Background: an optimization exercise with open tools, aiming at small area and a short achievable clock period. Do not read the settings as production practice.
Function was checked by simulation only, so behaviour that the tests miss may differ from the original.
The series may have gaps, and a smaller design here may also do less where the tests do not look.

### flow/config.mk
export PLATFORM = sky130hd
export DESIGN_NAME = Top
export DESIGN_NICKNAME = Top
export VERILOG_FILES = /design/flow/design.v
export SDC_FILE = /design/flow/constraint.sdc
export NUM_CORES = 4
export LEC_CHECK = 0
export CAP_MARGIN = 20
export CELL_PAD_IN_SITES_DETAIL_PLACEMENT = 1
export CELL_PAD_IN_SITES_GLOBAL_PLACEMENT = 1
export CORE_MARGIN = 2
export CORE_UTILIZATION = 30
export PLACE_DENSITY = 0.4
export SLEW_MARGIN = 20
### flow/constraint.sdc
create_clock -name core_clock -period 9.0 [get_ports {pclk}]
set_input_delay 1.8000 -clock core_clock [delete_from_list [all_inputs] [get_ports {pclk}]]
set_output_delay 1.8000 -clock core_clock [all_outputs]
set_load 0.01 [all_outputs]
### flow/design.v
module Master #(parameter DATA = 32, ADDR = 32)(
    input  wire             pclk,
    input  wire             presetn,
    input  wire             pready,     
    input  wire [DATA-1:0]  prdata,     
    input  wire             transfer,
    input  wire             rw,         
    input  wire [ADDR-1:0]  addr_in,
    input  wire [DATA-1:0]  data_in,
    output reg  [ADDR-1:0]  paddr,
    output reg              pwrite,
    output reg  [DATA-1:0]  pwdata,
    output reg              psel,
    output reg              penable
);
    parameter IDLE   = 2'b00,
              SETUP  = 2'b01, 
              ACCESS = 2'b10;
    reg [1:0] state, next_state;
    always @(*) begin
        case(state)
            IDLE   : next_state = (transfer) ? SETUP : IDLE;
            SETUP  : next_state = ACCESS;
            ACCESS : next_state = (pready&&!transfer)?IDLE:ACCESS;
            default: next_state = IDLE;
        endcase
    end
    always @(posedge pclk or negedge presetn) begin
        if(!presetn)
            state <= IDLE;
        else
            state <= next_state;
    end
    always @(*) begin
        case(state)
            IDLE  : begin 
                paddr   = 0;
                pwdata  = 0;
                pwrite  = 0;
                psel    = 0;
                penable = 0;    end
            SETUP : begin
                psel    = 1;
                penable = 0;
                paddr   = addr_in;
                pwdata  = data_in;
                pwrite  = rw;
            end
            ACCESS: begin
                psel    = 1;
                penable = 1;
                paddr   = addr_in;
                pwdata  = data_in;
                pwrite  = rw;
            end
            default: begin
                paddr   = 0;
                pwdata  = 0;
                pwrite  = 0;
                psel    = 0;
                penable = 0;
            end
        endcase
    end
endmodule
module Slave #(parameter DATA = 32, ADDR =32)(
    input wire             pclk,
    input wire             presetn,
    input wire [ADDR-1:0]  paddr,
    input wire             pwrite,
    input wire [DATA-1:0]  pwdata,
    input wire             psel,
    input wire             penable,
    output reg [DATA-1:0]  prdata,
    output reg             pready
);
    reg [DATA-1:0] mem [0:127];
  always @(posedge pclk or negedge presetn) begin
    if(!presetn) begin
        pready <= 0;
        prdata <= 0;
    end else begin
        if(psel && penable) begin
            pready <= 1;
            if(pwrite)
                mem[paddr[6:0]] <= pwdata;  
            else
                prdata <= mem[paddr[6:0]]; 
        end else begin
            pready <= 0;
        end
    end
end
endmodule
module Top #(parameter DATA = 32, ADDR = 32)(
    input  wire             pclk,
    input  wire             presetn,
    input  wire             transfer,
    input  wire             rw, 
    input  wire [ADDR-1:0]  addr_in,
    input  wire [DATA-1:0]  data_in,
    output wire [DATA-1:0]  prdata
);
    wire [ADDR-1:0] paddr;
    wire            pwrite;
    wire [DATA-1:0] pwdata;
    wire            psel;
    wire            penable;
    wire            pready;
    Master #(.DATA(DATA), .ADDR(ADDR)) master_inst (
        .pclk   (pclk),
        .presetn(presetn),
        .pready (pready),
        .prdata (prdata),
      .transfer(transfer),
        .rw     (rw),
        .addr_in(addr_in),
        .data_in(data_in),
        .paddr  (paddr),
        .pwrite (pwrite),
        .pwdata (pwdata),
        .psel   (psel),
        .penable(penable)
    );
    Slave #(.DATA(DATA), .ADDR(ADDR)) slave_inst (
        .pclk   (pclk),
        .presetn(presetn),
        .paddr  (paddr),
        .pwrite (pwrite),
        .pwdata (pwdata),
        .psel   (psel),
        .penable(penable),
        .prdata (prdata),
        .pready (pready)
    );
endmodule
### flow/run.sh
#!/bin/bash
# synth_recipe.tcl (not shown) runs the flow's synth.tcl, then flattens the netlist and writes it again
# the make line also repeats each setting of config.mk as NAME=value (left out here)
make -C /OpenROAD-flow-scripts/flow DESIGN_CONFIG=/design/flow/config.mk WORK_HOME=/design/flow/orfs CLKGATE_MAP_FILE= SYNTH_SCRIPT=/design/flow/synth_recipe.tcl finish
==> qor.yml, run 1 <==
cts_hold_buffers: 0
drt_wl_total_um: 773400
gp_congestion: 0.8907
setup_violations: 0
path_clk_slew_ns: 0.06
cp-end-kind: "flip-flop"
fillCellCount: 49634
synth_cells: 8366
cts_setup_buffers: 0
synth_area_leaders: "edfxtp_1, a22oi_1, a22o_1"
synth_warnings: 3
worst_ep_required_time_ns: 9.90
synthDistinctLibCells: 71
whs_ns: 0.5175
globalRouteOverflowTotal: 0
hp-class: "flip-flop to flip-flop"
hpwlAfterDp_um: 491500
clk_latency_ns: 1.12
clock_path_buffers: 4
synth_area_per_cell_um2: 18.14
fmax_ghz: 0.1566
drc: 0
status: "timing/DRC/antenna clean"
tightest_slew_ns: 1.365
drt-pass1-iter-count: 9
drt_iter0_drc: 15730
ys_ff_latch: 4131
core_area_um2: 504500
slew_viol_final: 0
fin_tns_setup_ns: 0
ant_nets: 0
grt_max_degree: 90
drive_above_1_share_pct: 16.74
syn_area_um2: 151800
crit_path_start_kind: "input port"
cts_tree: "yes"
via_per_inst: 6.018
maxCapViolations: 0
critPathMaxFanout: 32
antenna_found_initial: 118
layout_commonest_cell: "edfxtp_1"
worst_clock_skew_ns: 0.09576
synth_top_cell_by_area: "edfxtp_1"
grt_usage_pct: 29.49
post_drt_wl_per_cell_um: 48.04
period_minus_slack_ns: 6.385
critical_path_class: "input port to flip-flop"
die_x_um: 715.3
synth_top_area_share_pct: 81.03
crit_arrival_ns: 7.29
seqCellArea_um2: 123900
hold_violations: 0
first_global_vias: 94205
row_count: 261
multiInputGateArea_um2: 27410
areaGrowthSynthToFinish_pct: 18.38
cts_resized: 0
async_reset_ff_share_pct: 0.8473
dr_total_vias: 96882
die_y_um: 715.3
finalCritPeriodShare_pct: 70.94
synth_edf_count: 4096
cts_root_buf: "clkbuf_16"
initial_core_util_pct: 30.09
synth_fp_nets: 8437
fin_nets: 8995
grt_setup_unrepaired: "no"
max_slew_margin_pct: 8.975
yosys_most_used_dff: "edfxtp_1"
grt_pass1_wl_um: 986400
final_cell_mix: "edfxtp_1, a22oi_1, buf_4"
yosysSeqAreaShare_pct: 81.60
-- run 1: layer usage --
layer	wire length (um)	GRT usage, %	vias up
met5	182	0	-
met3	65830	5.726	1208
met1	316000	39.66	53421
met4	39430	12.76	20
li1	-	-	36787
met2	352000	46.53	5446
-- run 1: cell type report --
cell class,count,share of cell area (%)
Multi-Input combinational cell,3657,15.26
Timing Repair Buffer,662,3.076
Clock buffer,610,6.904
Sequential cell,4131,68.94
Clock inverter,252,1.045
Inverter,5,0.01044
Antenna cell,75,0.1044
Tap cell,6706,4.669
-- run 1: stage by stage --
step,area [um2],util [%],std cells,setup slack [ns]
2_1_floorplan,151800,-,8366,2.724
3_3_place_gp,165000,32.71,15155,1.587
3_5_place_dp,165200,32.74,15161,1.929
4_1_cts,179500,35.57,16023,3.049
5_1_grt,179500,35.59,16039,2.935
6_report,179700,35.62,16098,2.615
-- run 1: worst paths after layout --
check                                 startpoint                     to  slack (ns)  depth (start not counted)
min in group asynchronous                presetn      slave_inst.pready        0.77                          1
max                                   addr_in[4]  slave_inst.prdata[22]        2.61                          9
max reg2reg                 master_inst.state[0]   slave_inst.prdata[9]        2.98                         13
min                        slave_inst.mem[0][29]  slave_inst.prdata[29]        0.52                          2
min reg2reg                slave_inst.mem[0][29]  slave_inst.prdata[29]        0.52                          2
max in group asynchronous                presetn   slave_inst.prdata[5]        7.00                          3
-- run 1: sequential cells by signal, indices dropped and copies added, names as in the netlist --
name / flops
master_inst.state: 2
slave_inst.mem: 4096
slave_inst.prdata: 32
slave_inst.pready: 1
-- run 1: cells in the mapped netlist (6+ instances only) --
cell type	count
nor4_1	70
nand3_1	137
o221ai_1	13
clkbuf_1	305
nor4bb_1	12
a31oi_1	44
o211ai_1	20
nand2_1	191
or4_1	44
a22o_1	300
a221oi_1	128
and4b_1	6
and4_1	43
o22ai_1	212
a2111oi_0	39
mux2i_1	35
a32oi_1	42
mux2_2	13
a32o_1	6
nor2b_1	10
a22oi_1	1231
a2bb2oi_1	8
and3_1	93
nand4b_1	7
nand3b_1	6
nand4_1	138
dfrtp_1	35
buf_2	191
edfxtp_1	4096
a21oi_1	164
or3_1	8
o22a_1	25
a222oi_1	101
o21ai_0	58
nand4bb_1	9
nor2_1	156
nor3_1	165
and2_1	35
buf_4	13
o2bb2ai_1	14
o2111ai_1	17
buf_1	62
-- run 1: critical path, stage by stage --
cell and delay (ns):
buf_4 0.53, buf_4 0.31, or4b_2 0.80, nor2_4 0.24, a2111oi_1 1.17, o2111ai_1 0.23, or4_1 0.79, nor4_2 0.98
a31oi_1 0.20
-- run 1: kinds of logic (layout without fill, tap and decap cells) --
| kind of cell | after synthesis | after routing | synth area share, % |
|---|---|---|---|
| flip-flops | 4131 | 4131 | 81.60 |
| AO/OA/AOI/OAI | 2440 | 2440 | 12.17 |
| AND/OR/NAND/NOR | 1166 | 1166 | 4.243 |
| buffers and inverters | 578 | 1529 | 1.629 |
| multiplexers | 48 | 48 | 0.3272 |
| adder cells (fa/ha/maj) | 3 | 3 | 0.02473 |
| other | 0 | 75 | 0 |
### Clock tree after CTS, run 1

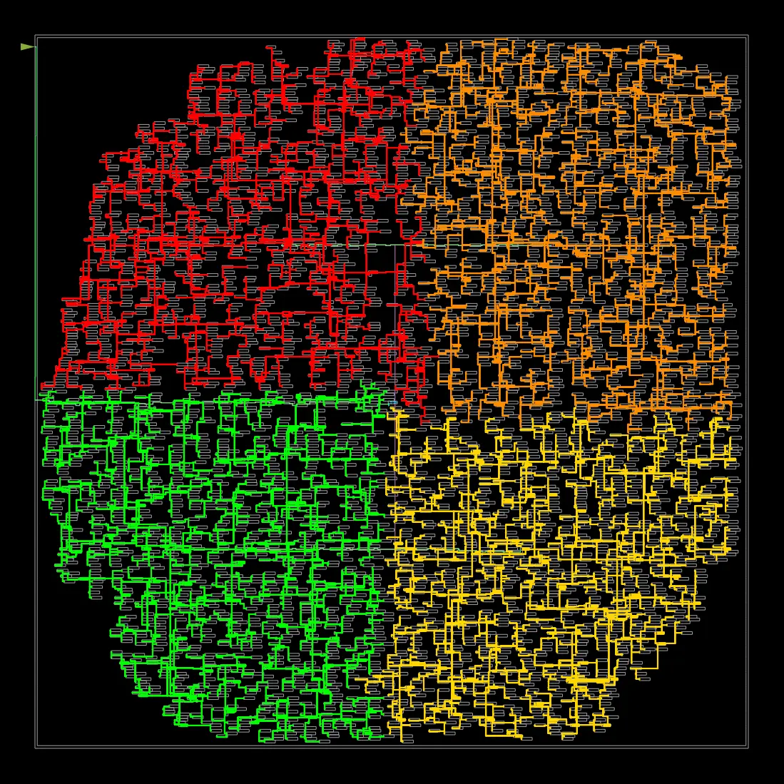
H-tree Lvls: 5
total CTS buffers: 467
sequential cell count: 4131
clk sinks: 4131

### Nets reached from selected ports, run 1

(1 px per um)
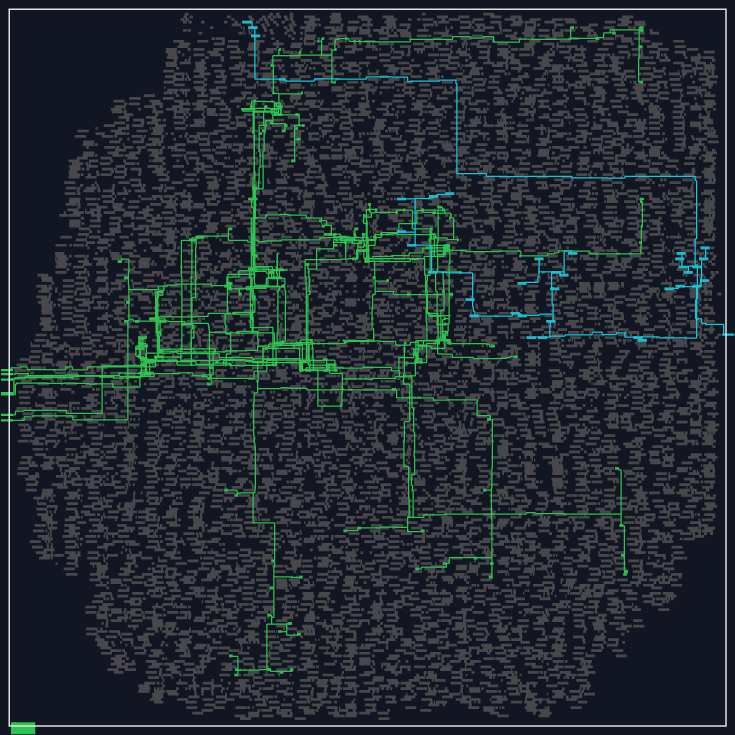
port	colour	bits	direction	edge	end cells	buffers	wire
addr_in	green	32	input	25 bottom, 7 left	219	26	12800 um
presetn	cyan	1	input	right	37	3	1600 um
I/O pin total: 100
IO buf count: 74

### Zoomed window, run 1

Window x 169 to 189, y 169 to 189 um. Cells in grey, sequential cells in the stronger grey; small squares are vias.
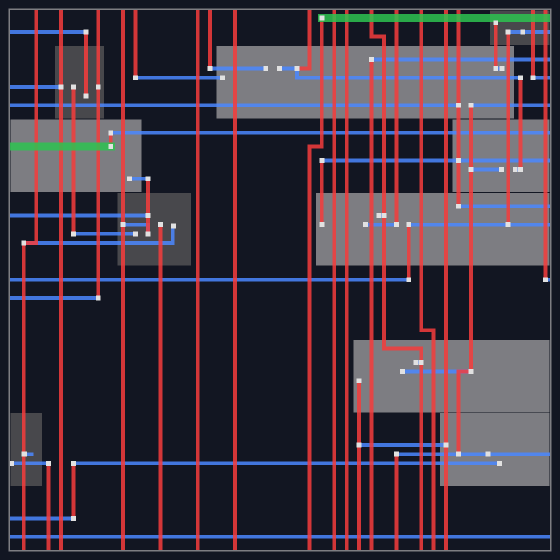
layer	colour
metal 3	green
metal 1	blue
metal 2	red
netlist names of flops here include	slave_inst.mem (3)
most frequent	edfxtp_1 (3), a22oi_1 (1), o21ai_0 (1)
sequential cells in the window	3
cells with their middle in the window	5

### Sequential cells coloured by instance or generate block, run 1

(1 px per um) Other cells in grey.
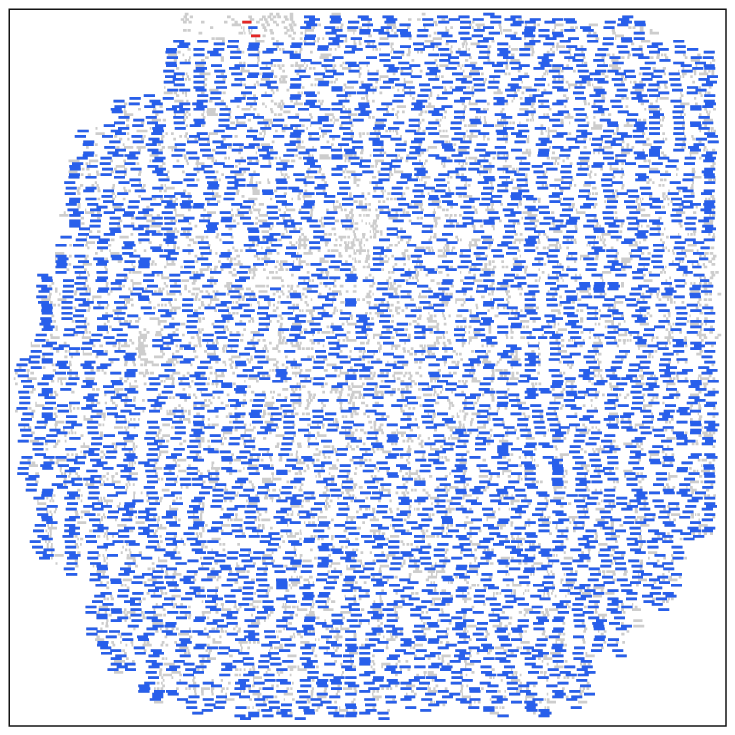
scope	colour	flops
master_inst	red	2
slave_inst	blue	4129
Util after Layout: 35.62%
Die ar.: 511700 um2

==> run 2: changes to the inputs <==
==> flow/design.v (replaced) <==
module Master (
    input  wire pclk,
    input  wire presetn,
    input  wire transfer,
    output wire acc
);
    reg [1:0] st;
    always @(posedge pclk or negedge presetn) begin
        if (!presetn)
            st <= 2'b00;
        else case (st)
            2'b00:   st <= {1'b0, transfer};           
            2'b01:   st <= 2'b10;                      
            2'b10:   st <= 2'b11;                      
            default: st <= transfer ? 2'b11 : 2'b00;   
        endcase
    end
    assign acc = st[1];
endmodule
module Slave (
    input  wire        pclk,
    input  wire        presetn,
    input  wire        acc,
    input  wire        rw,
    input  wire [6:0]  addr,
    input  wire [31:0] wdata,
    output reg  [31:0] prdata
);
    reg [31:0] mem [0:127];
    wire [7:0]  plo = 8'b1 << addr[2:0];
    wire [15:0] phi = 16'b1 << addr[6:3];
    wire        wr  = acc & rw;
    wire [127:0] sel;
    genvar i, b, g;
    generate
        for (i = 0; i < 128; i = i + 1) begin : g_word
            assign sel[i] = plo[i % 8] & phi[i / 8];
            always @(posedge pclk)
                if (wr && sel[i])
                    mem[i] <= wdata;
        end
    endgenerate
    wire [31:0] rd;
    generate
        for (b = 0; b < 32; b = b + 1) begin : g_bit
            wire [42:0] y;
            for (g = 0; g < 42; g = g + 1) begin : g_aoi
                AOI222 u (.a0(mem[3*g][b]), .s0(sel[3*g]),
                          .a1(mem[3*g+1][b]), .s1(sel[3*g+1]),
                          .a2(mem[3*g+2][b]), .s2(sel[3*g+2]), .y(y[g]));
            end
            AOI22 u_last (.a0(mem[126][b]), .s0(sel[126]),
                          .a1(mem[127][b]), .s1(sel[127]), .y(y[42]));
            wire [10:0] z;
            for (g = 0; g < 10; g = g + 1) begin : g_nand
                NAND4 u (.a(y[4*g]), .b(y[4*g+1]), .c(y[4*g+2]), .d(y[4*g+3]), .y(z[g]));
            end
            NAND3 u_n3 (.a(y[40]), .b(y[41]), .c(y[42]), .y(z[10]));
            wire [2:0] w;
            NOR4 u_o0 (.a(z[0]), .b(z[1]), .c(z[2]),  .d(z[3]), .y(w[0]));
            NOR4 u_o1 (.a(z[4]), .b(z[5]), .c(z[6]),  .d(z[7]), .y(w[1]));
            NOR3 u_o2 (.a(z[8]), .b(z[9]), .c(z[10]), .y(w[2]));
            NAND3 u_f (.a(w[0]), .b(w[1]), .c(w[2]), .y(rd[b]));
        end
    endgenerate
    always @(posedge pclk or negedge presetn) begin
        if (!presetn)
            prdata <= 32'b0;
        else if (acc && !rw)
            prdata <= rd;
    end
endmodule
module AOI222 (input wire a0, s0, a1, s1, a2, s2, output wire y);
    assign y = ~((a0 & s0) | (a1 & s1) | (a2 & s2));
endmodule
module AOI22 (input wire a0, s0, a1, s1, output wire y);
    assign y = ~((a0 & s0) | (a1 & s1));
endmodule
module NAND4 (input wire a, b, c, d, output wire y);
    assign y = ~(a & b & c & d);
endmodule
module NAND3 (input wire a, b, c, output wire y);
    assign y = ~(a & b & c);
endmodule
module NOR4 (input wire a, b, c, d, output wire y);
    assign y = ~(a | b | c | d);
endmodule
module NOR3 (input wire a, b, c, output wire y);
    assign y = ~(a | b | c);
endmodule
module Top #(parameter DATA = 32, ADDR = 32)(
    input  wire             pclk,
    input  wire             presetn,
    input  wire             transfer,
    input  wire             rw,
    input  wire [ADDR-1:0]  addr_in,
    input  wire [DATA-1:0]  data_in,
    output wire [DATA-1:0]  prdata
);
    wire acc;
    Master master_inst (
        .pclk    (pclk),
        .presetn (presetn),
        .transfer(transfer),
        .acc     (acc)
    );
    Slave slave_inst (
        .pclk   (pclk),
        .presetn(presetn),
        .acc    (acc),
        .rw     (rw),
        .addr   (addr_in[6:0]),
        .wdata  (data_in),
        .prdata (prdata)
    );
endmodule
--- a/flow/config.mk
+++ b/flow/config.mk
@@ -10,5 +10,8 @@
 export CELL_PAD_IN_SITES_GLOBAL_PLACEMENT = 1
 export CORE_MARGIN = 2
-export CORE_UTILIZATION = 30
-export PLACE_DENSITY = 0.4
+export CORE_UTILIZATION = 50
+export PLACE_DENSITY = 0.6
+export SETUP_SLACK_MARGIN = 5
 export SLEW_MARGIN = 20
+export SYNTH_HIERARCHICAL = 1
+export SYNTH_MINIMUM_KEEP_SIZE = 0
==> run 2 against run 1 <==
Net effect: design area shrank 4.0%; register-to-register slack gained 2.9 ns; critical path type unchanged; die area shrank 43%; routed wire length shrank 37%; highest routed layer is now met4; clock skew shrank 0.039 ns.
==> qor.yml, run 2 <==
synth_cells: 6390
max_slew_margin_pct: 18.67
r2r-end: "slave_inst.prdata[16]"
synth_area_per_cell_um2: 22.43
synth_edf_count: 4096
largest_reg_flops: 4096
grt_pass1_wl_um: 657800
slowest_delay_ns: 1.01
grt_use_met2_pct: 50.73
dr_total_vias: 82768
hp-class: "flip-flop to flip-flop"
cts_hold_buffers: 0
grt_usage_pct: 32.52
grt-busiest-layer: "met2"
synth_top_area_share_pct: 85.83
htreeDepth: 5
fmax_ghz: 0.2247
drt_iter0_drc: 16998
dp.cells: 10508
die_x_um: 539.4
synthDistinctLibCells: 31
reg2reg_depth: 5
fin_nets: 7568
post_drt_wl_per_cell_um: 41.95
yosys_most_used_dff: "edfxtp_1"
use_met3_pct: 5.462
drc: 0
fillCellCount: 23315
period_minus_slack_ns: 4.451
drive_above_1_share_pct: 22.72
path_clk_slew_ns: 0.06
grt_max_degree: 87
reg2reg_from: "slave_inst.mem[30][16]"
syn_area_um2: 143300
yosysSeqAreaShare_pct: 86.42
crit_path_start_kind: "input port"
cts_tree: "yes"
crit_arrival_ns: 5.31
worst_hold_path.num_cells: 1
setup_violations: 0
critPathMaxFanout: 18
tightest_slew_ns: 1.220
ant_nets: 0
status: "timing/DRC/antenna clean"
row_count: 196
place_area_um2: 153500
layout_commonest_cell: "edfxtp_1"
initial_core_util_pct: 50.25
via_per_inst: 7.123
critical_path_buf_inv_count: 4
clk_latency_ns: 1.01
synth_fp_nets: 6460
antenna_found_initial: 19
crit_slowest_cell: "nor4_4"
fin_tns_setup_ns: 0
clock_path_buffers: 4
portBuffers: 74
finalCritPeriodShare_pct: 49.46
synth.most_common_cell: "edfxtp_1"
r2r_setup_slack_ns: 5.93
grt_use_met1_pct: 45.80
[run 2: per-stage QoR]
| stage | setup slack [ns] |
|---|---|
| after detailed placement | 1.668 |
| after global routing | 4.601 |
| after CTS | 4.725 |
| final | 4.549 |
| after global placement | 1.697 |
| after floorplan | 4.039 |
[run 2: modules after synthesis (local to each module, per instance), a selection]
module  cells inside  flip-flops and latches  cell area [um2]
NOR3               1                       0            10.01
AOI222             1                       0            10.01
AOI22              1                       0            12.51
NAND3              1                       0            5.005
NAND4              1                       0            6.256
Master            11                       2            115.1
NOR4               1                       0            12.51
Slave           4523                    4128           125900
[run 2: area by class of cell]
class,count,area (um2),area share (%)
Inverter,3,11.26,0.006527
Timing Repair Buffer,748,7869,4.561
Multi-Input combinational cell,2196,22390,12.98
Tap cell,3762,4707,2.728
Clock inverter,244,2546,1.476
Antenna cell,13,32.53,0.01886
Clock buffer,524,11110,6.440
Sequential cell,4130,123800,71.79
[run 2: timing repair]
action	4_1_cts	5_1_grt
cloned	24	16
setup endpoints to repair	1985	366
gates resized for setup	344	79
setup buffers	170	120
hold endpoints to repair	0	0
pin swaps	193	147
[run 2: worst max-delay path by stage]
stage / start / end / slack, ns / cells after the start
after floorplan: addr_in[2] / slave_inst.mem[122][0] / 4.04 / 4
after global placement: addr_in[2] / slave_inst.prdata[23] / 1.70 / 9
after detailed placement: addr_in[2] / slave_inst.prdata[23] / 1.67 / 10
after CTS: addr_in[3] / slave_inst.prdata[14] / 4.73 / 10
after global routing: addr_in[2] / slave_inst.prdata[3] / 4.60 / 11
final: addr_in[0] / slave_inst.prdata[14] / 4.55 / 11
[run 2: cell families (layout without fill, tap and decap cells)]
family                   after synthesis  in the layout  share of synthesized area (%)
multiplexers                          32             32                         0.2514
buffers and inverters                 79           1519                         0.2418
flip-flops                          4130           4130                          86.42
adder cells (fa/ha/maj)                2              2                        0.01746
AND/OR/NAND/NOR                      769            784                          3.389
AO/OA/AOI/OAI                       1378           1378                          9.679
other                                  0             13                              0
[run 2: layer usage]
metal	part of all wire, %	up-vias
met4	4.6	0
met2	47	5192
li1	-	32592
met3	11	646
met1	38	44338
met5	0	-
### Clock tree after CTS, run 2

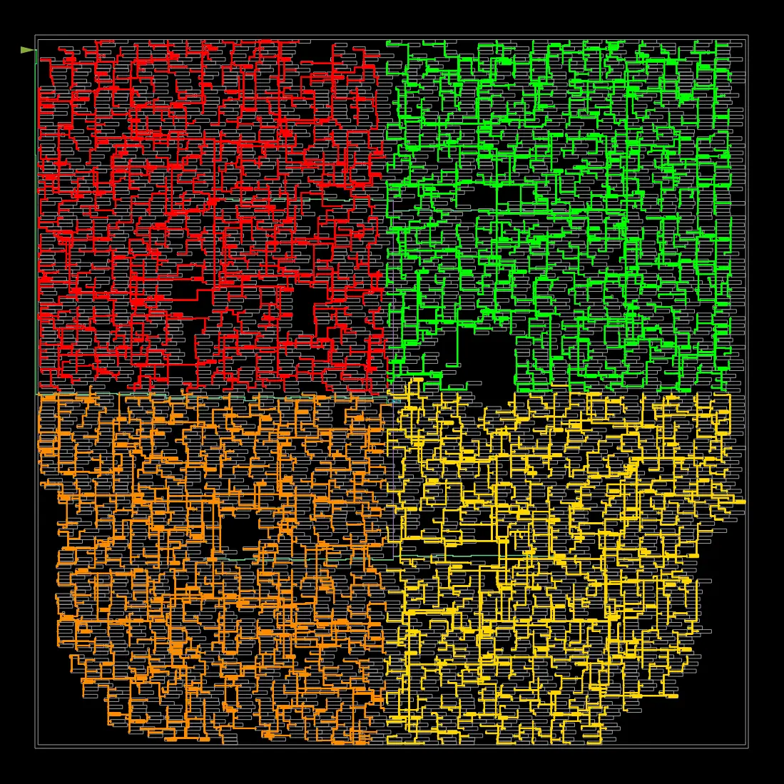
clk root buf: clkbuf_16
total CTS buffers: 419
sequential cell count: 4130
clk sinks: 4130

### Zoomed window, run 2

Window x 125 to 145, y 125 to 145 um. Cells in grey, sequential cells in the stronger grey; small squares are vias.
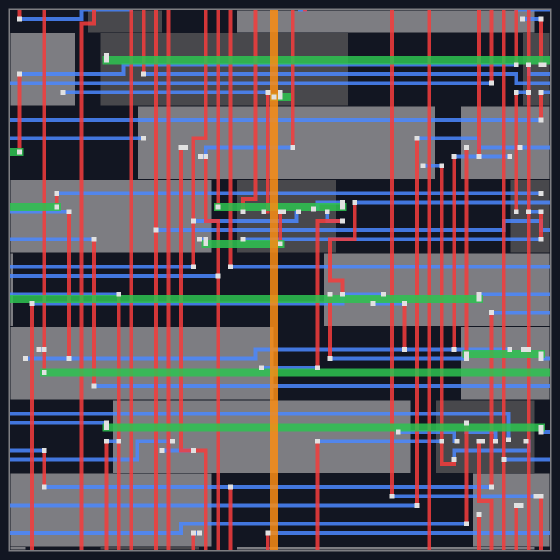
layer	colour
metal 1	blue
metal 3	green
metal 4	orange
metal 2	red
sequential cells in the window	6
netlist names of flops here include	slave_inst.mem (6)
cells with their middle in the window	10
most frequent	edfxtp_1 (6), a222oi_1 (2)

### Sequential cells coloured by instance or generate block, run 2

(1 px per um) Other cells in grey.
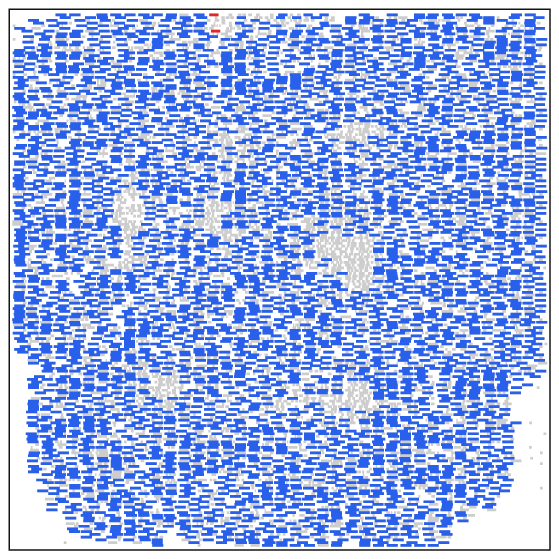
scope	colour	flops
master_inst	red	2
slave_inst	blue	4128
Util after Layout: 60.49%
Die ar.: 290900 um2

### Clock distribution, run 2

(1 px per um)
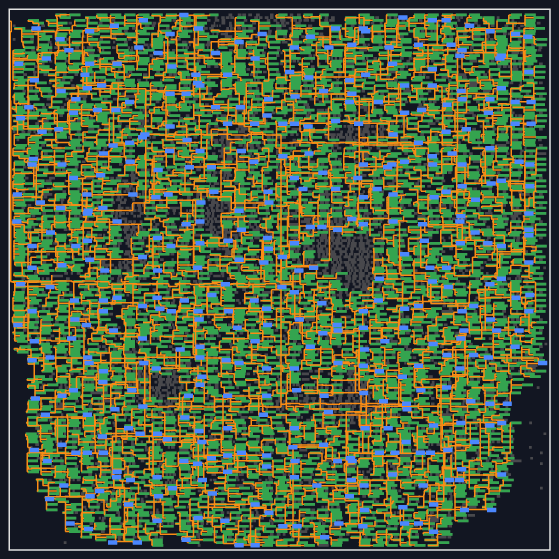
[clock drivers] blue | count: 419
[flip-flops] green | count: 4130
[clock wires] orange | length: 45.9 mm
routed clock nets	420
Fin Clk Skew: 0.05688 ns

==> run 3: changes to the inputs <==
--- a/flow/design.v
+++ b/flow/design.v
@@ -28,28 +28,32 @@
 );
     reg [31:0] mem [0:127];
+    wire wr = acc & rw;
+    wire rd = acc & ~rw;
     wire [7:0]  plo = 8'b1 << addr[2:0];
     wire [15:0] phi = 16'b1 << addr[6:3];
-    wire        wr  = acc & rw;
-    wire [127:0] sel;
+    wire [15:0] phw = phi & {16{wr}};
+    wire [15:0] phr = phi & {16{rd}};
+    wire [127:0] rsel;
     genvar i, b, g;
     generate
         for (i = 0; i < 128; i = i + 1) begin : g_word
-            assign sel[i] = plo[i % 8] & phi[i / 8];
+            assign rsel[i] = plo[i % 8] & phr[i / 8];
             always @(posedge pclk)
-                if (wr && sel[i])
+                if (plo[i % 8] && phw[i / 8])
                     mem[i] <= wdata;
         end
     endgenerate
-    wire [31:0] rd;
+    wire [31:0] nxt;
     generate
         for (b = 0; b < 32; b = b + 1) begin : g_bit
             wire [42:0] y;
             for (g = 0; g < 42; g = g + 1) begin : g_aoi
-                AOI222 u (.a0(mem[3*g][b]), .s0(sel[3*g]),
-                          .a1(mem[3*g+1][b]), .s1(sel[3*g+1]),
-                          .a2(mem[3*g+2][b]), .s2(sel[3*g+2]), .y(y[g]));
+                AOI222 u (.a0(mem[3*g][b]), .s0(rsel[3*g]),
+                          .a1(mem[3*g+1][b]), .s1(rsel[3*g+1]),
+                          .a2(mem[3*g+2][b]), .s2(rsel[3*g+2]), .y(y[g]));
             end
-            AOI22 u_last (.a0(mem[126][b]), .s0(sel[126]),
-                          .a1(mem[127][b]), .s1(sel[127]), .y(y[42]));
+            AOI222 u_last (.a0(mem[126][b]), .s0(rsel[126]),
+                           .a1(mem[127][b]), .s1(rsel[127]),
+                           .a2(prdata[b]), .s2(~rd), .y(y[42]));
             wire [10:0] z;
             for (g = 0; g < 10; g = g + 1) begin : g_nand
@@ -61,5 +65,5 @@
             NOR4 u_o1 (.a(z[4]), .b(z[5]), .c(z[6]),  .d(z[7]), .y(w[1]));
             NOR3 u_o2 (.a(z[8]), .b(z[9]), .c(z[10]), .y(w[2]));
-            NAND3 u_f (.a(w[0]), .b(w[1]), .c(w[2]), .y(rd[b]));
+            NAND3 u_f (.a(w[0]), .b(w[1]), .c(w[2]), .y(nxt[b]));
         end
     endgenerate
@@ -67,13 +71,10 @@
         if (!presetn)
             prdata <= 32'b0;
-        else if (acc && !rw)
-            prdata <= rd;
+        else
+            prdata <= nxt;
     end
 endmodule
 module AOI222 (input wire a0, s0, a1, s1, a2, s2, output wire y);
     assign y = ~((a0 & s0) | (a1 & s1) | (a2 & s2));
-endmodule
-module AOI22 (input wire a0, s0, a1, s1, output wire y);
-    assign y = ~((a0 & s0) | (a1 & s1));
 endmodule
 module NAND4 (input wire a, b, c, d, output wire y);
--- a/flow/config.mk
+++ b/flow/config.mk
@@ -11,4 +11,6 @@
 export CORE_MARGIN = 2
 export CORE_UTILIZATION = 50
+export CTS_CLUSTER_DIAMETER = 100
+export CTS_CLUSTER_SIZE = 25
 export PLACE_DENSITY = 0.6
 export SETUP_SLACK_MARGIN = 5
==> run 3 against run 2 <==
Net effect: still clean on timing, DRC and antenna; synthesized area down 0.14%; via count down 3.9%; maximum frequency up 6.9%; design area down 6.8%.
==> qor.yml, run 3 <==
status: "timing/DRC/antenna clean"
slew_viol_final: 0
grt_usage_pct: 31.13
hp-class: "flip-flop to flip-flop"
crit_arrival_ns: 4.93
async_reset_ff_share_pct: 0.8232
largest_reg_flops: 4096
fmax_ghz: 0.2402
initial_core_util_pct: 50.22
drive_above_1_share_pct: 15.61
top_layer: "met5"
final_area_um2: 160800
period_minus_slack_ns: 4.163
ys_ff_latch: 4130
synth.most_common_cell: "edfxtp_1"
ys_top_cells_by_count: "edfxtp_1, a222oi_1, nand4_1, nor3_1, nand3_1"
antenna_found_initial: 25
synthDistinctLibCells: 27
synth_warnings: 10
yosysSeqAreaShare_pct: 86.54
worst_clock_skew_ns: 0.06159
layout_commonest_cell: "edfxtp_1"
gp_congestion: 0.8139
drc: 0
via_per_inst: 7.319
path_clk_slew_ns: 0.11
io_pins: 100
yosys_most_used_dff: "edfxtp_1"
critPathMaxFanout: 32
cts_root_buf: "clkbuf_16"
seqCellArea_um2: 123900
core_area_um2: 285000
crit_path_start_kind: "input port"
areaGrowthSynthToFinish_pct: 12.39
met1Wirelength_um: 180300
first_global_vias: 77015
drt-pass1-iter-count: 14
synth_area_leaders: "edfxtp_1, a222oi_1, nand4_1"
fillCellCount: 23768
row_count: 196
dr_total_vias: 79528
tightest_slew_ns: 1.165
ant_nets: 0
fin_tns_setup_ns: 0
hpwlAfterDp_um: 245300
drt_wl_total_um: 464200
final_cell_mix: "edfxtp_1, a222oi_1, buf_4"
cp-end-kind: "flip-flop"
grt_max_degree: 90
fin_nets: 7098
clock_path_buffers: 4
grt_setup_unrepaired: "yes"
syn_area_um2: 143100
setup_violations: 0
globalRouteOverflowTotal: 0
post_drt_wl_per_cell_um: 42.72
synth_fp_nets: 6425
dr_wl_met2_um: 218300
hold_violations: 0
drt_iter0_drc: 16512
-- run 3: cell count changes in the layout (fill, tap and decap cells not counted), moves of 19 or more --
| cell | before | now |
|---|---|---|
| clkbuf_16 | 438 | 197 |
| nor2_4 | 129 | 0 |
| buf_4 | 506 | 394 |
| nor3_2 | 20 | 129 |
| clkinv_2 | 89 | 1 |
| clkinv_1 | 79 | 1 |
| buf_12 | 96 | 50 |
| bufinv_16 | 46 | 1 |
| clkbuf_1 | 92 | 50 |
| a222oi_1 | 1344 | 1376 |
| a22oi_2 | 32 | 0 |
| nor3_4 | 140 | 159 |
-- run 3: area by class of cell --
class	count	area share, %
inverter	3	0.007001
sequential	4130	77.01
clock inverter	8	0.05912
antenna	18	0.02800
clock buffer	239	3.057
timing repair buffer	562	3.526
tap	3762	2.926
multi-input combinational	2144	13.39
-- run 3: timing repair --
action,in CTS,in global routing
pin swaps,69,48
buffers inserted,75,47
gates cloned,13,8
resized for setup,225,87
setup endpoints to repair,329,28
-- run 3: kinds of logic after synthesis --
| kind of cell | Yosys count | synth area share, % |
|---|---|---|
| AND/OR/NAND/NOR | 759 | 3.530 |
| buffers and inverters | 86 | 0.2745 |
| flip-flops | 4130 | 86.54 |
| adder cells (fa/ha/maj) | 2 | 0.01748 |
| AO/OA/AOI/OAI | 1378 | 9.636 |
-- run 3: path summary, 6_finish.rpt --
kind,start,to,slack [ns],depth (start not counted)
max,rw,slave_inst.prdata[19],4.84,11
min,master_inst.st[0],master_inst.st[0],0.53,1
max reg2reg,master_inst.st[1],slave_inst.prdata[19],5.19,10
min reg2reg,master_inst.st[0],master_inst.st[0],0.53,1
max in group asynchronous,presetn,slave_inst.prdata[0],7.46,2
min in group asynchronous,presetn,slave_inst.prdata[31],1.00,2
-- run 3: Yosys stat by module (local to each module, per instance), excerpt --
module  flip-flops and latches  times used
AOI222                       0        1376
Master                       2           1
NAND3                        0          64
NAND4                        0         320
NOR3                         0          32
NOR4                         0          64
Slave                     4128           1
-- run 3: per-layer routing --
| metal | vias up | track usage (%) |
|---|---|---|
| met2 | 4611 | 49.12 |
| met5 | - | 0 |
| met3 | 508 | 5.396 |
| met1 | 43026 | 44.08 |
| met4 | 4 | 10.90 |
| li1 | 31379 | - |
-- run 3: worst max-delay path, cell delays in order --
cell and delay [ns]:
buf_6 0.14, nand4bb_4 0.23, buf_12 0.17, buf_12 0.15, buf_4 0.15, nor3_2 0.04, buf_6 0.23, a222oi_1 0.52
nand4_1 0.49, nor4_4 0.79, nand3_1 0.15
-- run 3: stage by stage --
stage | utilization [%] | std cells | hold slack [ns] | worst slack [ns]
after floorplan | - | 6355 | 0.4866 | 4.035
after detailed placement | 53.66 | 10455 | 0.5170 | 2.328
final | 56.44 | 10866 | 0.5254 | 4.837
after global routing | 56.43 | 10851 | 0.5459 | 4.935
after CTS | 56.10 | 10790 | 0.5325 | 4.924
after global placement | 53.65 | 10454 | 0.5017 | 2.483
### Clock distribution, run 3

(1 px per um)
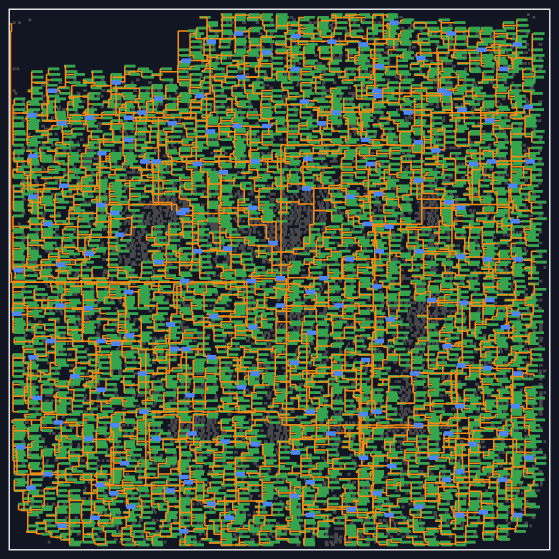
[clock drivers] blue | count: 187
[flip-flops] green | count: 4130
[clock wires] orange | length: 40.4 mm
routed clock nets	188

### Zoomed window, run 3

Window x 125 to 145, y 125 to 145 um. Cells in grey, sequential cells in the stronger grey; small squares are vias.
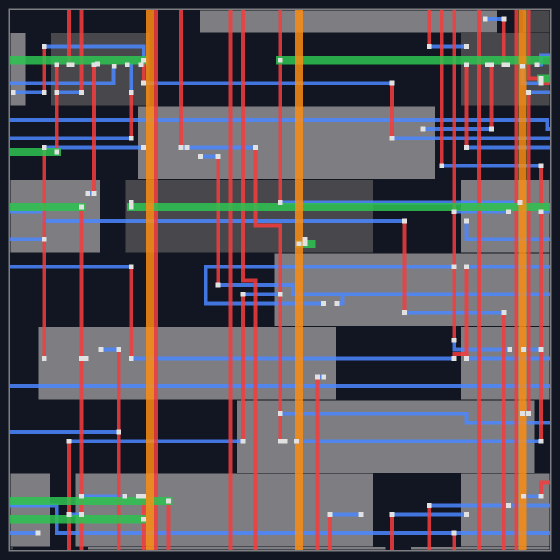
layer	colour
metal 4	orange
metal 2	red
metal 1	blue
metal 3	green
netlist names of flops here include	slave_inst.mem (5)
sequential cells in the window	5
cells with their middle in the window	8
most frequent	edfxtp_1 (5), a222oi_1 (2), clkbuf_16 (1)

### Nets reached from selected ports, run 3

(1 px per um)
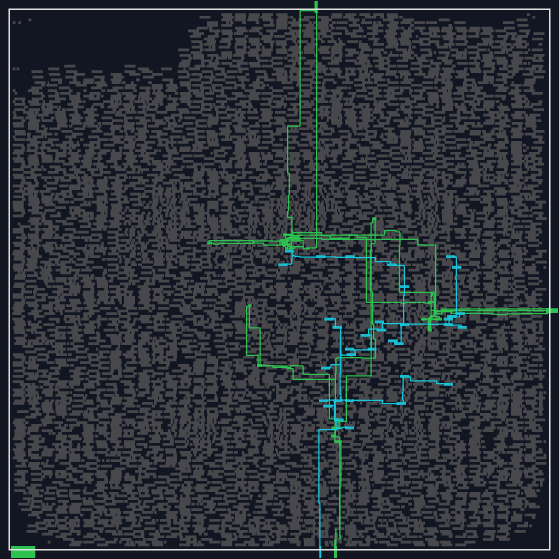
port	colour	bits	direction	edge	end cells	buffers	wire
addr_in	green	32	input	27 bottom, 3 right, 2 top	25	9	3140 um
presetn	cyan	1	input	bottom	34	2	898 um

### Clock tree after CTS, run 3

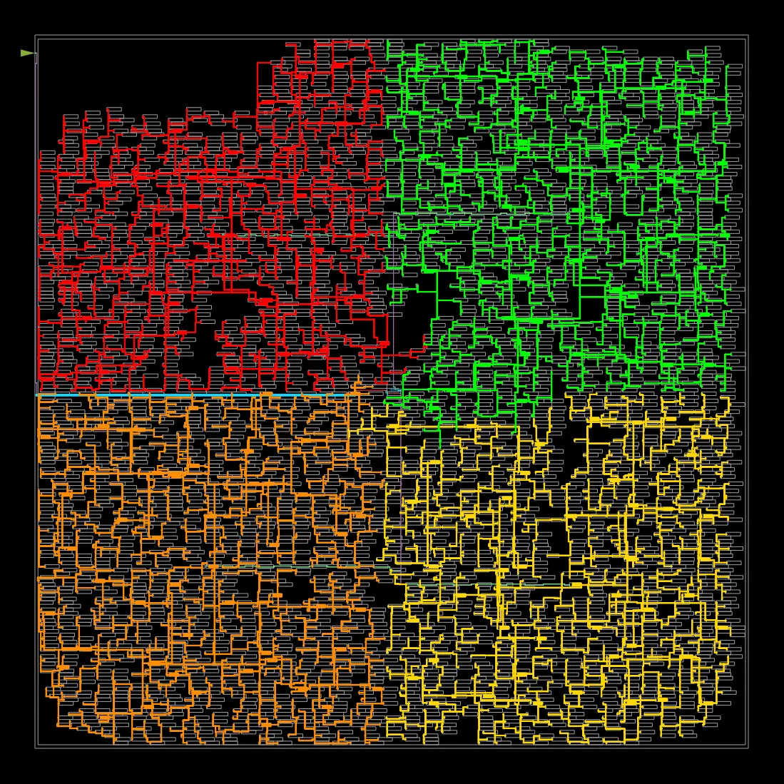
total CTS buffers: 187
H-tree Lvls: 4

==> run 4: changes to the inputs <==
--- a/flow/config.mk
+++ b/flow/config.mk
@@ -10,8 +10,8 @@
 export CELL_PAD_IN_SITES_GLOBAL_PLACEMENT = 1
 export CORE_MARGIN = 2
-export CORE_UTILIZATION = 50
+export CORE_UTILIZATION = 60
 export CTS_CLUSTER_DIAMETER = 100
 export CTS_CLUSTER_SIZE = 25
-export PLACE_DENSITY = 0.6
+export PLACE_DENSITY = 0.7
 export SETUP_SLACK_MARGIN = 5
 export SLEW_MARGIN = 20
==> run 4 against run 3 <==
Net effect: sequential cell count is the same; synthesized area did not move; die area is 17% lower; via count grew 2.7%; still clean; register-to-register slack worse by 0.15 ns; largest cell class unchanged; critical path depth fell by 1; critical endpoint is now slave_inst.prdata[3]; design area down 0.35%; global-route usage up 5.5 points; synthesized cell count stayed put.
==> qor.yml, run 4 <==
status: "timing/DRC/antenna clean"
cts_sinks: 4130
row_count: 179
antenna_found_initial: 18
dieArea_um2: 242400
crit_top_cell: "buf_6"
r2r_setup_slack_ns: 5.04
path_depth: 10
synth.most_common_cell: "edfxtp_1"
reg2reg_depth: 11
hp-class: "flip-flop to flip-flop"
initial_core_util_pct: 60.22
slew_viol_final: 0
synthDistinctLibCells: 27
synth_fp_nets: 6425
crit_chain: "buf_6 -> nand2b_4 -> buf_12 -> nor3_4 -> clkbuf_16 -> buf_6 -> a222oi_1 -> nand4_1 -> nor4_4 -> nand3_1"
via_per_inst: 7.952
critical_path_class: "input port to flip-flop"
async_reset_ff_share_pct: 0.8232
areaGrowthSynthToFinish_pct: 11.99
reg2reg_from: "master_inst.st[1]"
path_clk_slew_ns: 0.10
setup_slack_ns: 4.825
critical_path_buf_inv_count: 4
first_global_vias: 79599
synth_top_cell_by_area: "edfxtp_1"
drt_iter0_drc: 18816
core_area_um2: 237600
fmax_ghz: 0.2395
io_pins: 100
crit_end: "slave_inst.prdata[3]"
synth_area_per_cell_um2: 22.52
crit_slowest_cell: "nor4_4"
dp_worst_setup_slack_ns: 2.394
cp-end-kind: "flip-flop"
htreeDepth: 4
synth_cells: 6355
ys_top_cells_by_count: "edfxtp_1, a222oi_1, nand4_1, nor3_1, nand3_1"
cts_hold_buffers: 0
post_drt_wl_per_cell_um: 44.71
die_y_um: 492.4
yosysSeqAreaShare_pct: 86.54
crit_path_start_kind: "input port"
gp_congestion: 0.8199
grt_usage_pct: 36.61
critPathMaxFanout: 15
max_slew_margin_pct: 22.51
worst_ep_required_time_ns: 9.73
synth_warnings: 10
period_minus_slack_ns: 4.175
r2r-end: "slave_inst.prdata[25]"
crit_start: "addr_in[4]"
synth_area_leaders: "edfxtp_1, a222oi_1, nand4_1"
slowest_delay_ns: 0.79
final_cell_mix: "edfxtp_1, a222oi_1, buf_4"
ys_ff_latch: 4130
drive_above_1_share_pct: 15.74
ant_nets: 0
dr_total_vias: 81664
maxCapViolations: 0
fin_nets: 7118
[run 4: per-module statistics from Yosys (local to each module, per instance), a selection]
module  flip-flops and latches  cells inside  cell area, um2
AOI222                       0             1           10.01
NOR4                         0             1           12.51
NAND4                        0             1           6.256
Slave                     4128          4488          125800
NOR3                         0             1           10.01
NAND3                        0             1           5.005
Master                       2            11           115.1
[run 4: cells by family after synthesis]
group           count (synthesis)  synth area share, %
simple gates                  759                3.530
buf+inv                        86               0.2745
fa+ha+maj                       2              0.01748
flops                        4130                86.54
compound gates               1378                9.636
[run 4: final cells by class]
class,instances,area (um2)
Antenna cell,14,35.03
Clock buffer,222,4832
Clock inverter,4,48.80
Fill cell,18265,77350
Inverter,3,11.26
Multi-Input combinational cell,2142,21580
Sequential cell,4130,123800
Tap cell,3167,3963
Timing Repair Buffer,588,5953
[run 4: repair_timing]
action / in CTS / in global routing
gates resized for setup: 189 / 129
setup endpoints to repair: 315 / 28
hold endpoints to repair: 0 / 0
buffers inserted: 67 / 92
cloned: 8 / 14
pin swaps: 55 / 73
[run 4: through the flow]
stage,instance area [um2],std cells,hold slack [ns],utilization (%)
floorplan,144400,6355,0.4866,-
global placement,152100,9847,0.5003,63.99
detailed placement,152100,9848,0.5592,64.00
CTS,158600,10149,0.5928,66.74
global route,160200,10257,0.6379,67.43
finish,160300,10270,0.5965,67.45
[run 4: how the worst min path moves through the flow]
stage | startpoint | end | slack (ns) | cells after the start
3_5_place_dp | master_inst.st[0] | master_inst.st[0] | 0.56 | 1
3_3_place_gp | master_inst.st[0] | master_inst.st[0] | 0.50 | 1
5_1_grt | master_inst.st[0] | master_inst.st[0] | 0.64 | 1
6_report | master_inst.st[0] | master_inst.st[0] | 0.60 | 1
4_1_cts | master_inst.st[0] | master_inst.st[0] | 0.59 | 1
2_1_floorplan | master_inst.st[0] | master_inst.st[0] | 0.49 | 1
[run 4: per-layer routing]
metal	GRT usage, %	share of wire (%)
met2	57.78	48
met1	50.96	35
met4	14.78	4.6
met3	7.350	13
met5	0	0.0087
### Nets reached from selected ports, run 4

(1.5 px per um)
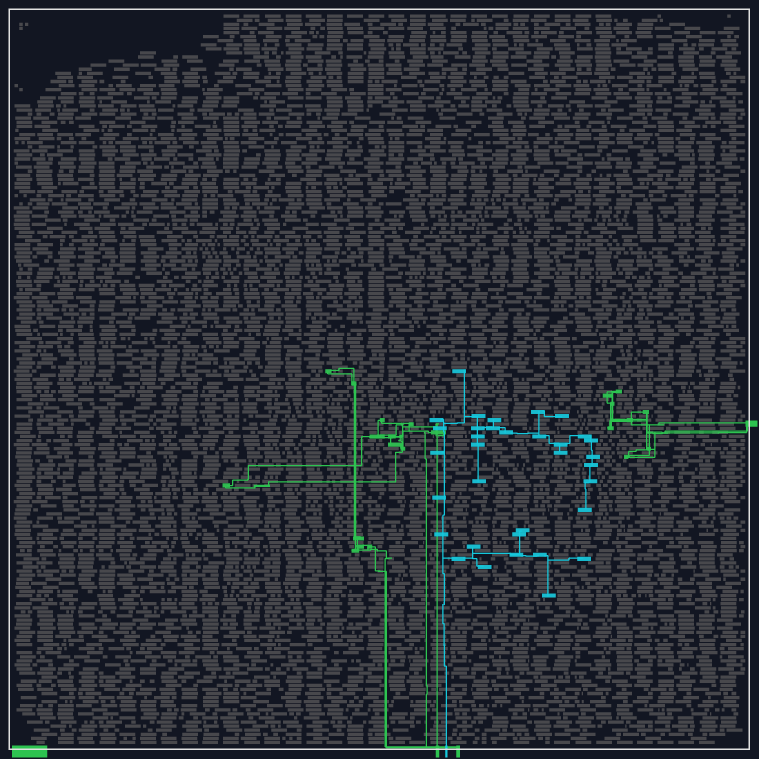
port	colour	bits	direction	edge	end cells	buffers	wire
presetn	cyan	1	input	bottom	34	1	652 um
addr_in	green	32	input	29 bottom, 3 right	23	10	2170 um

### Clock distribution, run 4

(1 px per um)
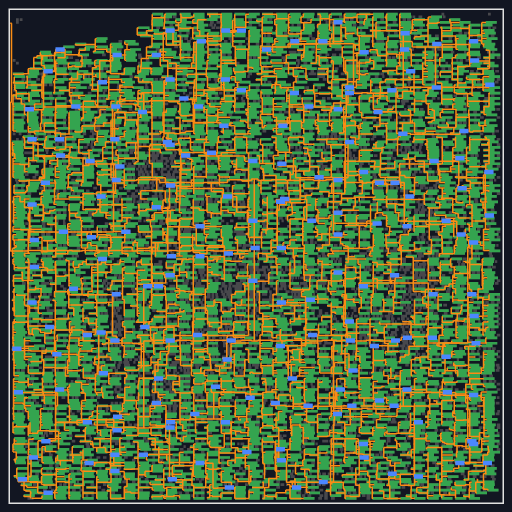
[clock drivers] blue | count: 183
[clock wires] orange | length: 37.3 mm
[flip-flops] green | count: 4130
routed clock nets	184
clock latency (worst-skew pair): 0.91 ns
Fin Clk Skew: 0.04674 ns

### Zoomed window, run 4

Window x 113 to 133, y 113 to 133 um. Cells in grey, sequential cells in the stronger grey; small squares are vias.
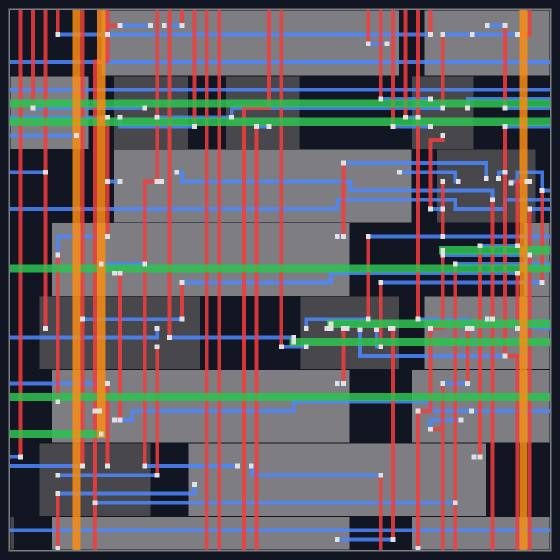
layer	colour
metal 2	red
metal 1	blue
metal 4	orange
metal 3	green
cells with their middle in the window	12
most frequent	edfxtp_1 (5), a222oi_1 (2), buf_4 (2)
netlist names of flops here include	slave_inst.mem (5)
sequential cells in the window	5

### Clock tree after CTS, run 4

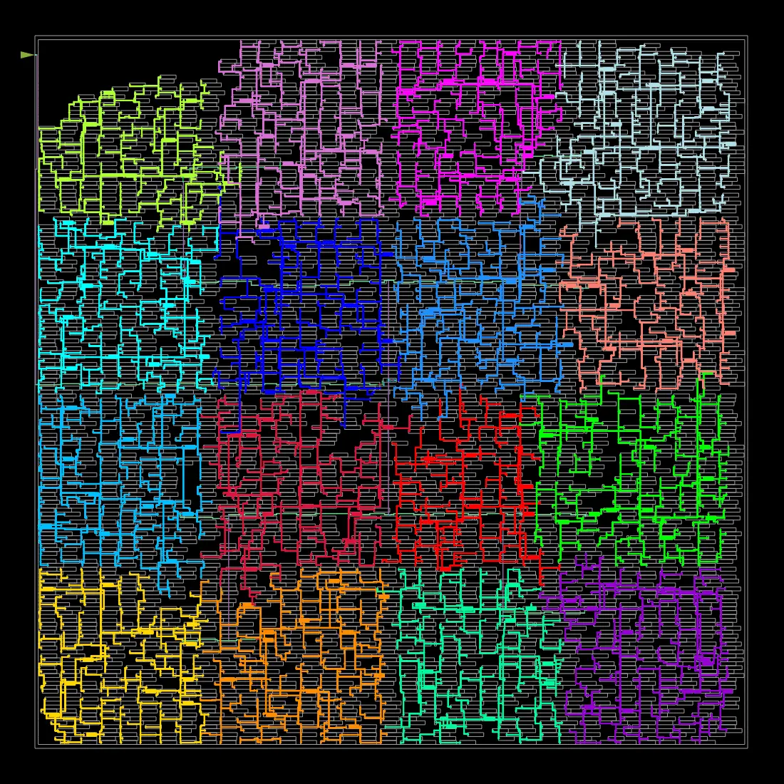
total CTS buffers: 183

==> run 5: changes to the inputs <==
--- a/flow/design.v
+++ b/flow/design.v
@@ -57,13 +57,13 @@
                            .a2(prdata[b]), .s2(~rd), .y(y[42]));
             wire [10:0] z;
-            for (g = 0; g < 10; g = g + 1) begin : g_nand
-                NAND4 u (.a(y[4*g]), .b(y[4*g+1]), .c(y[4*g+2]), .d(y[4*g+3]), .y(z[g]));
+            for (g = 0; g < 10; g = g + 1) begin : g_and
+                AND4 u (.a(y[4*g]), .b(y[4*g+1]), .c(y[4*g+2]), .d(y[4*g+3]), .y(z[g]));
             end
-            NAND3 u_n3 (.a(y[40]), .b(y[41]), .c(y[42]), .y(z[10]));
+            AND3 u_a3 (.a(y[40]), .b(y[41]), .c(y[42]), .y(z[10]));
             wire [2:0] w;
-            NOR4 u_o0 (.a(z[0]), .b(z[1]), .c(z[2]),  .d(z[3]), .y(w[0]));
-            NOR4 u_o1 (.a(z[4]), .b(z[5]), .c(z[6]),  .d(z[7]), .y(w[1]));
-            NOR3 u_o2 (.a(z[8]), .b(z[9]), .c(z[10]), .y(w[2]));
-            NAND3 u_f (.a(w[0]), .b(w[1]), .c(w[2]), .y(nxt[b]));
+            NAND4 u_n0 (.a(z[0]), .b(z[1]), .c(z[2]),  .d(z[3]), .y(w[0]));
+            NAND4 u_n1 (.a(z[4]), .b(z[5]), .c(z[6]),  .d(z[7]), .y(w[1]));
+            NAND3 u_n2 (.a(z[8]), .b(z[9]), .c(z[10]), .y(w[2]));
+            OR3 u_f (.a(w[0]), .b(w[1]), .c(w[2]), .y(nxt[b]));
         end
     endgenerate
@@ -78,4 +78,10 @@
     assign y = ~((a0 & s0) | (a1 & s1) | (a2 & s2));
 endmodule
+module AND4 (input wire a, b, c, d, output wire y);
+    assign y = a & b & c & d;
+endmodule
+module AND3 (input wire a, b, c, output wire y);
+    assign y = a & b & c;
+endmodule
 module NAND4 (input wire a, b, c, d, output wire y);
     assign y = ~(a & b & c & d);
@@ -84,9 +90,6 @@
     assign y = ~(a & b & c);
 endmodule
-module NOR4 (input wire a, b, c, d, output wire y);
-    assign y = ~(a | b | c | d);
-endmodule
-module NOR3 (input wire a, b, c, output wire y);
-    assign y = ~(a | b | c);
+module OR3 (input wire a, b, c, output wire y);
+    assign y = a | b | c;
 endmodule
 module Top #(parameter DATA = 32, ADDR = 32)(
==> flow/flow/run.sh (new file) <==
#!/bin/bash
set -euo pipefail
bash standard.sh \
  SETUP_SLACK_MARGIN=6 \
  "BUFFER_PORTS_ARGS=-buffer_cell sky130_fd_sc_hd__buf_4" \
  finish > flow_make.log 2>&1
==> flow/standard.sh (new file) <==
#!/bin/bash
# synth_recipe.tcl (not shown) runs the flow's synth.tcl, then flattens the netlist and writes it again
# the make line also repeats each setting of config.mk as NAME=value (left out here)
make -C /OpenROAD-flow-scripts/flow DESIGN_CONFIG=/design/flow/config.mk WORK_HOME=/design/flow/orfs CLKGATE_MAP_FILE= SYNTH_SCRIPT=/design/flow/synth_recipe.tcl "${@:-finish}"
--- a/flow/config.mk
+++ b/flow/config.mk
@@ -14,5 +14,4 @@
 export CTS_CLUSTER_SIZE = 25
 export PLACE_DENSITY = 0.7
-export SETUP_SLACK_MARGIN = 5
 export SLEW_MARGIN = 20
 export SYNTH_HIERARCHICAL = 1
removed: flow/run.sh
==> run 5 against run 4 <==
Net effect: still clean on timing, DRC and antenna; final cell count rose by 1.6%; critical path depth is 2 higher; synthesized area grew 0.22%; global-route usage grew 2.5 points; routed wire length is 6.4% higher; die area up 0.22%; highest routed layer unchanged.
==> qor.yml, run 5 <==
slew_viol_final: 0
numCtsBuffers: 183
yosysSeqAreaShare_pct: 86.35
worst_ep_required_time_ns: 9.80
yosys_most_used_dff: "edfxtp_1"
async_reset_ff_share_pct: 0.8232
synthDistinctLibCells: 28
crit_path_start_kind: "input port"
initial_core_util_pct: 60.30
fillCellCount: 18114
ys_top_cells_by_count: "edfxtp_1, a222oi_1, and4_1, nor3_1, nand4_1"
syn_area_um2: 143400
dr_wl_met2_um: 227000
top_layer: "met5"
drc: 0
met1Wirelength_um: 165600
row_count: 179
antenna_found_initial: 50
grt_pass1_wl_um: 655100
gp_congestion: 0.8166
cts_sinks: 4130
multiInputGateArea_um2: 22420
via_per_inst: 8.035
dr_total_vias: 83868
dp_worst_setup_slack_ns: 3.065
drive_above_1_share_pct: 18.68
grt_setup_unrepaired: "yes"
fmax_ghz: 0.2239
layout_commonest_cell: "edfxtp_1"
path_clk_slew_ns: 0.12
grt_usage_pct: 39.11
clk_latency_ns: 0.91
status: "timing/DRC/antenna clean"
globalRouteOverflowTotal: 0
period_minus_slack_ns: 4.465
hp-class: "flip-flop to flip-flop"
synth_cells: 6355
drt-pass1-iter-count: 13
ys_ff_latch: 4130
clock_path_buffers: 3
hold_violations: 0
setup_slack_ns: 4.535
worst_clock_skew_ns: 0.05059
reg2reg_depth: 14
fin_nets: 7227
dr_wl_met3_um: 67360
fin_tns_setup_ns: 0
run 5: changes by cell type after synthesis:
cell     previous run  this run
and4_1              0       320
nand4_1           321        65
nor4_2             64         0
and3_1              0        32
nand3_1            65        33
nor3_2             62        30
or3_1               1        33
run 5: path summary, 6_finish.rpt:
path	start	end	slack [ns]
worst min register to register	master_inst.st[0]	master_inst.st[0]	0.55
min in group asynchronous	presetn	master_inst.st[0]	0.91
worst max-delay path	addr_in[0]	slave_inst.prdata[11]	4.53
worst max register to register	master_inst.st[1]	slave_inst.prdata[11]	4.97
worst min-delay path	master_inst.st[0]	master_inst.st[0]	0.55
max in group asynchronous	presetn	slave_inst.prdata[21]	7.50
run 5: per-stage QoR:
| stage | area [um2] | hold WS [ns] | std cells |
|---|---|---|---|
| after floorplan | 146900 | 0.4866 | 6355 |
| after global placement | 152900 | 0.5006 | 9832 |
| after detailed placement | 152900 | 0.5344 | 9832 |
| after CTS | 163000 | 0.5539 | 10304 |
| after global routing | 164400 | 0.5789 | 10415 |
| final | 164400 | 0.5506 | 10438 |
run 5: area by class of cell:
type | count | share of cell area (%)
Sequential cell | 4130 | 75.34
Multi-Input combinational cell | 2143 | 13.63
Timing Repair Buffer | 696 | 5.469
Clock buffer | 230 | 2.983
Tap cell | 3167 | 2.410
Antenna cell | 59 | 0.08978
Clock inverter | 10 | 0.07152
Inverter | 3 | 0.006848
run 5: layer usage:
| layer | vias to the layer above | global-route usage (%) |
|---|---|---|
| li1 | 31721 | - |
| met1 | 43771 | 53.71 |
| met2 | 7347 | 60.11 |
| met3 | 1001 | 8.550 |
| met4 | 28 | 19.76 |
| met5 | - | 0 |
run 5: timing repair:
item                        CTS  global route
setup endpoints to repair  3001          1889
setup buffers               181            67
resized for setup           600           201
cloned                       51             8
pin swaps                   222           124
hold buffers                  0             0
run 5: Yosys stat by module, one instance, submodules excluded, excerpt:
module / copies in the design / cells inside / cell area [um2]
Master: 1 / 11 / 115.1
AOI222: 1376 / 1 / 10.01
NAND4: 64 / 1 / 6.256
OR3: 32 / 1 / 6.256
NAND3: 32 / 1 / 5.005
AND3: 32 / 1 / 6.256
Slave: 1 / 4488 / 125800
AND4: 320 / 1 / 8.758
run 5: cells by family (layout without fill, tap and decap cells):
kind of cell    Yosys count  in the layout  synth area share [%]
other cells               0             59                     0
simple gates            759            763                 3.746
compound gates         1378           1378                 9.615
fa+ha+maj                 2              2               0.01744
flops                  4130           4130                 86.35
buf+inv                  86            939                0.2739
run 5: worst max-delay path, cell delays in order:
cell and delay, ns:
buf_12 0.12, or3b_4 0.30, buf_12 0.12, buf_16 0.16
buf_6 0.12, buf_12 0.11, nor3_4 0.08, clkbuf_16 0.21
a222oi_1 0.40, and4_1 0.34, nand4_1 0.80, or3_1 0.65
### Clock distribution, run 5

(1 px per um)
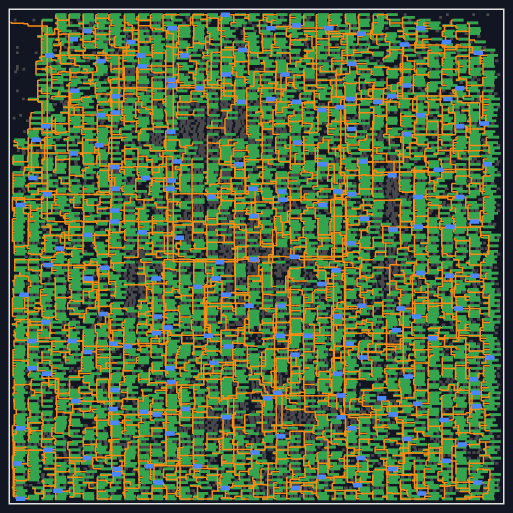
[clock wires] orange | length: 38.1 mm
[clock drivers] blue | count: 183
[flip-flops] green | count: 4130
flops lie	spread over the die

### Zoomed window, run 5

Window x 113 to 133, y 113 to 133 um. Cells in grey, sequential cells in the stronger grey; small squares are vias.
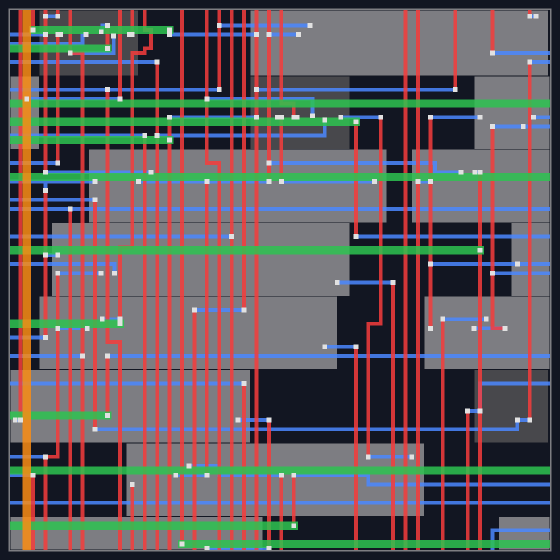
layer	colour
metal 1	blue
metal 4	orange
metal 3	green
metal 2	red
sequential cells in the window	6
cells with their middle in the window	9
most frequent	edfxtp_1 (6), a222oi_1 (2), buf_4 (1)
netlist names of flops here include	slave_inst.mem (6)

### Sequential cells coloured by instance or generate block, run 5

(1 px per um) Other cells in grey.
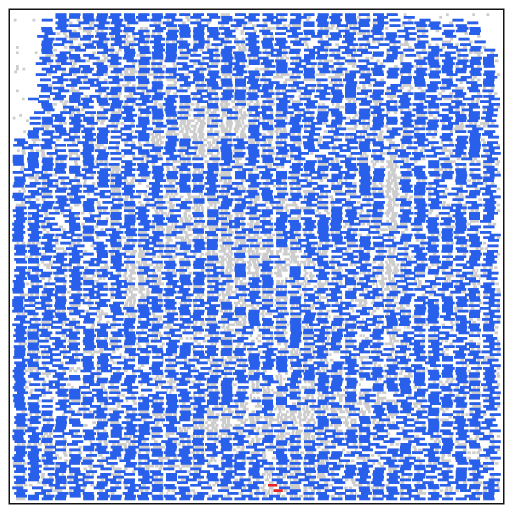
scope	colour	flops
slave_inst	blue	4128
master_inst	red	2
Util after Layout: 69.14%
Cell Count, Final, Fillers Out: 10438

### Clock tree after CTS, run 5

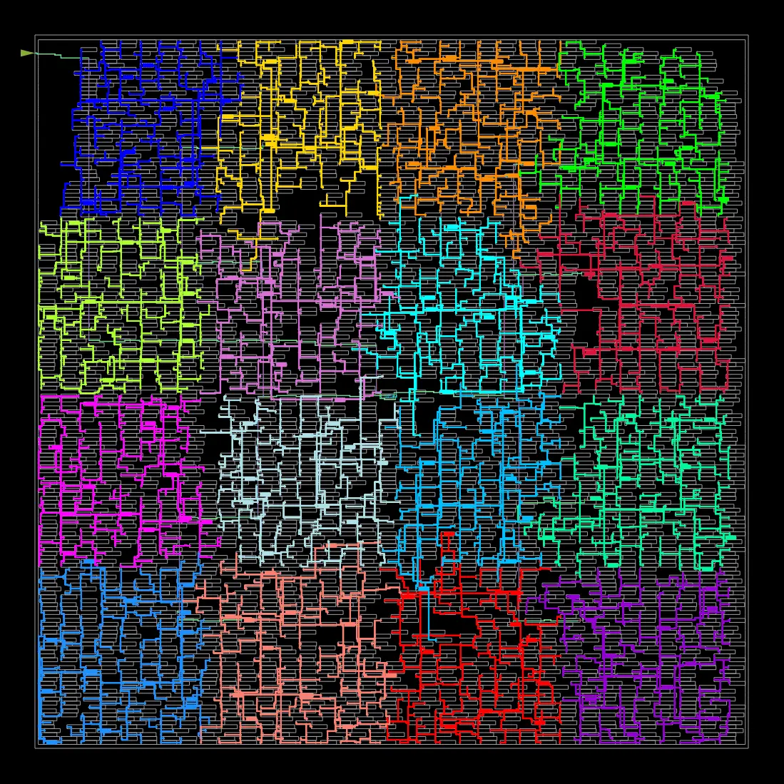

==> run 6: changes to the inputs <==
--- a/flow/design.v
+++ b/flow/design.v
@@ -62,8 +62,8 @@
             AND3 u_a3 (.a(y[40]), .b(y[41]), .c(y[42]), .y(z[10]));
             wire [2:0] w;
-            NAND4 u_n0 (.a(z[0]), .b(z[1]), .c(z[2]),  .d(z[3]), .y(w[0]));
-            NAND4 u_n1 (.a(z[4]), .b(z[5]), .c(z[6]),  .d(z[7]), .y(w[1]));
-            NAND3 u_n2 (.a(z[8]), .b(z[9]), .c(z[10]), .y(w[2]));
-            OR3 u_f (.a(w[0]), .b(w[1]), .c(w[2]), .y(nxt[b]));
+            AND4 u_w0 (.a(z[0]), .b(z[1]), .c(z[2]),  .d(z[3]), .y(w[0]));
+            AND4 u_w1 (.a(z[4]), .b(z[5]), .c(z[6]),  .d(z[7]), .y(w[1]));
+            AND3 u_w2 (.a(z[8]), .b(z[9]), .c(z[10]), .y(w[2]));
+            NAND3 u_f (.a(w[0]), .b(w[1]), .c(w[2]), .y(nxt[b]));
         end
     endgenerate
@@ -84,12 +84,6 @@
     assign y = a & b & c;
 endmodule
-module NAND4 (input wire a, b, c, d, output wire y);
-    assign y = ~(a & b & c & d);
-endmodule
 module NAND3 (input wire a, b, c, output wire y);
     assign y = ~(a & b & c);
-endmodule
-module OR3 (input wire a, b, c, output wire y);
-    assign y = a | b | c;
 endmodule
 module Top #(parameter DATA = 32, ADDR = 32)(
==> run 6 against run 5 <==
Net effect: worst hold slack gained 0.011 ns; sequential cell count unchanged; maximum frequency grew 20%; sequential share of layout area is 0.87 points lower; critical endpoint is now slave_inst.prdata[7]; design area increased by 1.2%; largest cell class unchanged; critical path type unchanged.
==> qor.yml, run 6 <==
areaGrowthSynthToFinish_pct: 15.84
setup_violations: 0
largest_reg_flops: 4096
portBuffers: 74
clk_latency_ns: 0.88
synth_cells: 6355
status: "timing/DRC/antenna clean"
critPathMaxFanout: 10
via_per_inst: 8.090
ys_ff_latch: 4130
hp-class: "flip-flop to flip-flop"
fmax_ghz: 0.2688
grt_pass1_wl_um: 669400
cts_hold_buffers: 0
grt_max_degree: 87
globalRouteOverflowTotal: 0
cts_sinks: 4130
grt_setup_unrepaired: "yes"
crit_chain: "buf_12 -> or3b_4 -> buf_12 -> nor3_4 -> buf_12 -> buf_8 -> buf_16 -> a222oi_1 -> and4_4 -> and4_4 -> nand3_2"
clock_path_buffers: 3
row_count: 179
ant_nets: 0
dr_total_vias: 84702
cts_tree: "yes"
synth_top_cell_by_area: "edfxtp_1"
whs_ns: 0.5611
yosysSeqAreaShare_pct: 86.25
fin_nets: 7296
place_area_um2: 153000
cts_root_buf: "clkbuf_16"
ys_top_cells_by_count: "edfxtp_1, a222oi_1, and4_1, nor3_1, and3_1"
maxCapViolations: 0
yosys_most_used_dff: "edfxtp_1"
synth_warnings: 10
drt_iter0_drc: 21266
fin_tns_setup_ns: 0
drc: 0
finalCritPeriodShare_pct: 41.33
io_pins: 100
synthDistinctLibCells: 28
async_reset_ff_share_pct: 0.8232
drt-pass1-iter-count: 22
synth_area_leaders: "edfxtp_1, a222oi_1, and4_1"
crit_path_start_kind: "input port"
die_y_um: 493.2
final_cell_mix: "edfxtp_1, a222oi_1, buf_4"
syn_area_um2: 143600
worst_ep_required_time_ns: 9.75
slew_viol_final: 0
synth.most_common_cell: "edfxtp_1"
grt_usage_pct: 40.03
crit_slowest_cell: "a222oi_1"
drt_wl_total_um: 499800
initial_core_util_pct: 60.37
gp_congestion: 0.8176
numCtsBuffers: 183
worst_clock_skew_ns: 0.03417
final_area_um2: 166300
synth_top_area_share_pct: 85.66
synth_edf_count: 4096
antenna_found_initial: 31
r2r_setup_slack_ns: 5.68
path_clk_slew_ns: 0.09
slowest_delay_ns: 0.49
critical_path_class: "input port to flip-flop"
## run 6: cell type report
type                       instances  area [um2]
multi-input combinational       2144       22920
timing repair buffer             764       10460
antenna                           16       40.04
clock buffer                     238        4956
sequential                      4130      123900
tap                             3167        3963
fill                           17938       71520
inverter                           3       11.26
clock inverter                     8       107.6
## run 6: metal layers
| layer | part of all wire [%] | wire [um] | up-vias | GRT usage [%] |
|---|---|---|---|---|
| li1 | - | - | 31811 | - |
| met1 | 33 | 165500 | 44114 | 53.94 |
| met2 | 47 | 234300 | 7595 | 62.78 |
| met3 | 13 | 67360 | 1162 | 7.980 |
| met4 | 6.5 | 32350 | 20 | 21.12 |
| met5 | 0.069 | 345 | - | 0 |
## run 6: cell families after synthesis
| kind of cell | Yosys count | share of synthesized area, % |
|---|---|---|
| and+or+nand+nor | 759 | 3.853 |
| DFF | 4130 | 86.25 |
| adders and majority gates | 2 | 0.01742 |
| AOI/OAI and AO/OA | 1378 | 9.604 |
| buffers and inverters | 86 | 0.2736 |
## run 6: critical path: cells and delay by family
kind	cells	cell delay (ns)
compound gates	1	0.49
buf+inv	5	0.84
simple gates	5	1.31
## run 6: timing repair
action	CTS	global route
pin swaps	178	104
buffers inserted	232	64
setup endpoints to repair	3335	2200
cloned	66	20
resized for setup	847	149
## run 6: path summary, 6_finish.rpt
check,from,end,cells after the start
max in group asynchronous,presetn,slave_inst.prdata[7],1
setup reg to reg,master_inst.st[1],slave_inst.prdata[7],13
setup / recovery,addr_in[0],slave_inst.prdata[7],11
hold reg to reg,master_inst.st[0],master_inst.st[0],1
hold / removal,master_inst.st[0],master_inst.st[0],1
min in group asynchronous,presetn,slave_inst.prdata[20],1
## run 6: through the flow
step                      util, %  worst slack (ns)
after CTS                   69.27             5.515
after global routing        69.92             5.422
after detailed placement    64.31             3.169
final                       69.93             5.280
after floorplan                 -             4.984
after global placement      64.31             3.280
## run 6: modules after synthesis (local to each module, per instance), a selection
module | cells | flops+latches
Slave | 4488 | 4128
AOI222 | 1 | 0
AND3 | 1 | 0
NAND3 | 1 | 0
AND4 | 1 | 0
Master | 11 | 2
### Clock tree after CTS, run 6

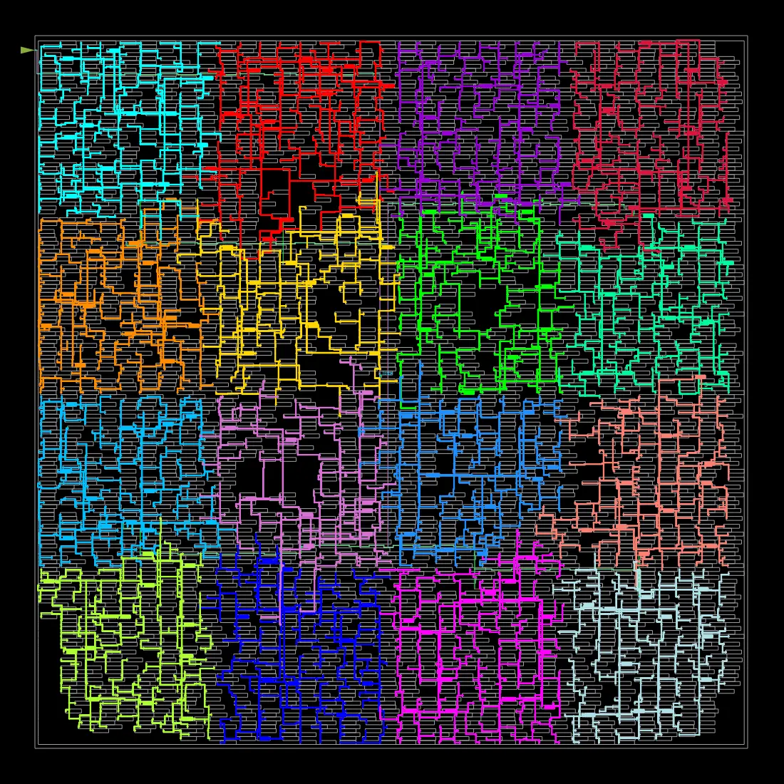

### Sequential cells coloured by instance or generate block, run 6

(1 px per um) Other cells in grey.
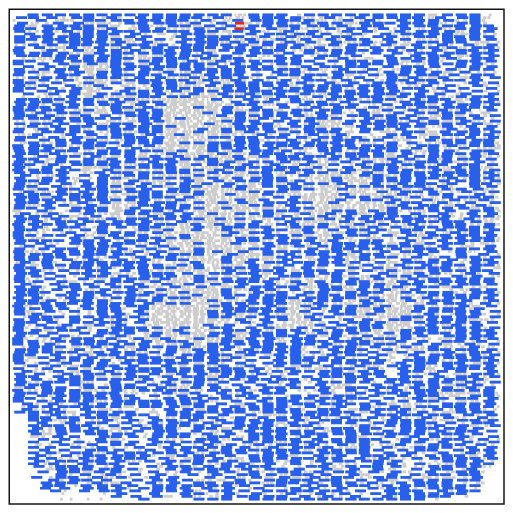
scope	colour	flops
slave_inst	blue	4128
master_inst	red	2

### Zoomed window, run 6

Window x 113 to 133, y 113 to 133 um. Cells in grey, sequential cells in the stronger grey; small squares are vias.
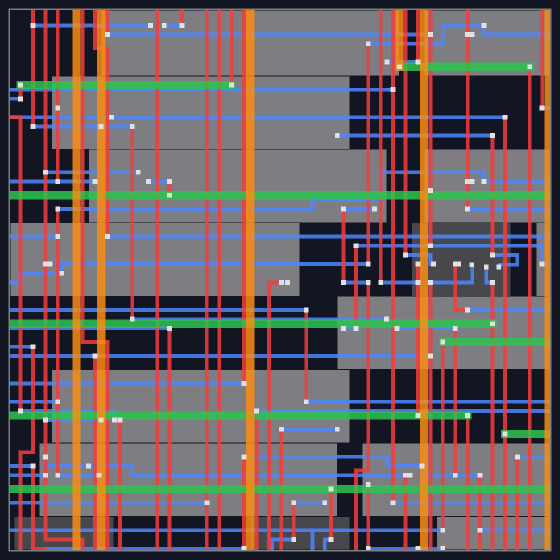
layer	colour
metal 3	green
metal 2	red
metal 1	blue
metal 4	orange
netlist names of flops here include	slave_inst.mem (8)
most frequent	edfxtp_1 (8), a222oi_1 (1)
cells with their middle in the window	9
sequential cells in the window	8

### Nets reached from selected ports, run 6

(1.5 px per um)
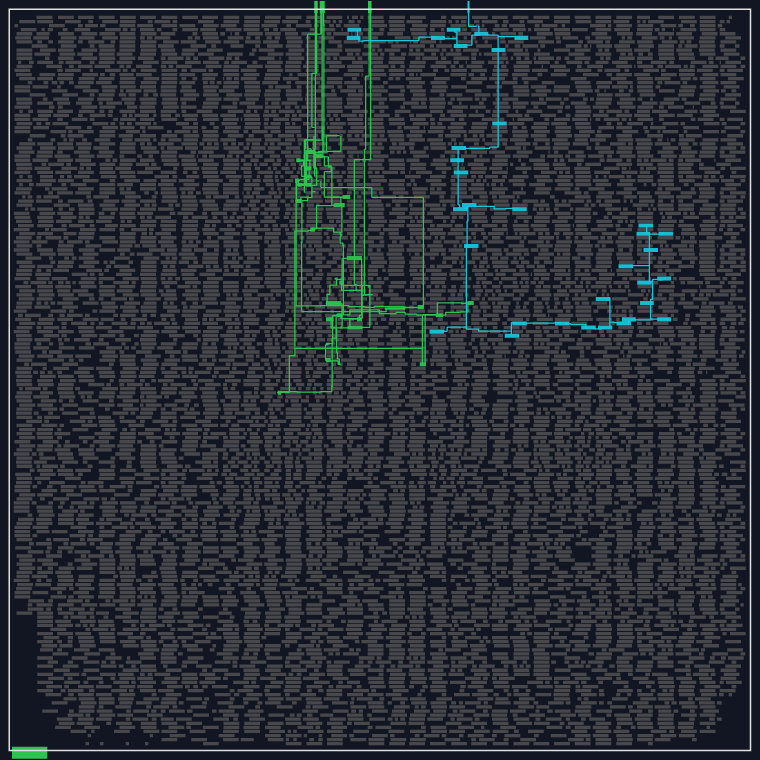
port	colour	bits	direction	edge	end cells	buffers	wire
presetn	cyan	1	input	top	34	1	687 um
addr_in	green	32	input	25 bottom, 7 top	25	19	2860 um

==> run 7: changes to the inputs <==
--- a/flow/design.v
+++ b/flow/design.v
@@ -32,13 +32,12 @@
     wire [7:0]  plo = 8'b1 << addr[2:0];
     wire [15:0] phi = 16'b1 << addr[6:3];
-    wire [15:0] phw = phi & {16{wr}};
-    wire [15:0] phr = phi & {16{rd}};
-    wire [127:0] rsel;
+    wire [127:0] rsel, wsel;
     genvar i, b, g;
     generate
         for (i = 0; i < 128; i = i + 1) begin : g_word
-            assign rsel[i] = plo[i % 8] & phr[i / 8];
+            AND3 u_r (.a(plo[i % 8]), .b(phi[i / 8]), .c(rd), .y(rsel[i]));
+            AND3 u_w (.a(plo[i % 8]), .b(phi[i / 8]), .c(wr), .y(wsel[i]));
             always @(posedge pclk)
-                if (plo[i % 8] && phw[i / 8])
+                if (wsel[i])
                     mem[i] <= wdata;
         end
--- a/flow/config.mk
+++ b/flow/config.mk
@@ -7,11 +7,11 @@
 export LEC_CHECK = 0
 export CAP_MARGIN = 20
-export CELL_PAD_IN_SITES_DETAIL_PLACEMENT = 1
-export CELL_PAD_IN_SITES_GLOBAL_PLACEMENT = 1
+export CELL_PAD_IN_SITES_DETAIL_PLACEMENT = 0
+export CELL_PAD_IN_SITES_GLOBAL_PLACEMENT = 0
 export CORE_MARGIN = 2
-export CORE_UTILIZATION = 60
+export CORE_UTILIZATION = 66
 export CTS_CLUSTER_DIAMETER = 100
 export CTS_CLUSTER_SIZE = 25
-export PLACE_DENSITY = 0.7
+export PLACE_DENSITY = 0.75
 export SLEW_MARGIN = 20
 export SYNTH_HIERARCHICAL = 1
==> run 7 against run 6 <==
Net effect: sequential cell count unchanged; critical path depth down 3; clock skew up 0.0056 ns; worst hold slack worse by 0.0033 ns; die area down 9.0%; maximum frequency down 0.91%; highest routed layer unchanged; critical endpoint is now slave_inst.prdata[1]; via count down 4.2%; critical path type unchanged; non-clock buffer count down 621; register-to-register slack about the same; routed wire length down 15%; core utilization up 2.0 points.
==> qor.yml, run 7 <==
io_pins: 100
setup_violations: 0
dr_total_vias: 81136
crit_chain: "buf_4 -> and3b_2 -> buf_6 -> and3_2 -> a222oi_1 -> and4_1 -> and4_1 -> nand3_1"
crit_slowest_cell: "and3_2"
core_area_um2: 216700
crit_arrival_ns: 4.52
ant_nets: 0
final_cell_mix: "edfxtp_1, a222oi_1, and3_4"
hold_violations: 0
grt_usage_pct: 36.83
synth_top_family_by_area: "compound AO/OA/AOI/OAI gates"
period_minus_slack_ns: 3.754
crit_top_cell: "and4_1"
fmax_ghz: 0.2664
cts_root_buf: "clkbuf_16"
maxCapViolations: 0
drive_above_1_share_pct: 12.35
fillCellCount: 11999
synth-simple-area-share_pct: 4.073
hpwlAfterDp_um: 210900
cts_sinks: 4130
row_count: 171
die_x_um: 470.4
fin_tns_setup_ns: 0
synth_edf_count: 4096
htreeDepth: 4
drt_wl_total_um: 423400
gp_congestion: 0.8530
critical_path_buf_inv_count: 2
clock_path_buffers: 3
status: "timing/DRC/antenna clean"
synth_top_cell_by_area: "edfxtp_1"
die_y_um: 470.4
drt-pass1-iter-count: 14
setup_slack_ns: 5.246
crit_path_start_kind: "input port"
clk_latency_ns: 0.91
globalRouteOverflowTotal: 0
grt_pass1_wl_um: 567900
critPathTopFamily: "simple AND/OR/NAND/NOR gates"
synth.most_common_cell: "edfxtp_1"
via_per_inst: 8.440
cts_tree: "yes"
dp_worst_setup_slack_ns: 3.676
areaGrowthSynthToFinish_pct: 8.517
largest_reg_flops: 4096
synth_area_leaders: "edfxtp_1, a222oi_1, and4_1"
synthDistinctLibCells: 24
tightest_slew_ns: 1.179
async_reset_ff_share_pct: 0.8232
initial_core_util_pct: 66.24
first_global_vias: 74651
ys_top_cells_by_count: "edfxtp_1, a222oi_1, and4_1, and3_1, dfrtp_1"
drt_iter0_drc: 21819
layout_commonest_cell: "edfxtp_1"
dp.cells: 9252
synthMuxAreaShare_pct: 0
yosysSeqAreaShare_pct: 86.27
ys_ff_latch: 4130
worst_ep_required_time_ns: 9.77
numCtsBuffers: 183
portBuffers: 74
max_slew_margin_pct: 21.38
cp-end-kind: "flip-flop"
path_clk_slew_ns: 0.10
critPathMaxFanout: 40
synth_area_per_cell_um2: 22.85
synth_top_area_share_pct: 85.67
synth_fp_nets: 6352
post_drt_wl_per_cell_um: 44.04
drc: 0
==> run 7: cell families after synthesis <==
| kind of cell | count (synthesis) |
|---|---|
| compound gates | 1378 |
| simple gates | 765 |
| fa+ha+maj | 2 |
| buf+inv | 7 |
| flops | 4130 |
==> run 7: final cells by class <==
class,instances,area [um2],share of cell area (%)
sequential,4130,123900,79.52
clock buffer,214,4802,3.082
antenna,29,72.57,0.04658
inverter,3,11.26,0.007228
clock inverter,9,123.9,0.07951
timing repair buffer,143,1330,0.8537
tap,2854,3571,2.292
multi-input combinational,2231,22000,14.12
==> run 7: worst paths after layout <==
kind,slack (ns),endpoint,cells past startpoint,start
max in group asynchronous,7.65,slave_inst.prdata[22],1,presetn
setup / recovery,5.25,slave_inst.prdata[1],8,addr_in[2]
hold reg to reg,0.56,master_inst.st[0],1,master_inst.st[0]
hold / removal,0.56,master_inst.st[0],1,master_inst.st[0]
setup reg to reg,5.68,slave_inst.prdata[5],7,master_inst.st[1]
min in group asynchronous,0.86,master_inst.st[0],1,presetn
==> run 7: layer usage <==
metal | vias to the layer above | track usage [%] | part of all wire [%]
li1 | 30853 | - | -
met1 | 40824 | 51.07 | 32
met2 | 8308 | 54.90 | 45
met5 | - | 0 | 0.062
met4 | 36 | 17.03 | 5.4
met3 | 1115 | 10.92 | 17
==> run 7: through the flow <==
step,hold WS (ns),instance area (um2)
6_report,0.5579,155800
4_1_cts,0.5556,155300
5_1_grt,0.5823,155700
3_3_place_gp,0.4999,148900
2_1_floorplan,0.4865,144400
3_5_place_dp,0.5352,148900
==> run 7: timing repair <==
item / CTS / global route
gates cloned: 55 / 32
hold buffers: 0 / 0
gates resized for setup: 330 / 45
setup buffers: 22 / 0
pin swaps: 53 / 30
setup endpoints to repair: 3488 / 3233
==> run 7: per-module statistics from Yosys, one instance, submodules excluded, excerpt <==
module	flops+latches	copies in the design	area [um2]
AND3	0	320	6.256
AND4	0	384	8.758
AOI222	0	1376	10.01
Master	2	1	115.1
NAND3	0	32	5.005
Slave	4128	1	124200
### Zoomed window, run 7

Window x 108 to 128, y 108 to 128 um. Cells in grey, sequential cells in the stronger grey; small squares are vias.
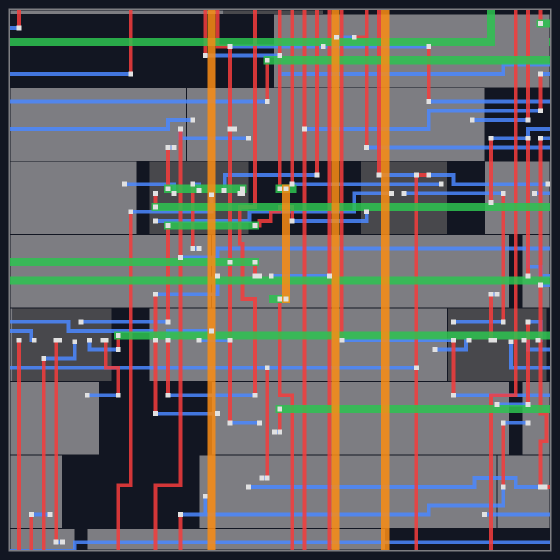
layer	colour
metal 2	red
metal 3	green
metal 1	blue
metal 4	orange
netlist names of flops here include	slave_inst.mem (8)
most frequent	edfxtp_1 (8), a222oi_1 (3), and4_1 (1)
sequential cells in the window	8
cells with their middle in the window	12

### Nets reached from selected ports, run 7

(1.5 px per um)
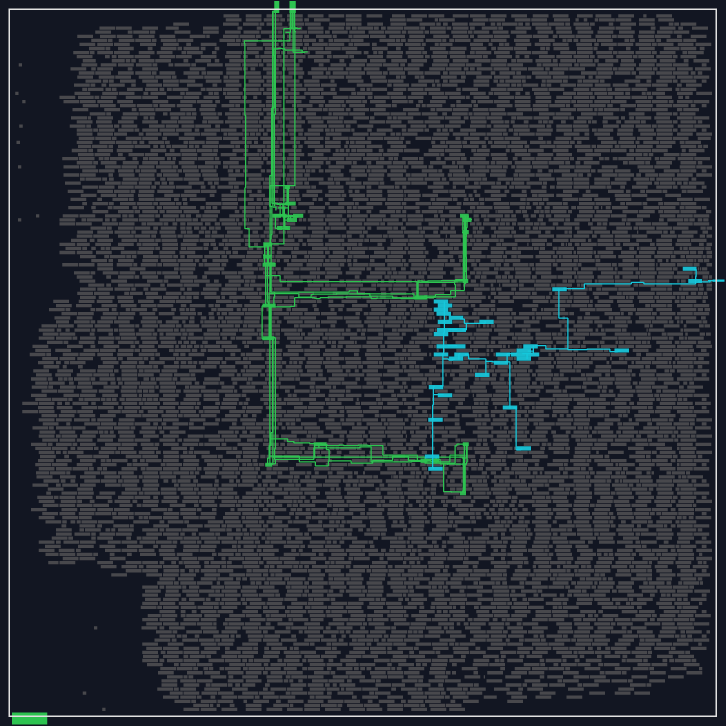
port	colour	bits	direction	edge	end cells	buffers	wire
presetn	cyan	1	input	right	34	1	539 um
addr_in	green	32	input	25 bottom, 7 top	24	7	3540 um

### Clock distribution, run 7

(1 px per um)
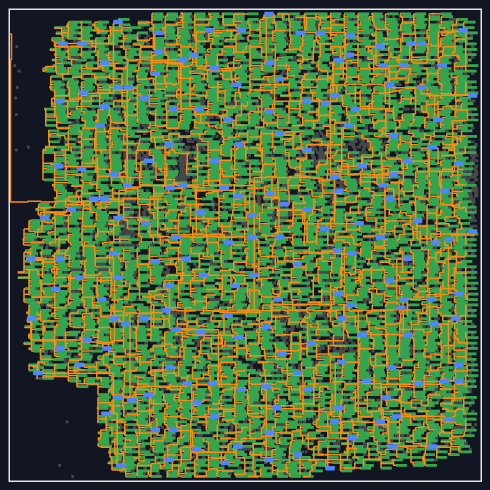
[flip-flops] green | count: 4130
[clock wires] orange | length: 35.1 mm
[clock drivers] blue | count: 183
routed clock nets	184
Fin Clk Skew: 0.03973 ns

### Sequential cells coloured by instance or generate block, run 7

(1 px per um) Other cells in grey.
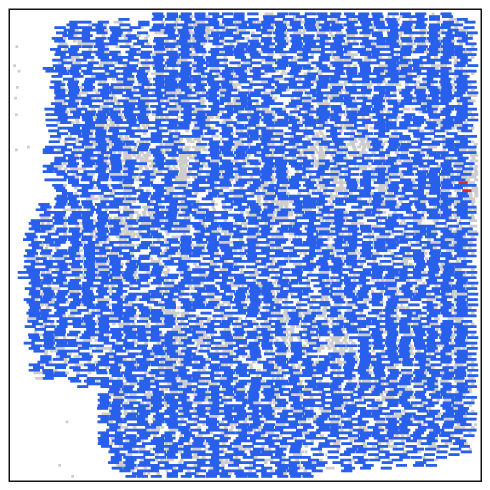
scope	colour	flops
slave_inst	blue	4128
master_inst	red	2
Die ar.: 221300 um2
Util after Layout: 71.88%
Cell Count, Final, Fillers Out: 9613

==> run 8: changes to the inputs <==
--- a/flow/design.v
+++ b/flow/design.v
@@ -32,9 +32,10 @@
     wire [7:0]  plo = 8'b1 << addr[2:0];
     wire [15:0] phi = 16'b1 << addr[6:3];
-    wire [127:0] rsel, wsel;
+    wire [127:0] rsel, rsel_h, wsel;
     genvar i, b, g;
     generate
         for (i = 0; i < 128; i = i + 1) begin : g_word
             AND3 u_r (.a(plo[i % 8]), .b(phi[i / 8]), .c(rd), .y(rsel[i]));
+            AND3 u_rh (.a(plo[i % 8]), .b(phi[i / 8]), .c(rd), .y(rsel_h[i]));
             AND3 u_w (.a(plo[i % 8]), .b(phi[i / 8]), .c(wr), .y(wsel[i]));
             always @(posedge pclk)
@@ -47,11 +48,12 @@
         for (b = 0; b < 32; b = b + 1) begin : g_bit
             wire [42:0] y;
+            wire [127:0] rs = (b < 16) ? rsel : rsel_h;
             for (g = 0; g < 42; g = g + 1) begin : g_aoi
-                AOI222 u (.a0(mem[3*g][b]), .s0(rsel[3*g]),
-                          .a1(mem[3*g+1][b]), .s1(rsel[3*g+1]),
-                          .a2(mem[3*g+2][b]), .s2(rsel[3*g+2]), .y(y[g]));
+                AOI222 u (.a0(mem[3*g][b]), .s0(rs[3*g]),
+                          .a1(mem[3*g+1][b]), .s1(rs[3*g+1]),
+                          .a2(mem[3*g+2][b]), .s2(rs[3*g+2]), .y(y[g]));
             end
-            AOI222 u_last (.a0(mem[126][b]), .s0(rsel[126]),
-                           .a1(mem[127][b]), .s1(rsel[127]),
+            AOI222 u_last (.a0(mem[126][b]), .s0(rs[126]),
+                           .a1(mem[127][b]), .s1(rs[127]),
                            .a2(prdata[b]), .s2(~rd), .y(y[42]));
             wire [10:0] z;
==> run 8 against run 7 <==
Net effect: still clean; worst hold slack lost 0.027 ns; core utilization grew 2.7 points; first-iteration DRC count grew 8.4%; critical path depth grew 2; largest cell class unchanged.
==> qor.yml, run 8 <==
dp.cells: 9384
globalRouteOverflowTotal: 0
dr_total_vias: 85443
final_cell_mix: "edfxtp_1, a222oi_1, and3_4"
setup_violations: 0
cts_hold_buffers: 0
clock_path_buffers: 3
cts_root_buf: "clkbuf_16"
drive_above_1_share_pct: 19.87
status: "timing/DRC/antenna clean"
synth_cells: 6410
die_x_um: 471.7
hp-class: "flip-flop to flip-flop"
synth_warnings: 10
first_global_vias: 78045
slew_viol_final: 0
cts_tree: "yes"
largest_reg_flops: 4096
synth_area_leaders: "edfxtp_1, a222oi_1, and4_1"
syn_area_um2: 144400
post_drt_wl_per_cell_um: 44.60
io_pins: 100
fin_tns_setup_ns: 0
grt_pass1_wl_um: 602400
portBuffers: 74
crit_arrival_ns: 4.31
worst_ep_required_time_ns: 9.77
die_y_um: 471.7
yosys_most_used_dff: "edfxtp_1"
grt_max_degree: 115
fin_nets: 7211
gp_congestion: 0.8476
period_minus_slack_ns: 3.544
antenna_found_initial: 43
areaGrowthSynthToFinish_pct: 12.34
yosysSeqAreaShare_pct: 85.79
ant_nets: 0
finalCritPeriodShare_pct: 39.37
stdcell_count: 10098
maxCapViolations: 0
grt_usage_pct: 39.07
grt_setup_unrepaired: "yes"
grt_use_met1_pct: 52.61
initial_core_util_pct: 66.41
row_count: 171
multiInputGateArea_um2: 24260
htreeDepth: 4
synth_top_cell_by_area: "edfxtp_1"
critPathMaxFanout: 8
ys_ff_latch: 4130
fmax_ghz: 0.2822
ys_top_cells_by_count: "edfxtp_1, a222oi_1, and3_1, and4_1, dfrtp_1"
synth_area_per_cell_um2: 22.52
drt_iter0_drc: 23653
grt-busiest-layer: "met2"
max_slew_margin_pct: 23.10
synth_top_area_share_pct: 85.20
hpwlAfterDp_um: 221800
crit_path_start_kind: "input port"
dieArea_um2: 222500
-- run 8: changes by cell type after synthesis --
cell and delta:
and3_1 +128
-- run 8: modules after synthesis, one instance, submodules excluded, a selection --
module	cells inside	area (um2)	copies in the design	flip-flops and latches
AND3	1	6.256	448	0
AND4	1	8.758	384	0
AOI222	1	10.01	1376	0
Master	11	115.1	1	2
NAND3	1	5.005	32	0
Slave	4159	124200	1	4128
-- run 8: logic make-up (layout without fill, tap and decap cells) --
family / Yosys count / after routing / synth area share [%]
other: 0 / 38 / 0
adder cells (fa/ha/maj): 2 / 2 / 0.01733
AO/OA/AOI/OAI: 1378 / 1378 / 9.552
flip-flops: 4130 / 4130 / 85.79
buffers and inverters: 7 / 676 / 0.03900
AND/OR/NAND/NOR: 893 / 1020 / 4.605
-- run 8: worst paths after layout --
check,startpoint,end,slack (ns),cells after the start
max,rw,slave_inst.prdata[10],5.46,10
min,master_inst.st[0],master_inst.st[0],0.53,1
max reg2reg,master_inst.st[1],slave_inst.prdata[10],5.72,9
min reg2reg,master_inst.st[0],master_inst.st[0],0.53,1
max in group asynchronous,presetn,slave_inst.prdata[2],7.53,1
min in group asynchronous,presetn,slave_inst.prdata[27],0.93,1
-- run 8: what timing repair did --
action,CTS,global route
buffers inserted,191,64
gates resized for setup,910,106
pin swaps,310,135
cloned,149,21
setup endpoints to repair,4000,2375
-- run 8: area by class of cell --
type                            instances  share of cell area (%)
Inverter                                3                0.006943
Tap cell                             2854                   2.202
Multi-Input combinational cell       2400                   14.96
Clock inverter                         10                 0.07252
Antenna cell                           38                 0.05863
Clock buffer                          240                   3.060
Timing Repair Buffer                  423                   3.262
Sequential cell                      4130                   76.38
-- run 8: metal layers --
metal	vias to the layer above	routed length, um
li1	32194	-
met1	42721	141200
met2	9042	196800
met3	1458	82290
met4	28	29690
met5	-	277
-- run 8: worst max-delay path, delay by kind of cell --
kind | cells | cell delay, ns
buf+inv | 4 | 0.61
compound gates | 1 | 0.84
simple gates | 5 | 1.03
-- run 8: metrics by stage --
stage	utilization (%)	worst slack [ns]	area, um2
final	74.61	5.456	162200
after global routing	74.57	5.552	162100
after CTS	73.98	5.605	160800
after detailed placement	68.89	3.748	149700
after global placement	68.89	3.800	149700
after floorplan	-	4.230	145300
### Clock tree after CTS, run 8

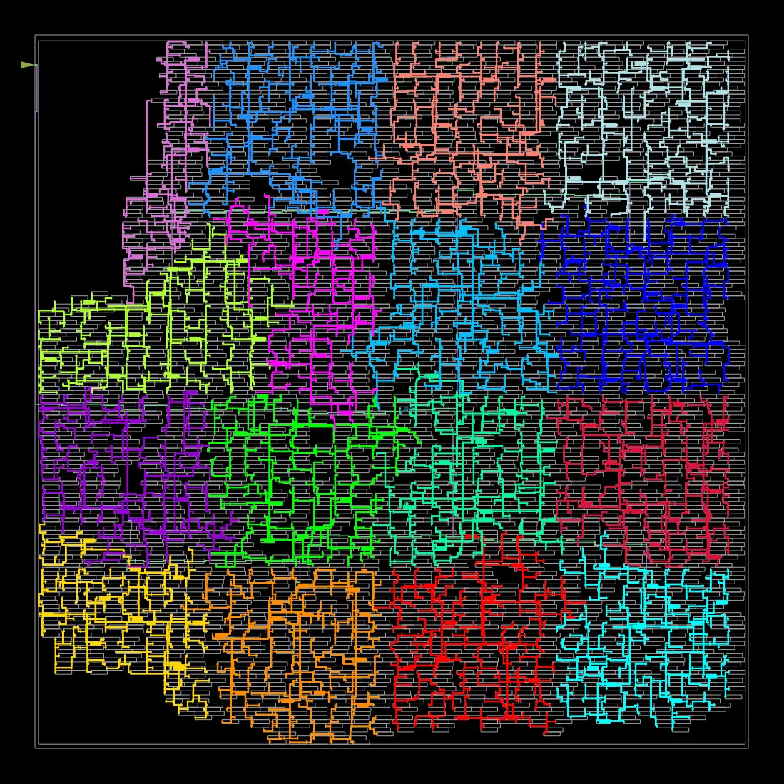

### Clock distribution, run 8

(1 px per um)
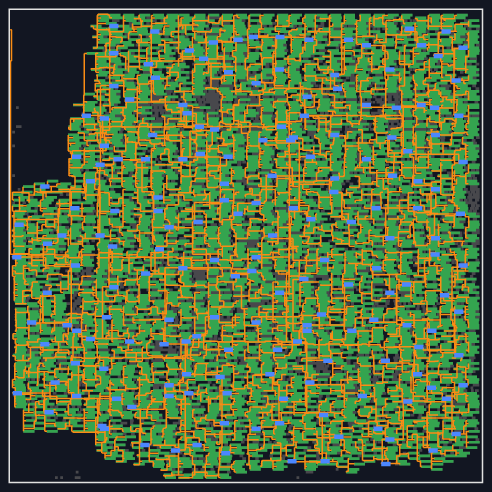
[clock drivers] blue | count: 183
[flip-flops] green | count: 4130
[clock wires] orange | length: 35.1 mm
flops lie	spread over the die
routed clock nets	184
clock latency (worst-skew pair): 0.89 ns
Fin Clk Skew: 0.06406 ns

### Zoomed window, run 8

Window x 108 to 128, y 108 to 128 um. Cells in grey, sequential cells in the stronger grey; small squares are vias.
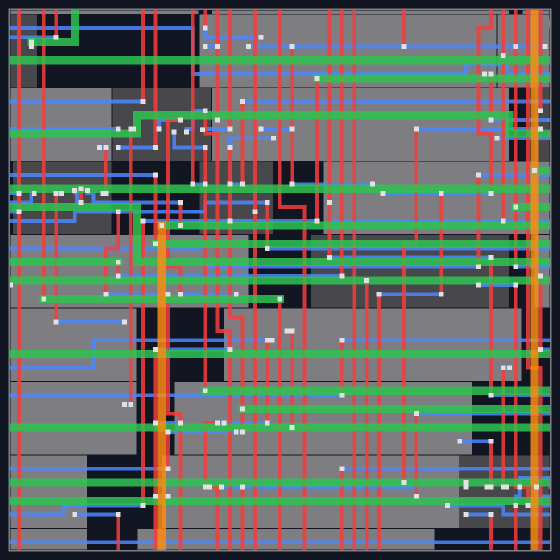
layer	colour
metal 3	green
metal 2	red
metal 4	orange
metal 1	blue
netlist names of flops here include	slave_inst.mem (7)
sequential cells in the window	7
most frequent	edfxtp_1 (7), a222oi_1 (3)
cells with their middle in the window	12

### Sequential cells coloured by instance or generate block, run 8

(1 px per um) Other cells in grey.
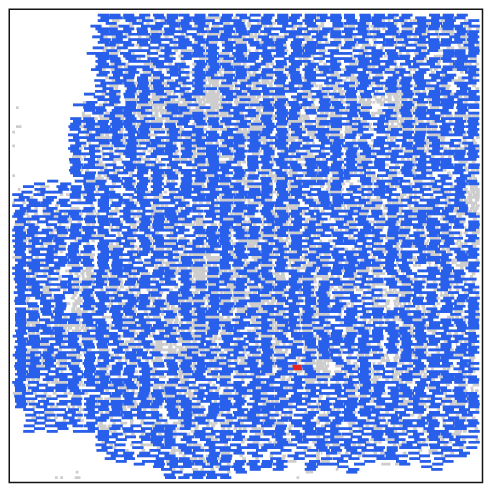
scope	colour	flops
master_inst	red	2
slave_inst	blue	4128

==> run 9: changes to the inputs <==
--- a/flow/design.v
+++ b/flow/design.v
@@ -30,6 +30,8 @@
     wire wr = acc & rw;
     wire rd = acc & ~rw;
-    wire [7:0]  plo = 8'b1 << addr[2:0];
-    wire [15:0] phi = 16'b1 << addr[6:3];
+    wire [7:0]  plo, plo_w;
+    wire [15:0] phi, phi_w;
+    PREDEC u_pr (.addr(addr), .lo(plo),   .hi(phi));
+    PREDEC u_pw (.addr(addr), .lo(plo_w), .hi(phi_w));
     wire [127:0] rsel, rsel_h, wsel;
     genvar i, b, g;
@@ -38,5 +40,5 @@
             AND3 u_r (.a(plo[i % 8]), .b(phi[i / 8]), .c(rd), .y(rsel[i]));
             AND3 u_rh (.a(plo[i % 8]), .b(phi[i / 8]), .c(rd), .y(rsel_h[i]));
-            AND3 u_w (.a(plo[i % 8]), .b(phi[i / 8]), .c(wr), .y(wsel[i]));
+            AND3 u_w (.a(plo_w[i % 8]), .b(phi_w[i / 8]), .c(wr), .y(wsel[i]));
             always @(posedge pclk)
                 if (wsel[i])
@@ -88,4 +90,8 @@
     assign y = ~(a & b & c);
 endmodule
+module PREDEC (input wire [6:0] addr, output wire [7:0] lo, output wire [15:0] hi);
+    assign lo = 8'b1 << addr[2:0];
+    assign hi = 16'b1 << addr[6:3];
+endmodule
 module Top #(parameter DATA = 32, ADDR = 32)(
     input  wire             pclk,
==> run 9 against run 8 <==
Net effect: register-to-register slack lost 0.11 ns; non-clock buffer count shrank 52; maximum frequency shrank 3.5%; critical path depth shrank 6; sequential share of layout area grew 0.62 points; count of clock-buffer cells in the layout shrank 5; highest routed layer unchanged; final cell count shrank 1.1%; die area grew 0.23%; critical endpoint is now slave_inst.mem[125][27]; core utilization shrank 0.68 points.
==> qor.yml, run 9 <==
status: "timing/DRC/antenna clean"
synth_fp_nets: 6508
initial_core_util_pct: 66.50
path_clk_slew_ns: 0.10
globalRouteOverflowTotal: 0
synth_top_family_by_area: "compound AO/OA/AOI/OAI gates"
die_y_um: 472.2
crit_chain: "bufbuf_16 -> and3b_1 -> buf_4 -> and3_2"
antenna_found_initial: 27
synth_warnings: 10
setup_violations: 0
hpwlAfterDp_um: 224100
ys_top_cells_by_count: "edfxtp_1, a222oi_1, and3_1, and4_1, dfrtp_1"
r2r_setup_slack_ns: 5.61
synth-simple-area-share_pct: 4.798
ant_nets: 0
crit_slowest_cell: "and3_2"
fmax_ghz: 0.2724
critPathTopFamily: "simple AND/OR/NAND/NOR gates"
hp-class: "flip-flop to flip-flop"
dr_wl_met2_um: 191800
gp_congestion: 0.8880
slew_viol_final: 0
core_area_um2: 217600
drt_wl_total_um: 423900
synth_edf_count: 4096
post_drt_wl_per_cell_um: 42.45
finalCritPeriodShare_pct: 40.80
numCtsBuffers: 183
synth_area_leaders: "edfxtp_1, a222oi_1, and4_1"
fin_tns_setup_ns: 0
crit_path_start_kind: "input port"
whs_endpoint: "master_inst.st[0]"
synth_compound_area_share_pct: 9.530
crit_start: "addr_in[0]"
synth-xor-area-share_pct: 0
worst_ep_required_time_ns: 9.51
grt_max_degree: 130
worst_hold_path.num_cells: 1
top_layer: "met5"
drt-pass1-iter-count: 17
fin_nets: 7126
areaGrowthSynthToFinish_pct: 11.17
grt_setup_unrepaired: "yes"
layout_commonest_cell: "edfxtp_1"
yosysSeqAreaShare_pct: 85.58
maxCapViolations: 0
synth_area_per_cell_um2: 22.48
dr_wl_met3_um: 67270
htreeDepth: 4
dieArea_um2: 223000
via_per_inst: 8.230
-- run 9: metrics by stage --
| stage | util (%) | cells | area, um2 |
|---|---|---|---|
| 2_1_floorplan | - | 6438 | 145200 |
| 3_3_place_gp | 68.78 | 9410 | 149700 |
| 3_5_place_dp | 68.78 | 9410 | 149700 |
| 4_1_cts | 73.22 | 9867 | 159300 |
| 5_1_grt | 73.92 | 9977 | 160800 |
| 6_report | 73.93 | 9988 | 160900 |
-- run 9: logic make-up after synthesis --
group / count (synthesis)
buffers and inverters: 11
DFF: 4130
and+or+nand+nor: 917
adders and majority gates: 2
AOI/OAI and AO/OA: 1378
-- run 9: worst max path at each step --
stage	to	slack, ns	depth (start not counted)
after global placement	slave_inst.prdata[15]	3.62	8
after CTS	slave_inst.mem[75][10]	5.53	3
after detailed placement	slave_inst.prdata[15]	3.53	8
after global routing	slave_inst.mem[125][18]	5.43	4
final	slave_inst.mem[125][27]	5.33	4
after floorplan	slave_inst.prdata[0]	4.98	6
-- run 9: worst register-to-register path: cells and delay by family (launching register included) --
kind	cells	cell delay, ns
AND/OR/NAND/NOR	2	1.88
flip-flops	1	0.65
buffers and inverters	1	0.44
-- run 9: layout make-up --
cell class,instances,area [um2]
sequential,4130,123900
fill,11626,56720
multi-input combinational,2367,23760
clock buffer,235,4838
timing repair buffer,371,4611
tap,2854,3571
clock inverter,12,162.7
antenna,16,40.04
inverter,3,11.26
-- run 9: modules after synthesis (local to each module, per instance), a selection --
module  copies in the design  flip-flops and latches  area (um2)  cells
NAND3                     32                       0       5.005      1
AND3                     448                       0       6.256      1
Slave                      1                    4128      123800   4131
PREDEC                     2                       0       336.6     28
AND4                     384                       0       8.758      1
Master                     1                       2       115.1     11
AOI222                  1376                       0       10.01      1
-- run 9: timing repair --
action / CTS / global route
setup buffers: 146 / 66
pin swaps: 241 / 139
hold buffers: 0 / 0
endpoints found under the setup margin: 4160 / 4032
cloned: 64 / 38
resized for setup: 805 / 133
-- run 9: layer usage --
layer	up-vias	track usage, %
met2	7867	54.57
met4	16	20.59
met5	-	0
met1	41173	48.66
li1	31918	-
met3	1225	10.36
### Nets reached from selected ports, run 9

(1.5 px per um)
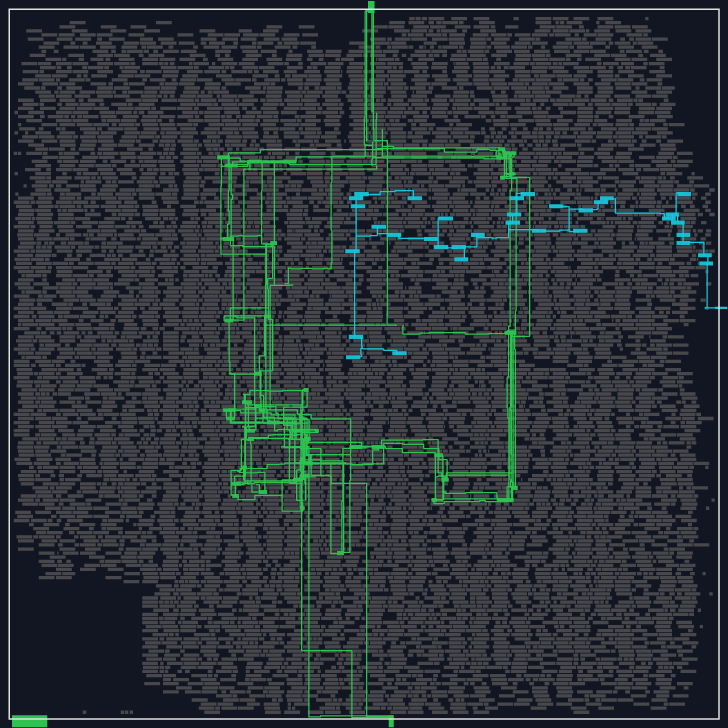
port	colour	bits	direction	edge	end cells	buffers	wire
addr_in	green	32	input	28 bottom, 4 top	49	35	7820 um
presetn	cyan	1	input	right	34	1	612 um

### Zoomed window, run 9

Window x 108 to 128, y 108 to 128 um. Cells in grey, sequential cells in the stronger grey; small squares are vias.
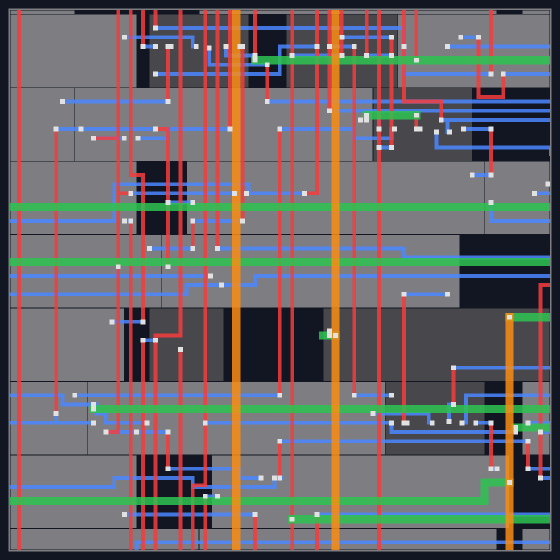
layer	colour
metal 3	green
metal 1	blue
metal 2	red
metal 4	orange
most frequent	edfxtp_1 (7), a222oi_1 (3)
netlist names of flops here include	slave_inst.mem (7)
sequential cells in the window	7
cells with their middle in the window	13

### Clock tree after CTS, run 9

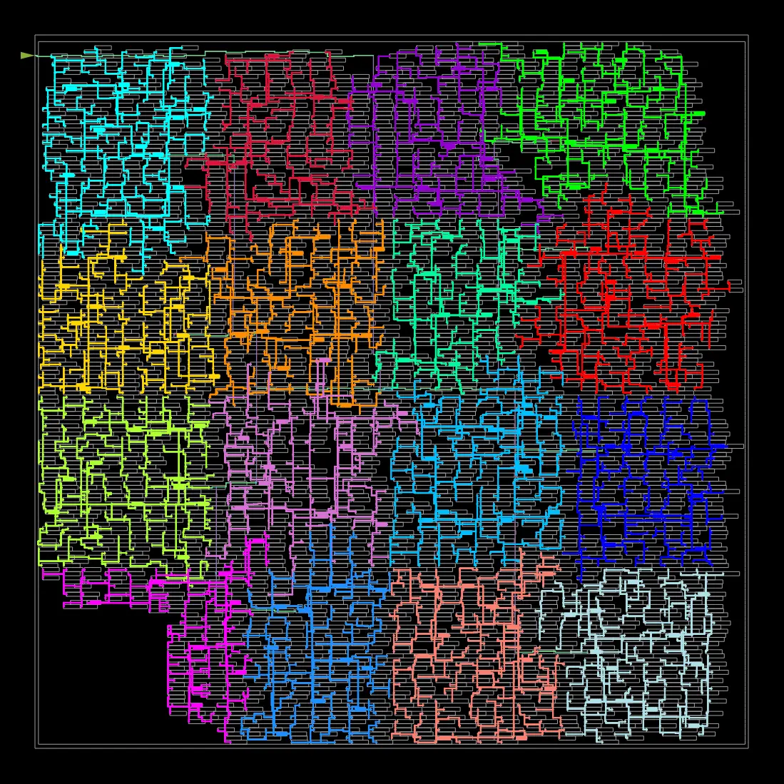

### Clock distribution, run 9

(1 px per um)
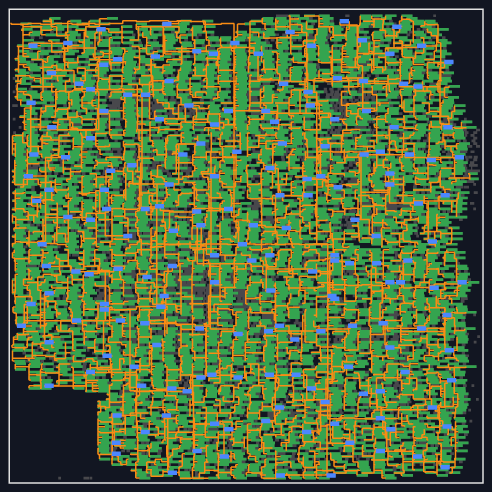
[flip-flops] green | count: 4130
[clock wires] orange | length: 34.6 mm
[clock drivers] blue | count: 183
routed clock nets	184
flops lie	spread over the die
Fin Clk Skew: 0.04257 ns
clock latency (worst-skew pair): 0.90 ns


## Gallery

Sequential cells coloured by instance or generate block.
(1 px per um) Other cells in grey.
picture 1
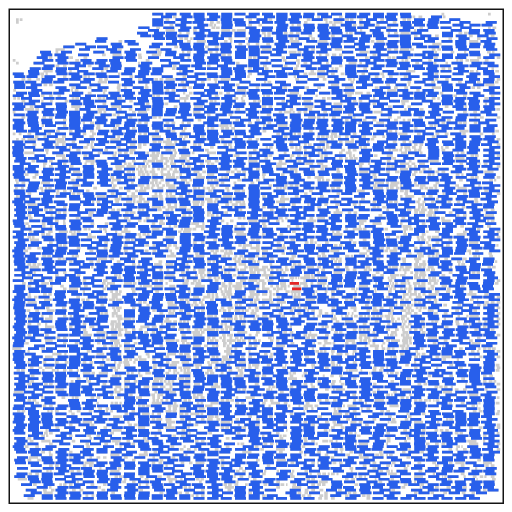
picture 2
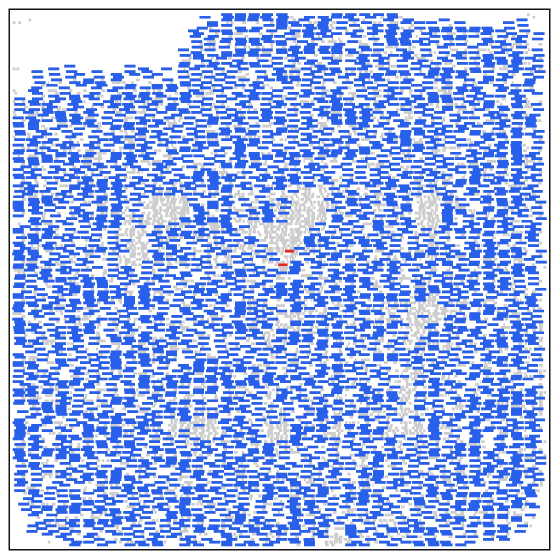
picture 3
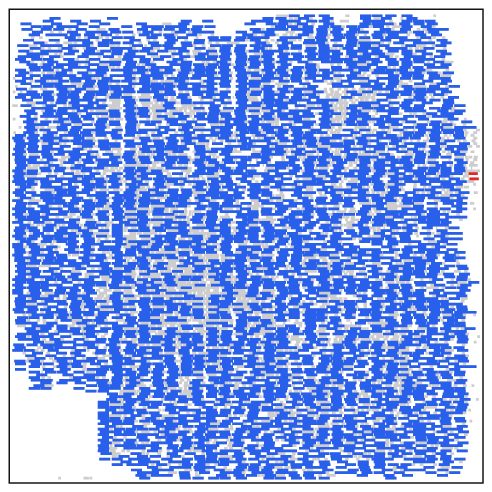
The one with the largest die is picture 2.
Picture 1 is run 4.
Picture 2 is run 3.
Picture 3 is run 9.

Key to picture 3:
scope	colour	flops
slave_inst	blue	4128
master_inst	red	2


==> notes/layouts.md <==
Pictures saved along the way, in no particular order.

Nets reached from selected ports.
Plate I
(1.5 px per um)
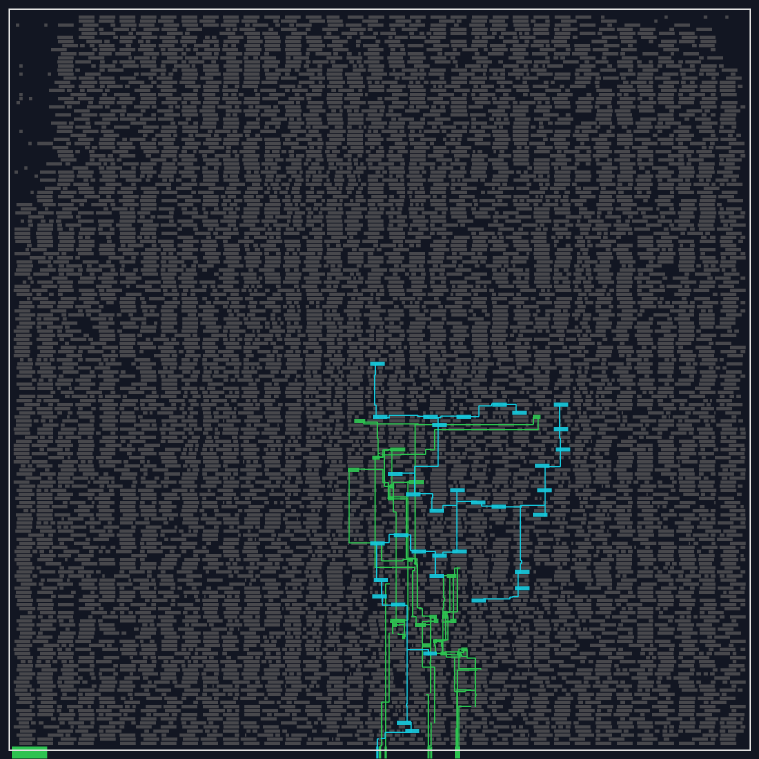
Plate II
(1 px per um)
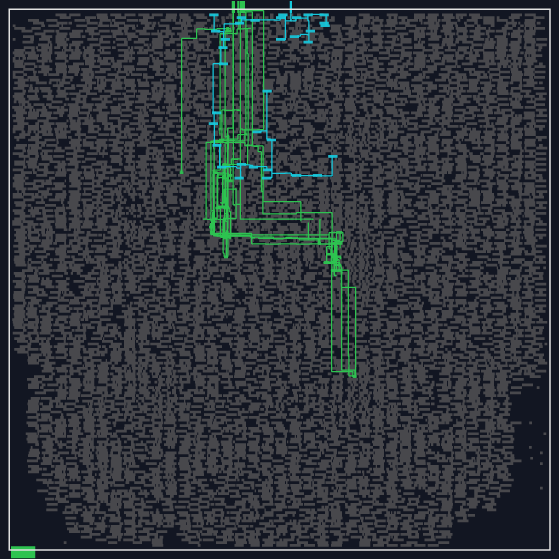
Plate III
(1.5 px per um)
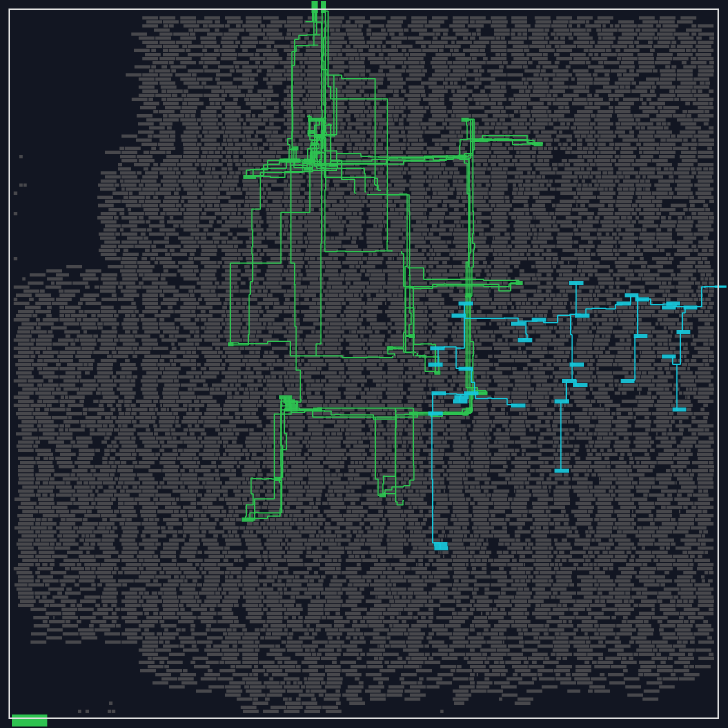
run 2 -> Plate II
run 5 -> Plate I
run 8 -> Plate III

[port drivers added, routing unchanged]
The flow's constraints put no driver on any port. The routed layouts listed below were extracted and timed again, unchanged, in two steps.
Step 1 assumes that a clkbuf_16 drives the clock port and a buf_2 every other input.
Step 2 also shifts input and output timing later by t, the mid clock arrival at the registers, as if the neighbouring blocks saw the same clock.
a / b / c = no drivers / after step 1 / after step 2; a / b = the first two.
| run | shift t [ns] | setup WS [ns] | hold slack, ns | latest minus earliest clock arrival (ns) | pins driven straight from the clock port |
|---|---|---|---|---|---|
| run 1 | 1.188 | 2.615 / 2.690 / 1.501 | 0.518 / 0.518 / 0.518 | 0.124 / 0.123 | 1 |
| run 2 | 1.058 | 4.549 / 4.390 / 3.331 | 0.507 / 0.507 / 0.507 | 0.075 / 0.075 | 1 |
| run 3 | 1.000 | 4.837 / 4.723 / 3.722 | 0.525 / 0.525 / 0.525 | 0.066 / 0.067 | 1 |
| run 4 | 0.990 | 4.825 / 4.719 / 3.729 | 0.596 / 0.596 / 0.596 | 0.056 / 0.055 | 1 |
| run 5 | 0.997 | 4.535 / 4.574 / 3.577 | 0.551 / 0.551 / 0.551 | 0.054 / 0.054 | 1 |
| run 6 | 0.986 | 5.280 / 5.261 / 4.275 | 0.561 / 0.561 / 0.561 | 0.050 / 0.049 | 1 |
| run 7 | 0.978 | 5.246 / 5.181 / 4.204 | 0.558 / 0.558 / 0.558 | 0.043 / 0.043 | 1 |
| run 8 | 0.964 | 5.456 / 5.332 / 4.369 | 0.531 / 0.531 / 0.531 | 0.069 / 0.069 | 1 |
| run 9 | 0.976 | 5.328 / 5.113 / 4.136 | 0.542 / 0.542 / 0.542 | 0.047 / 0.047 | 1 |
After both steps setup and hold are still met in every run listed. For run 2, which loses most, drivers alone change the setup slack by -0.159 ns; drivers and shift together by -1.218 ns.
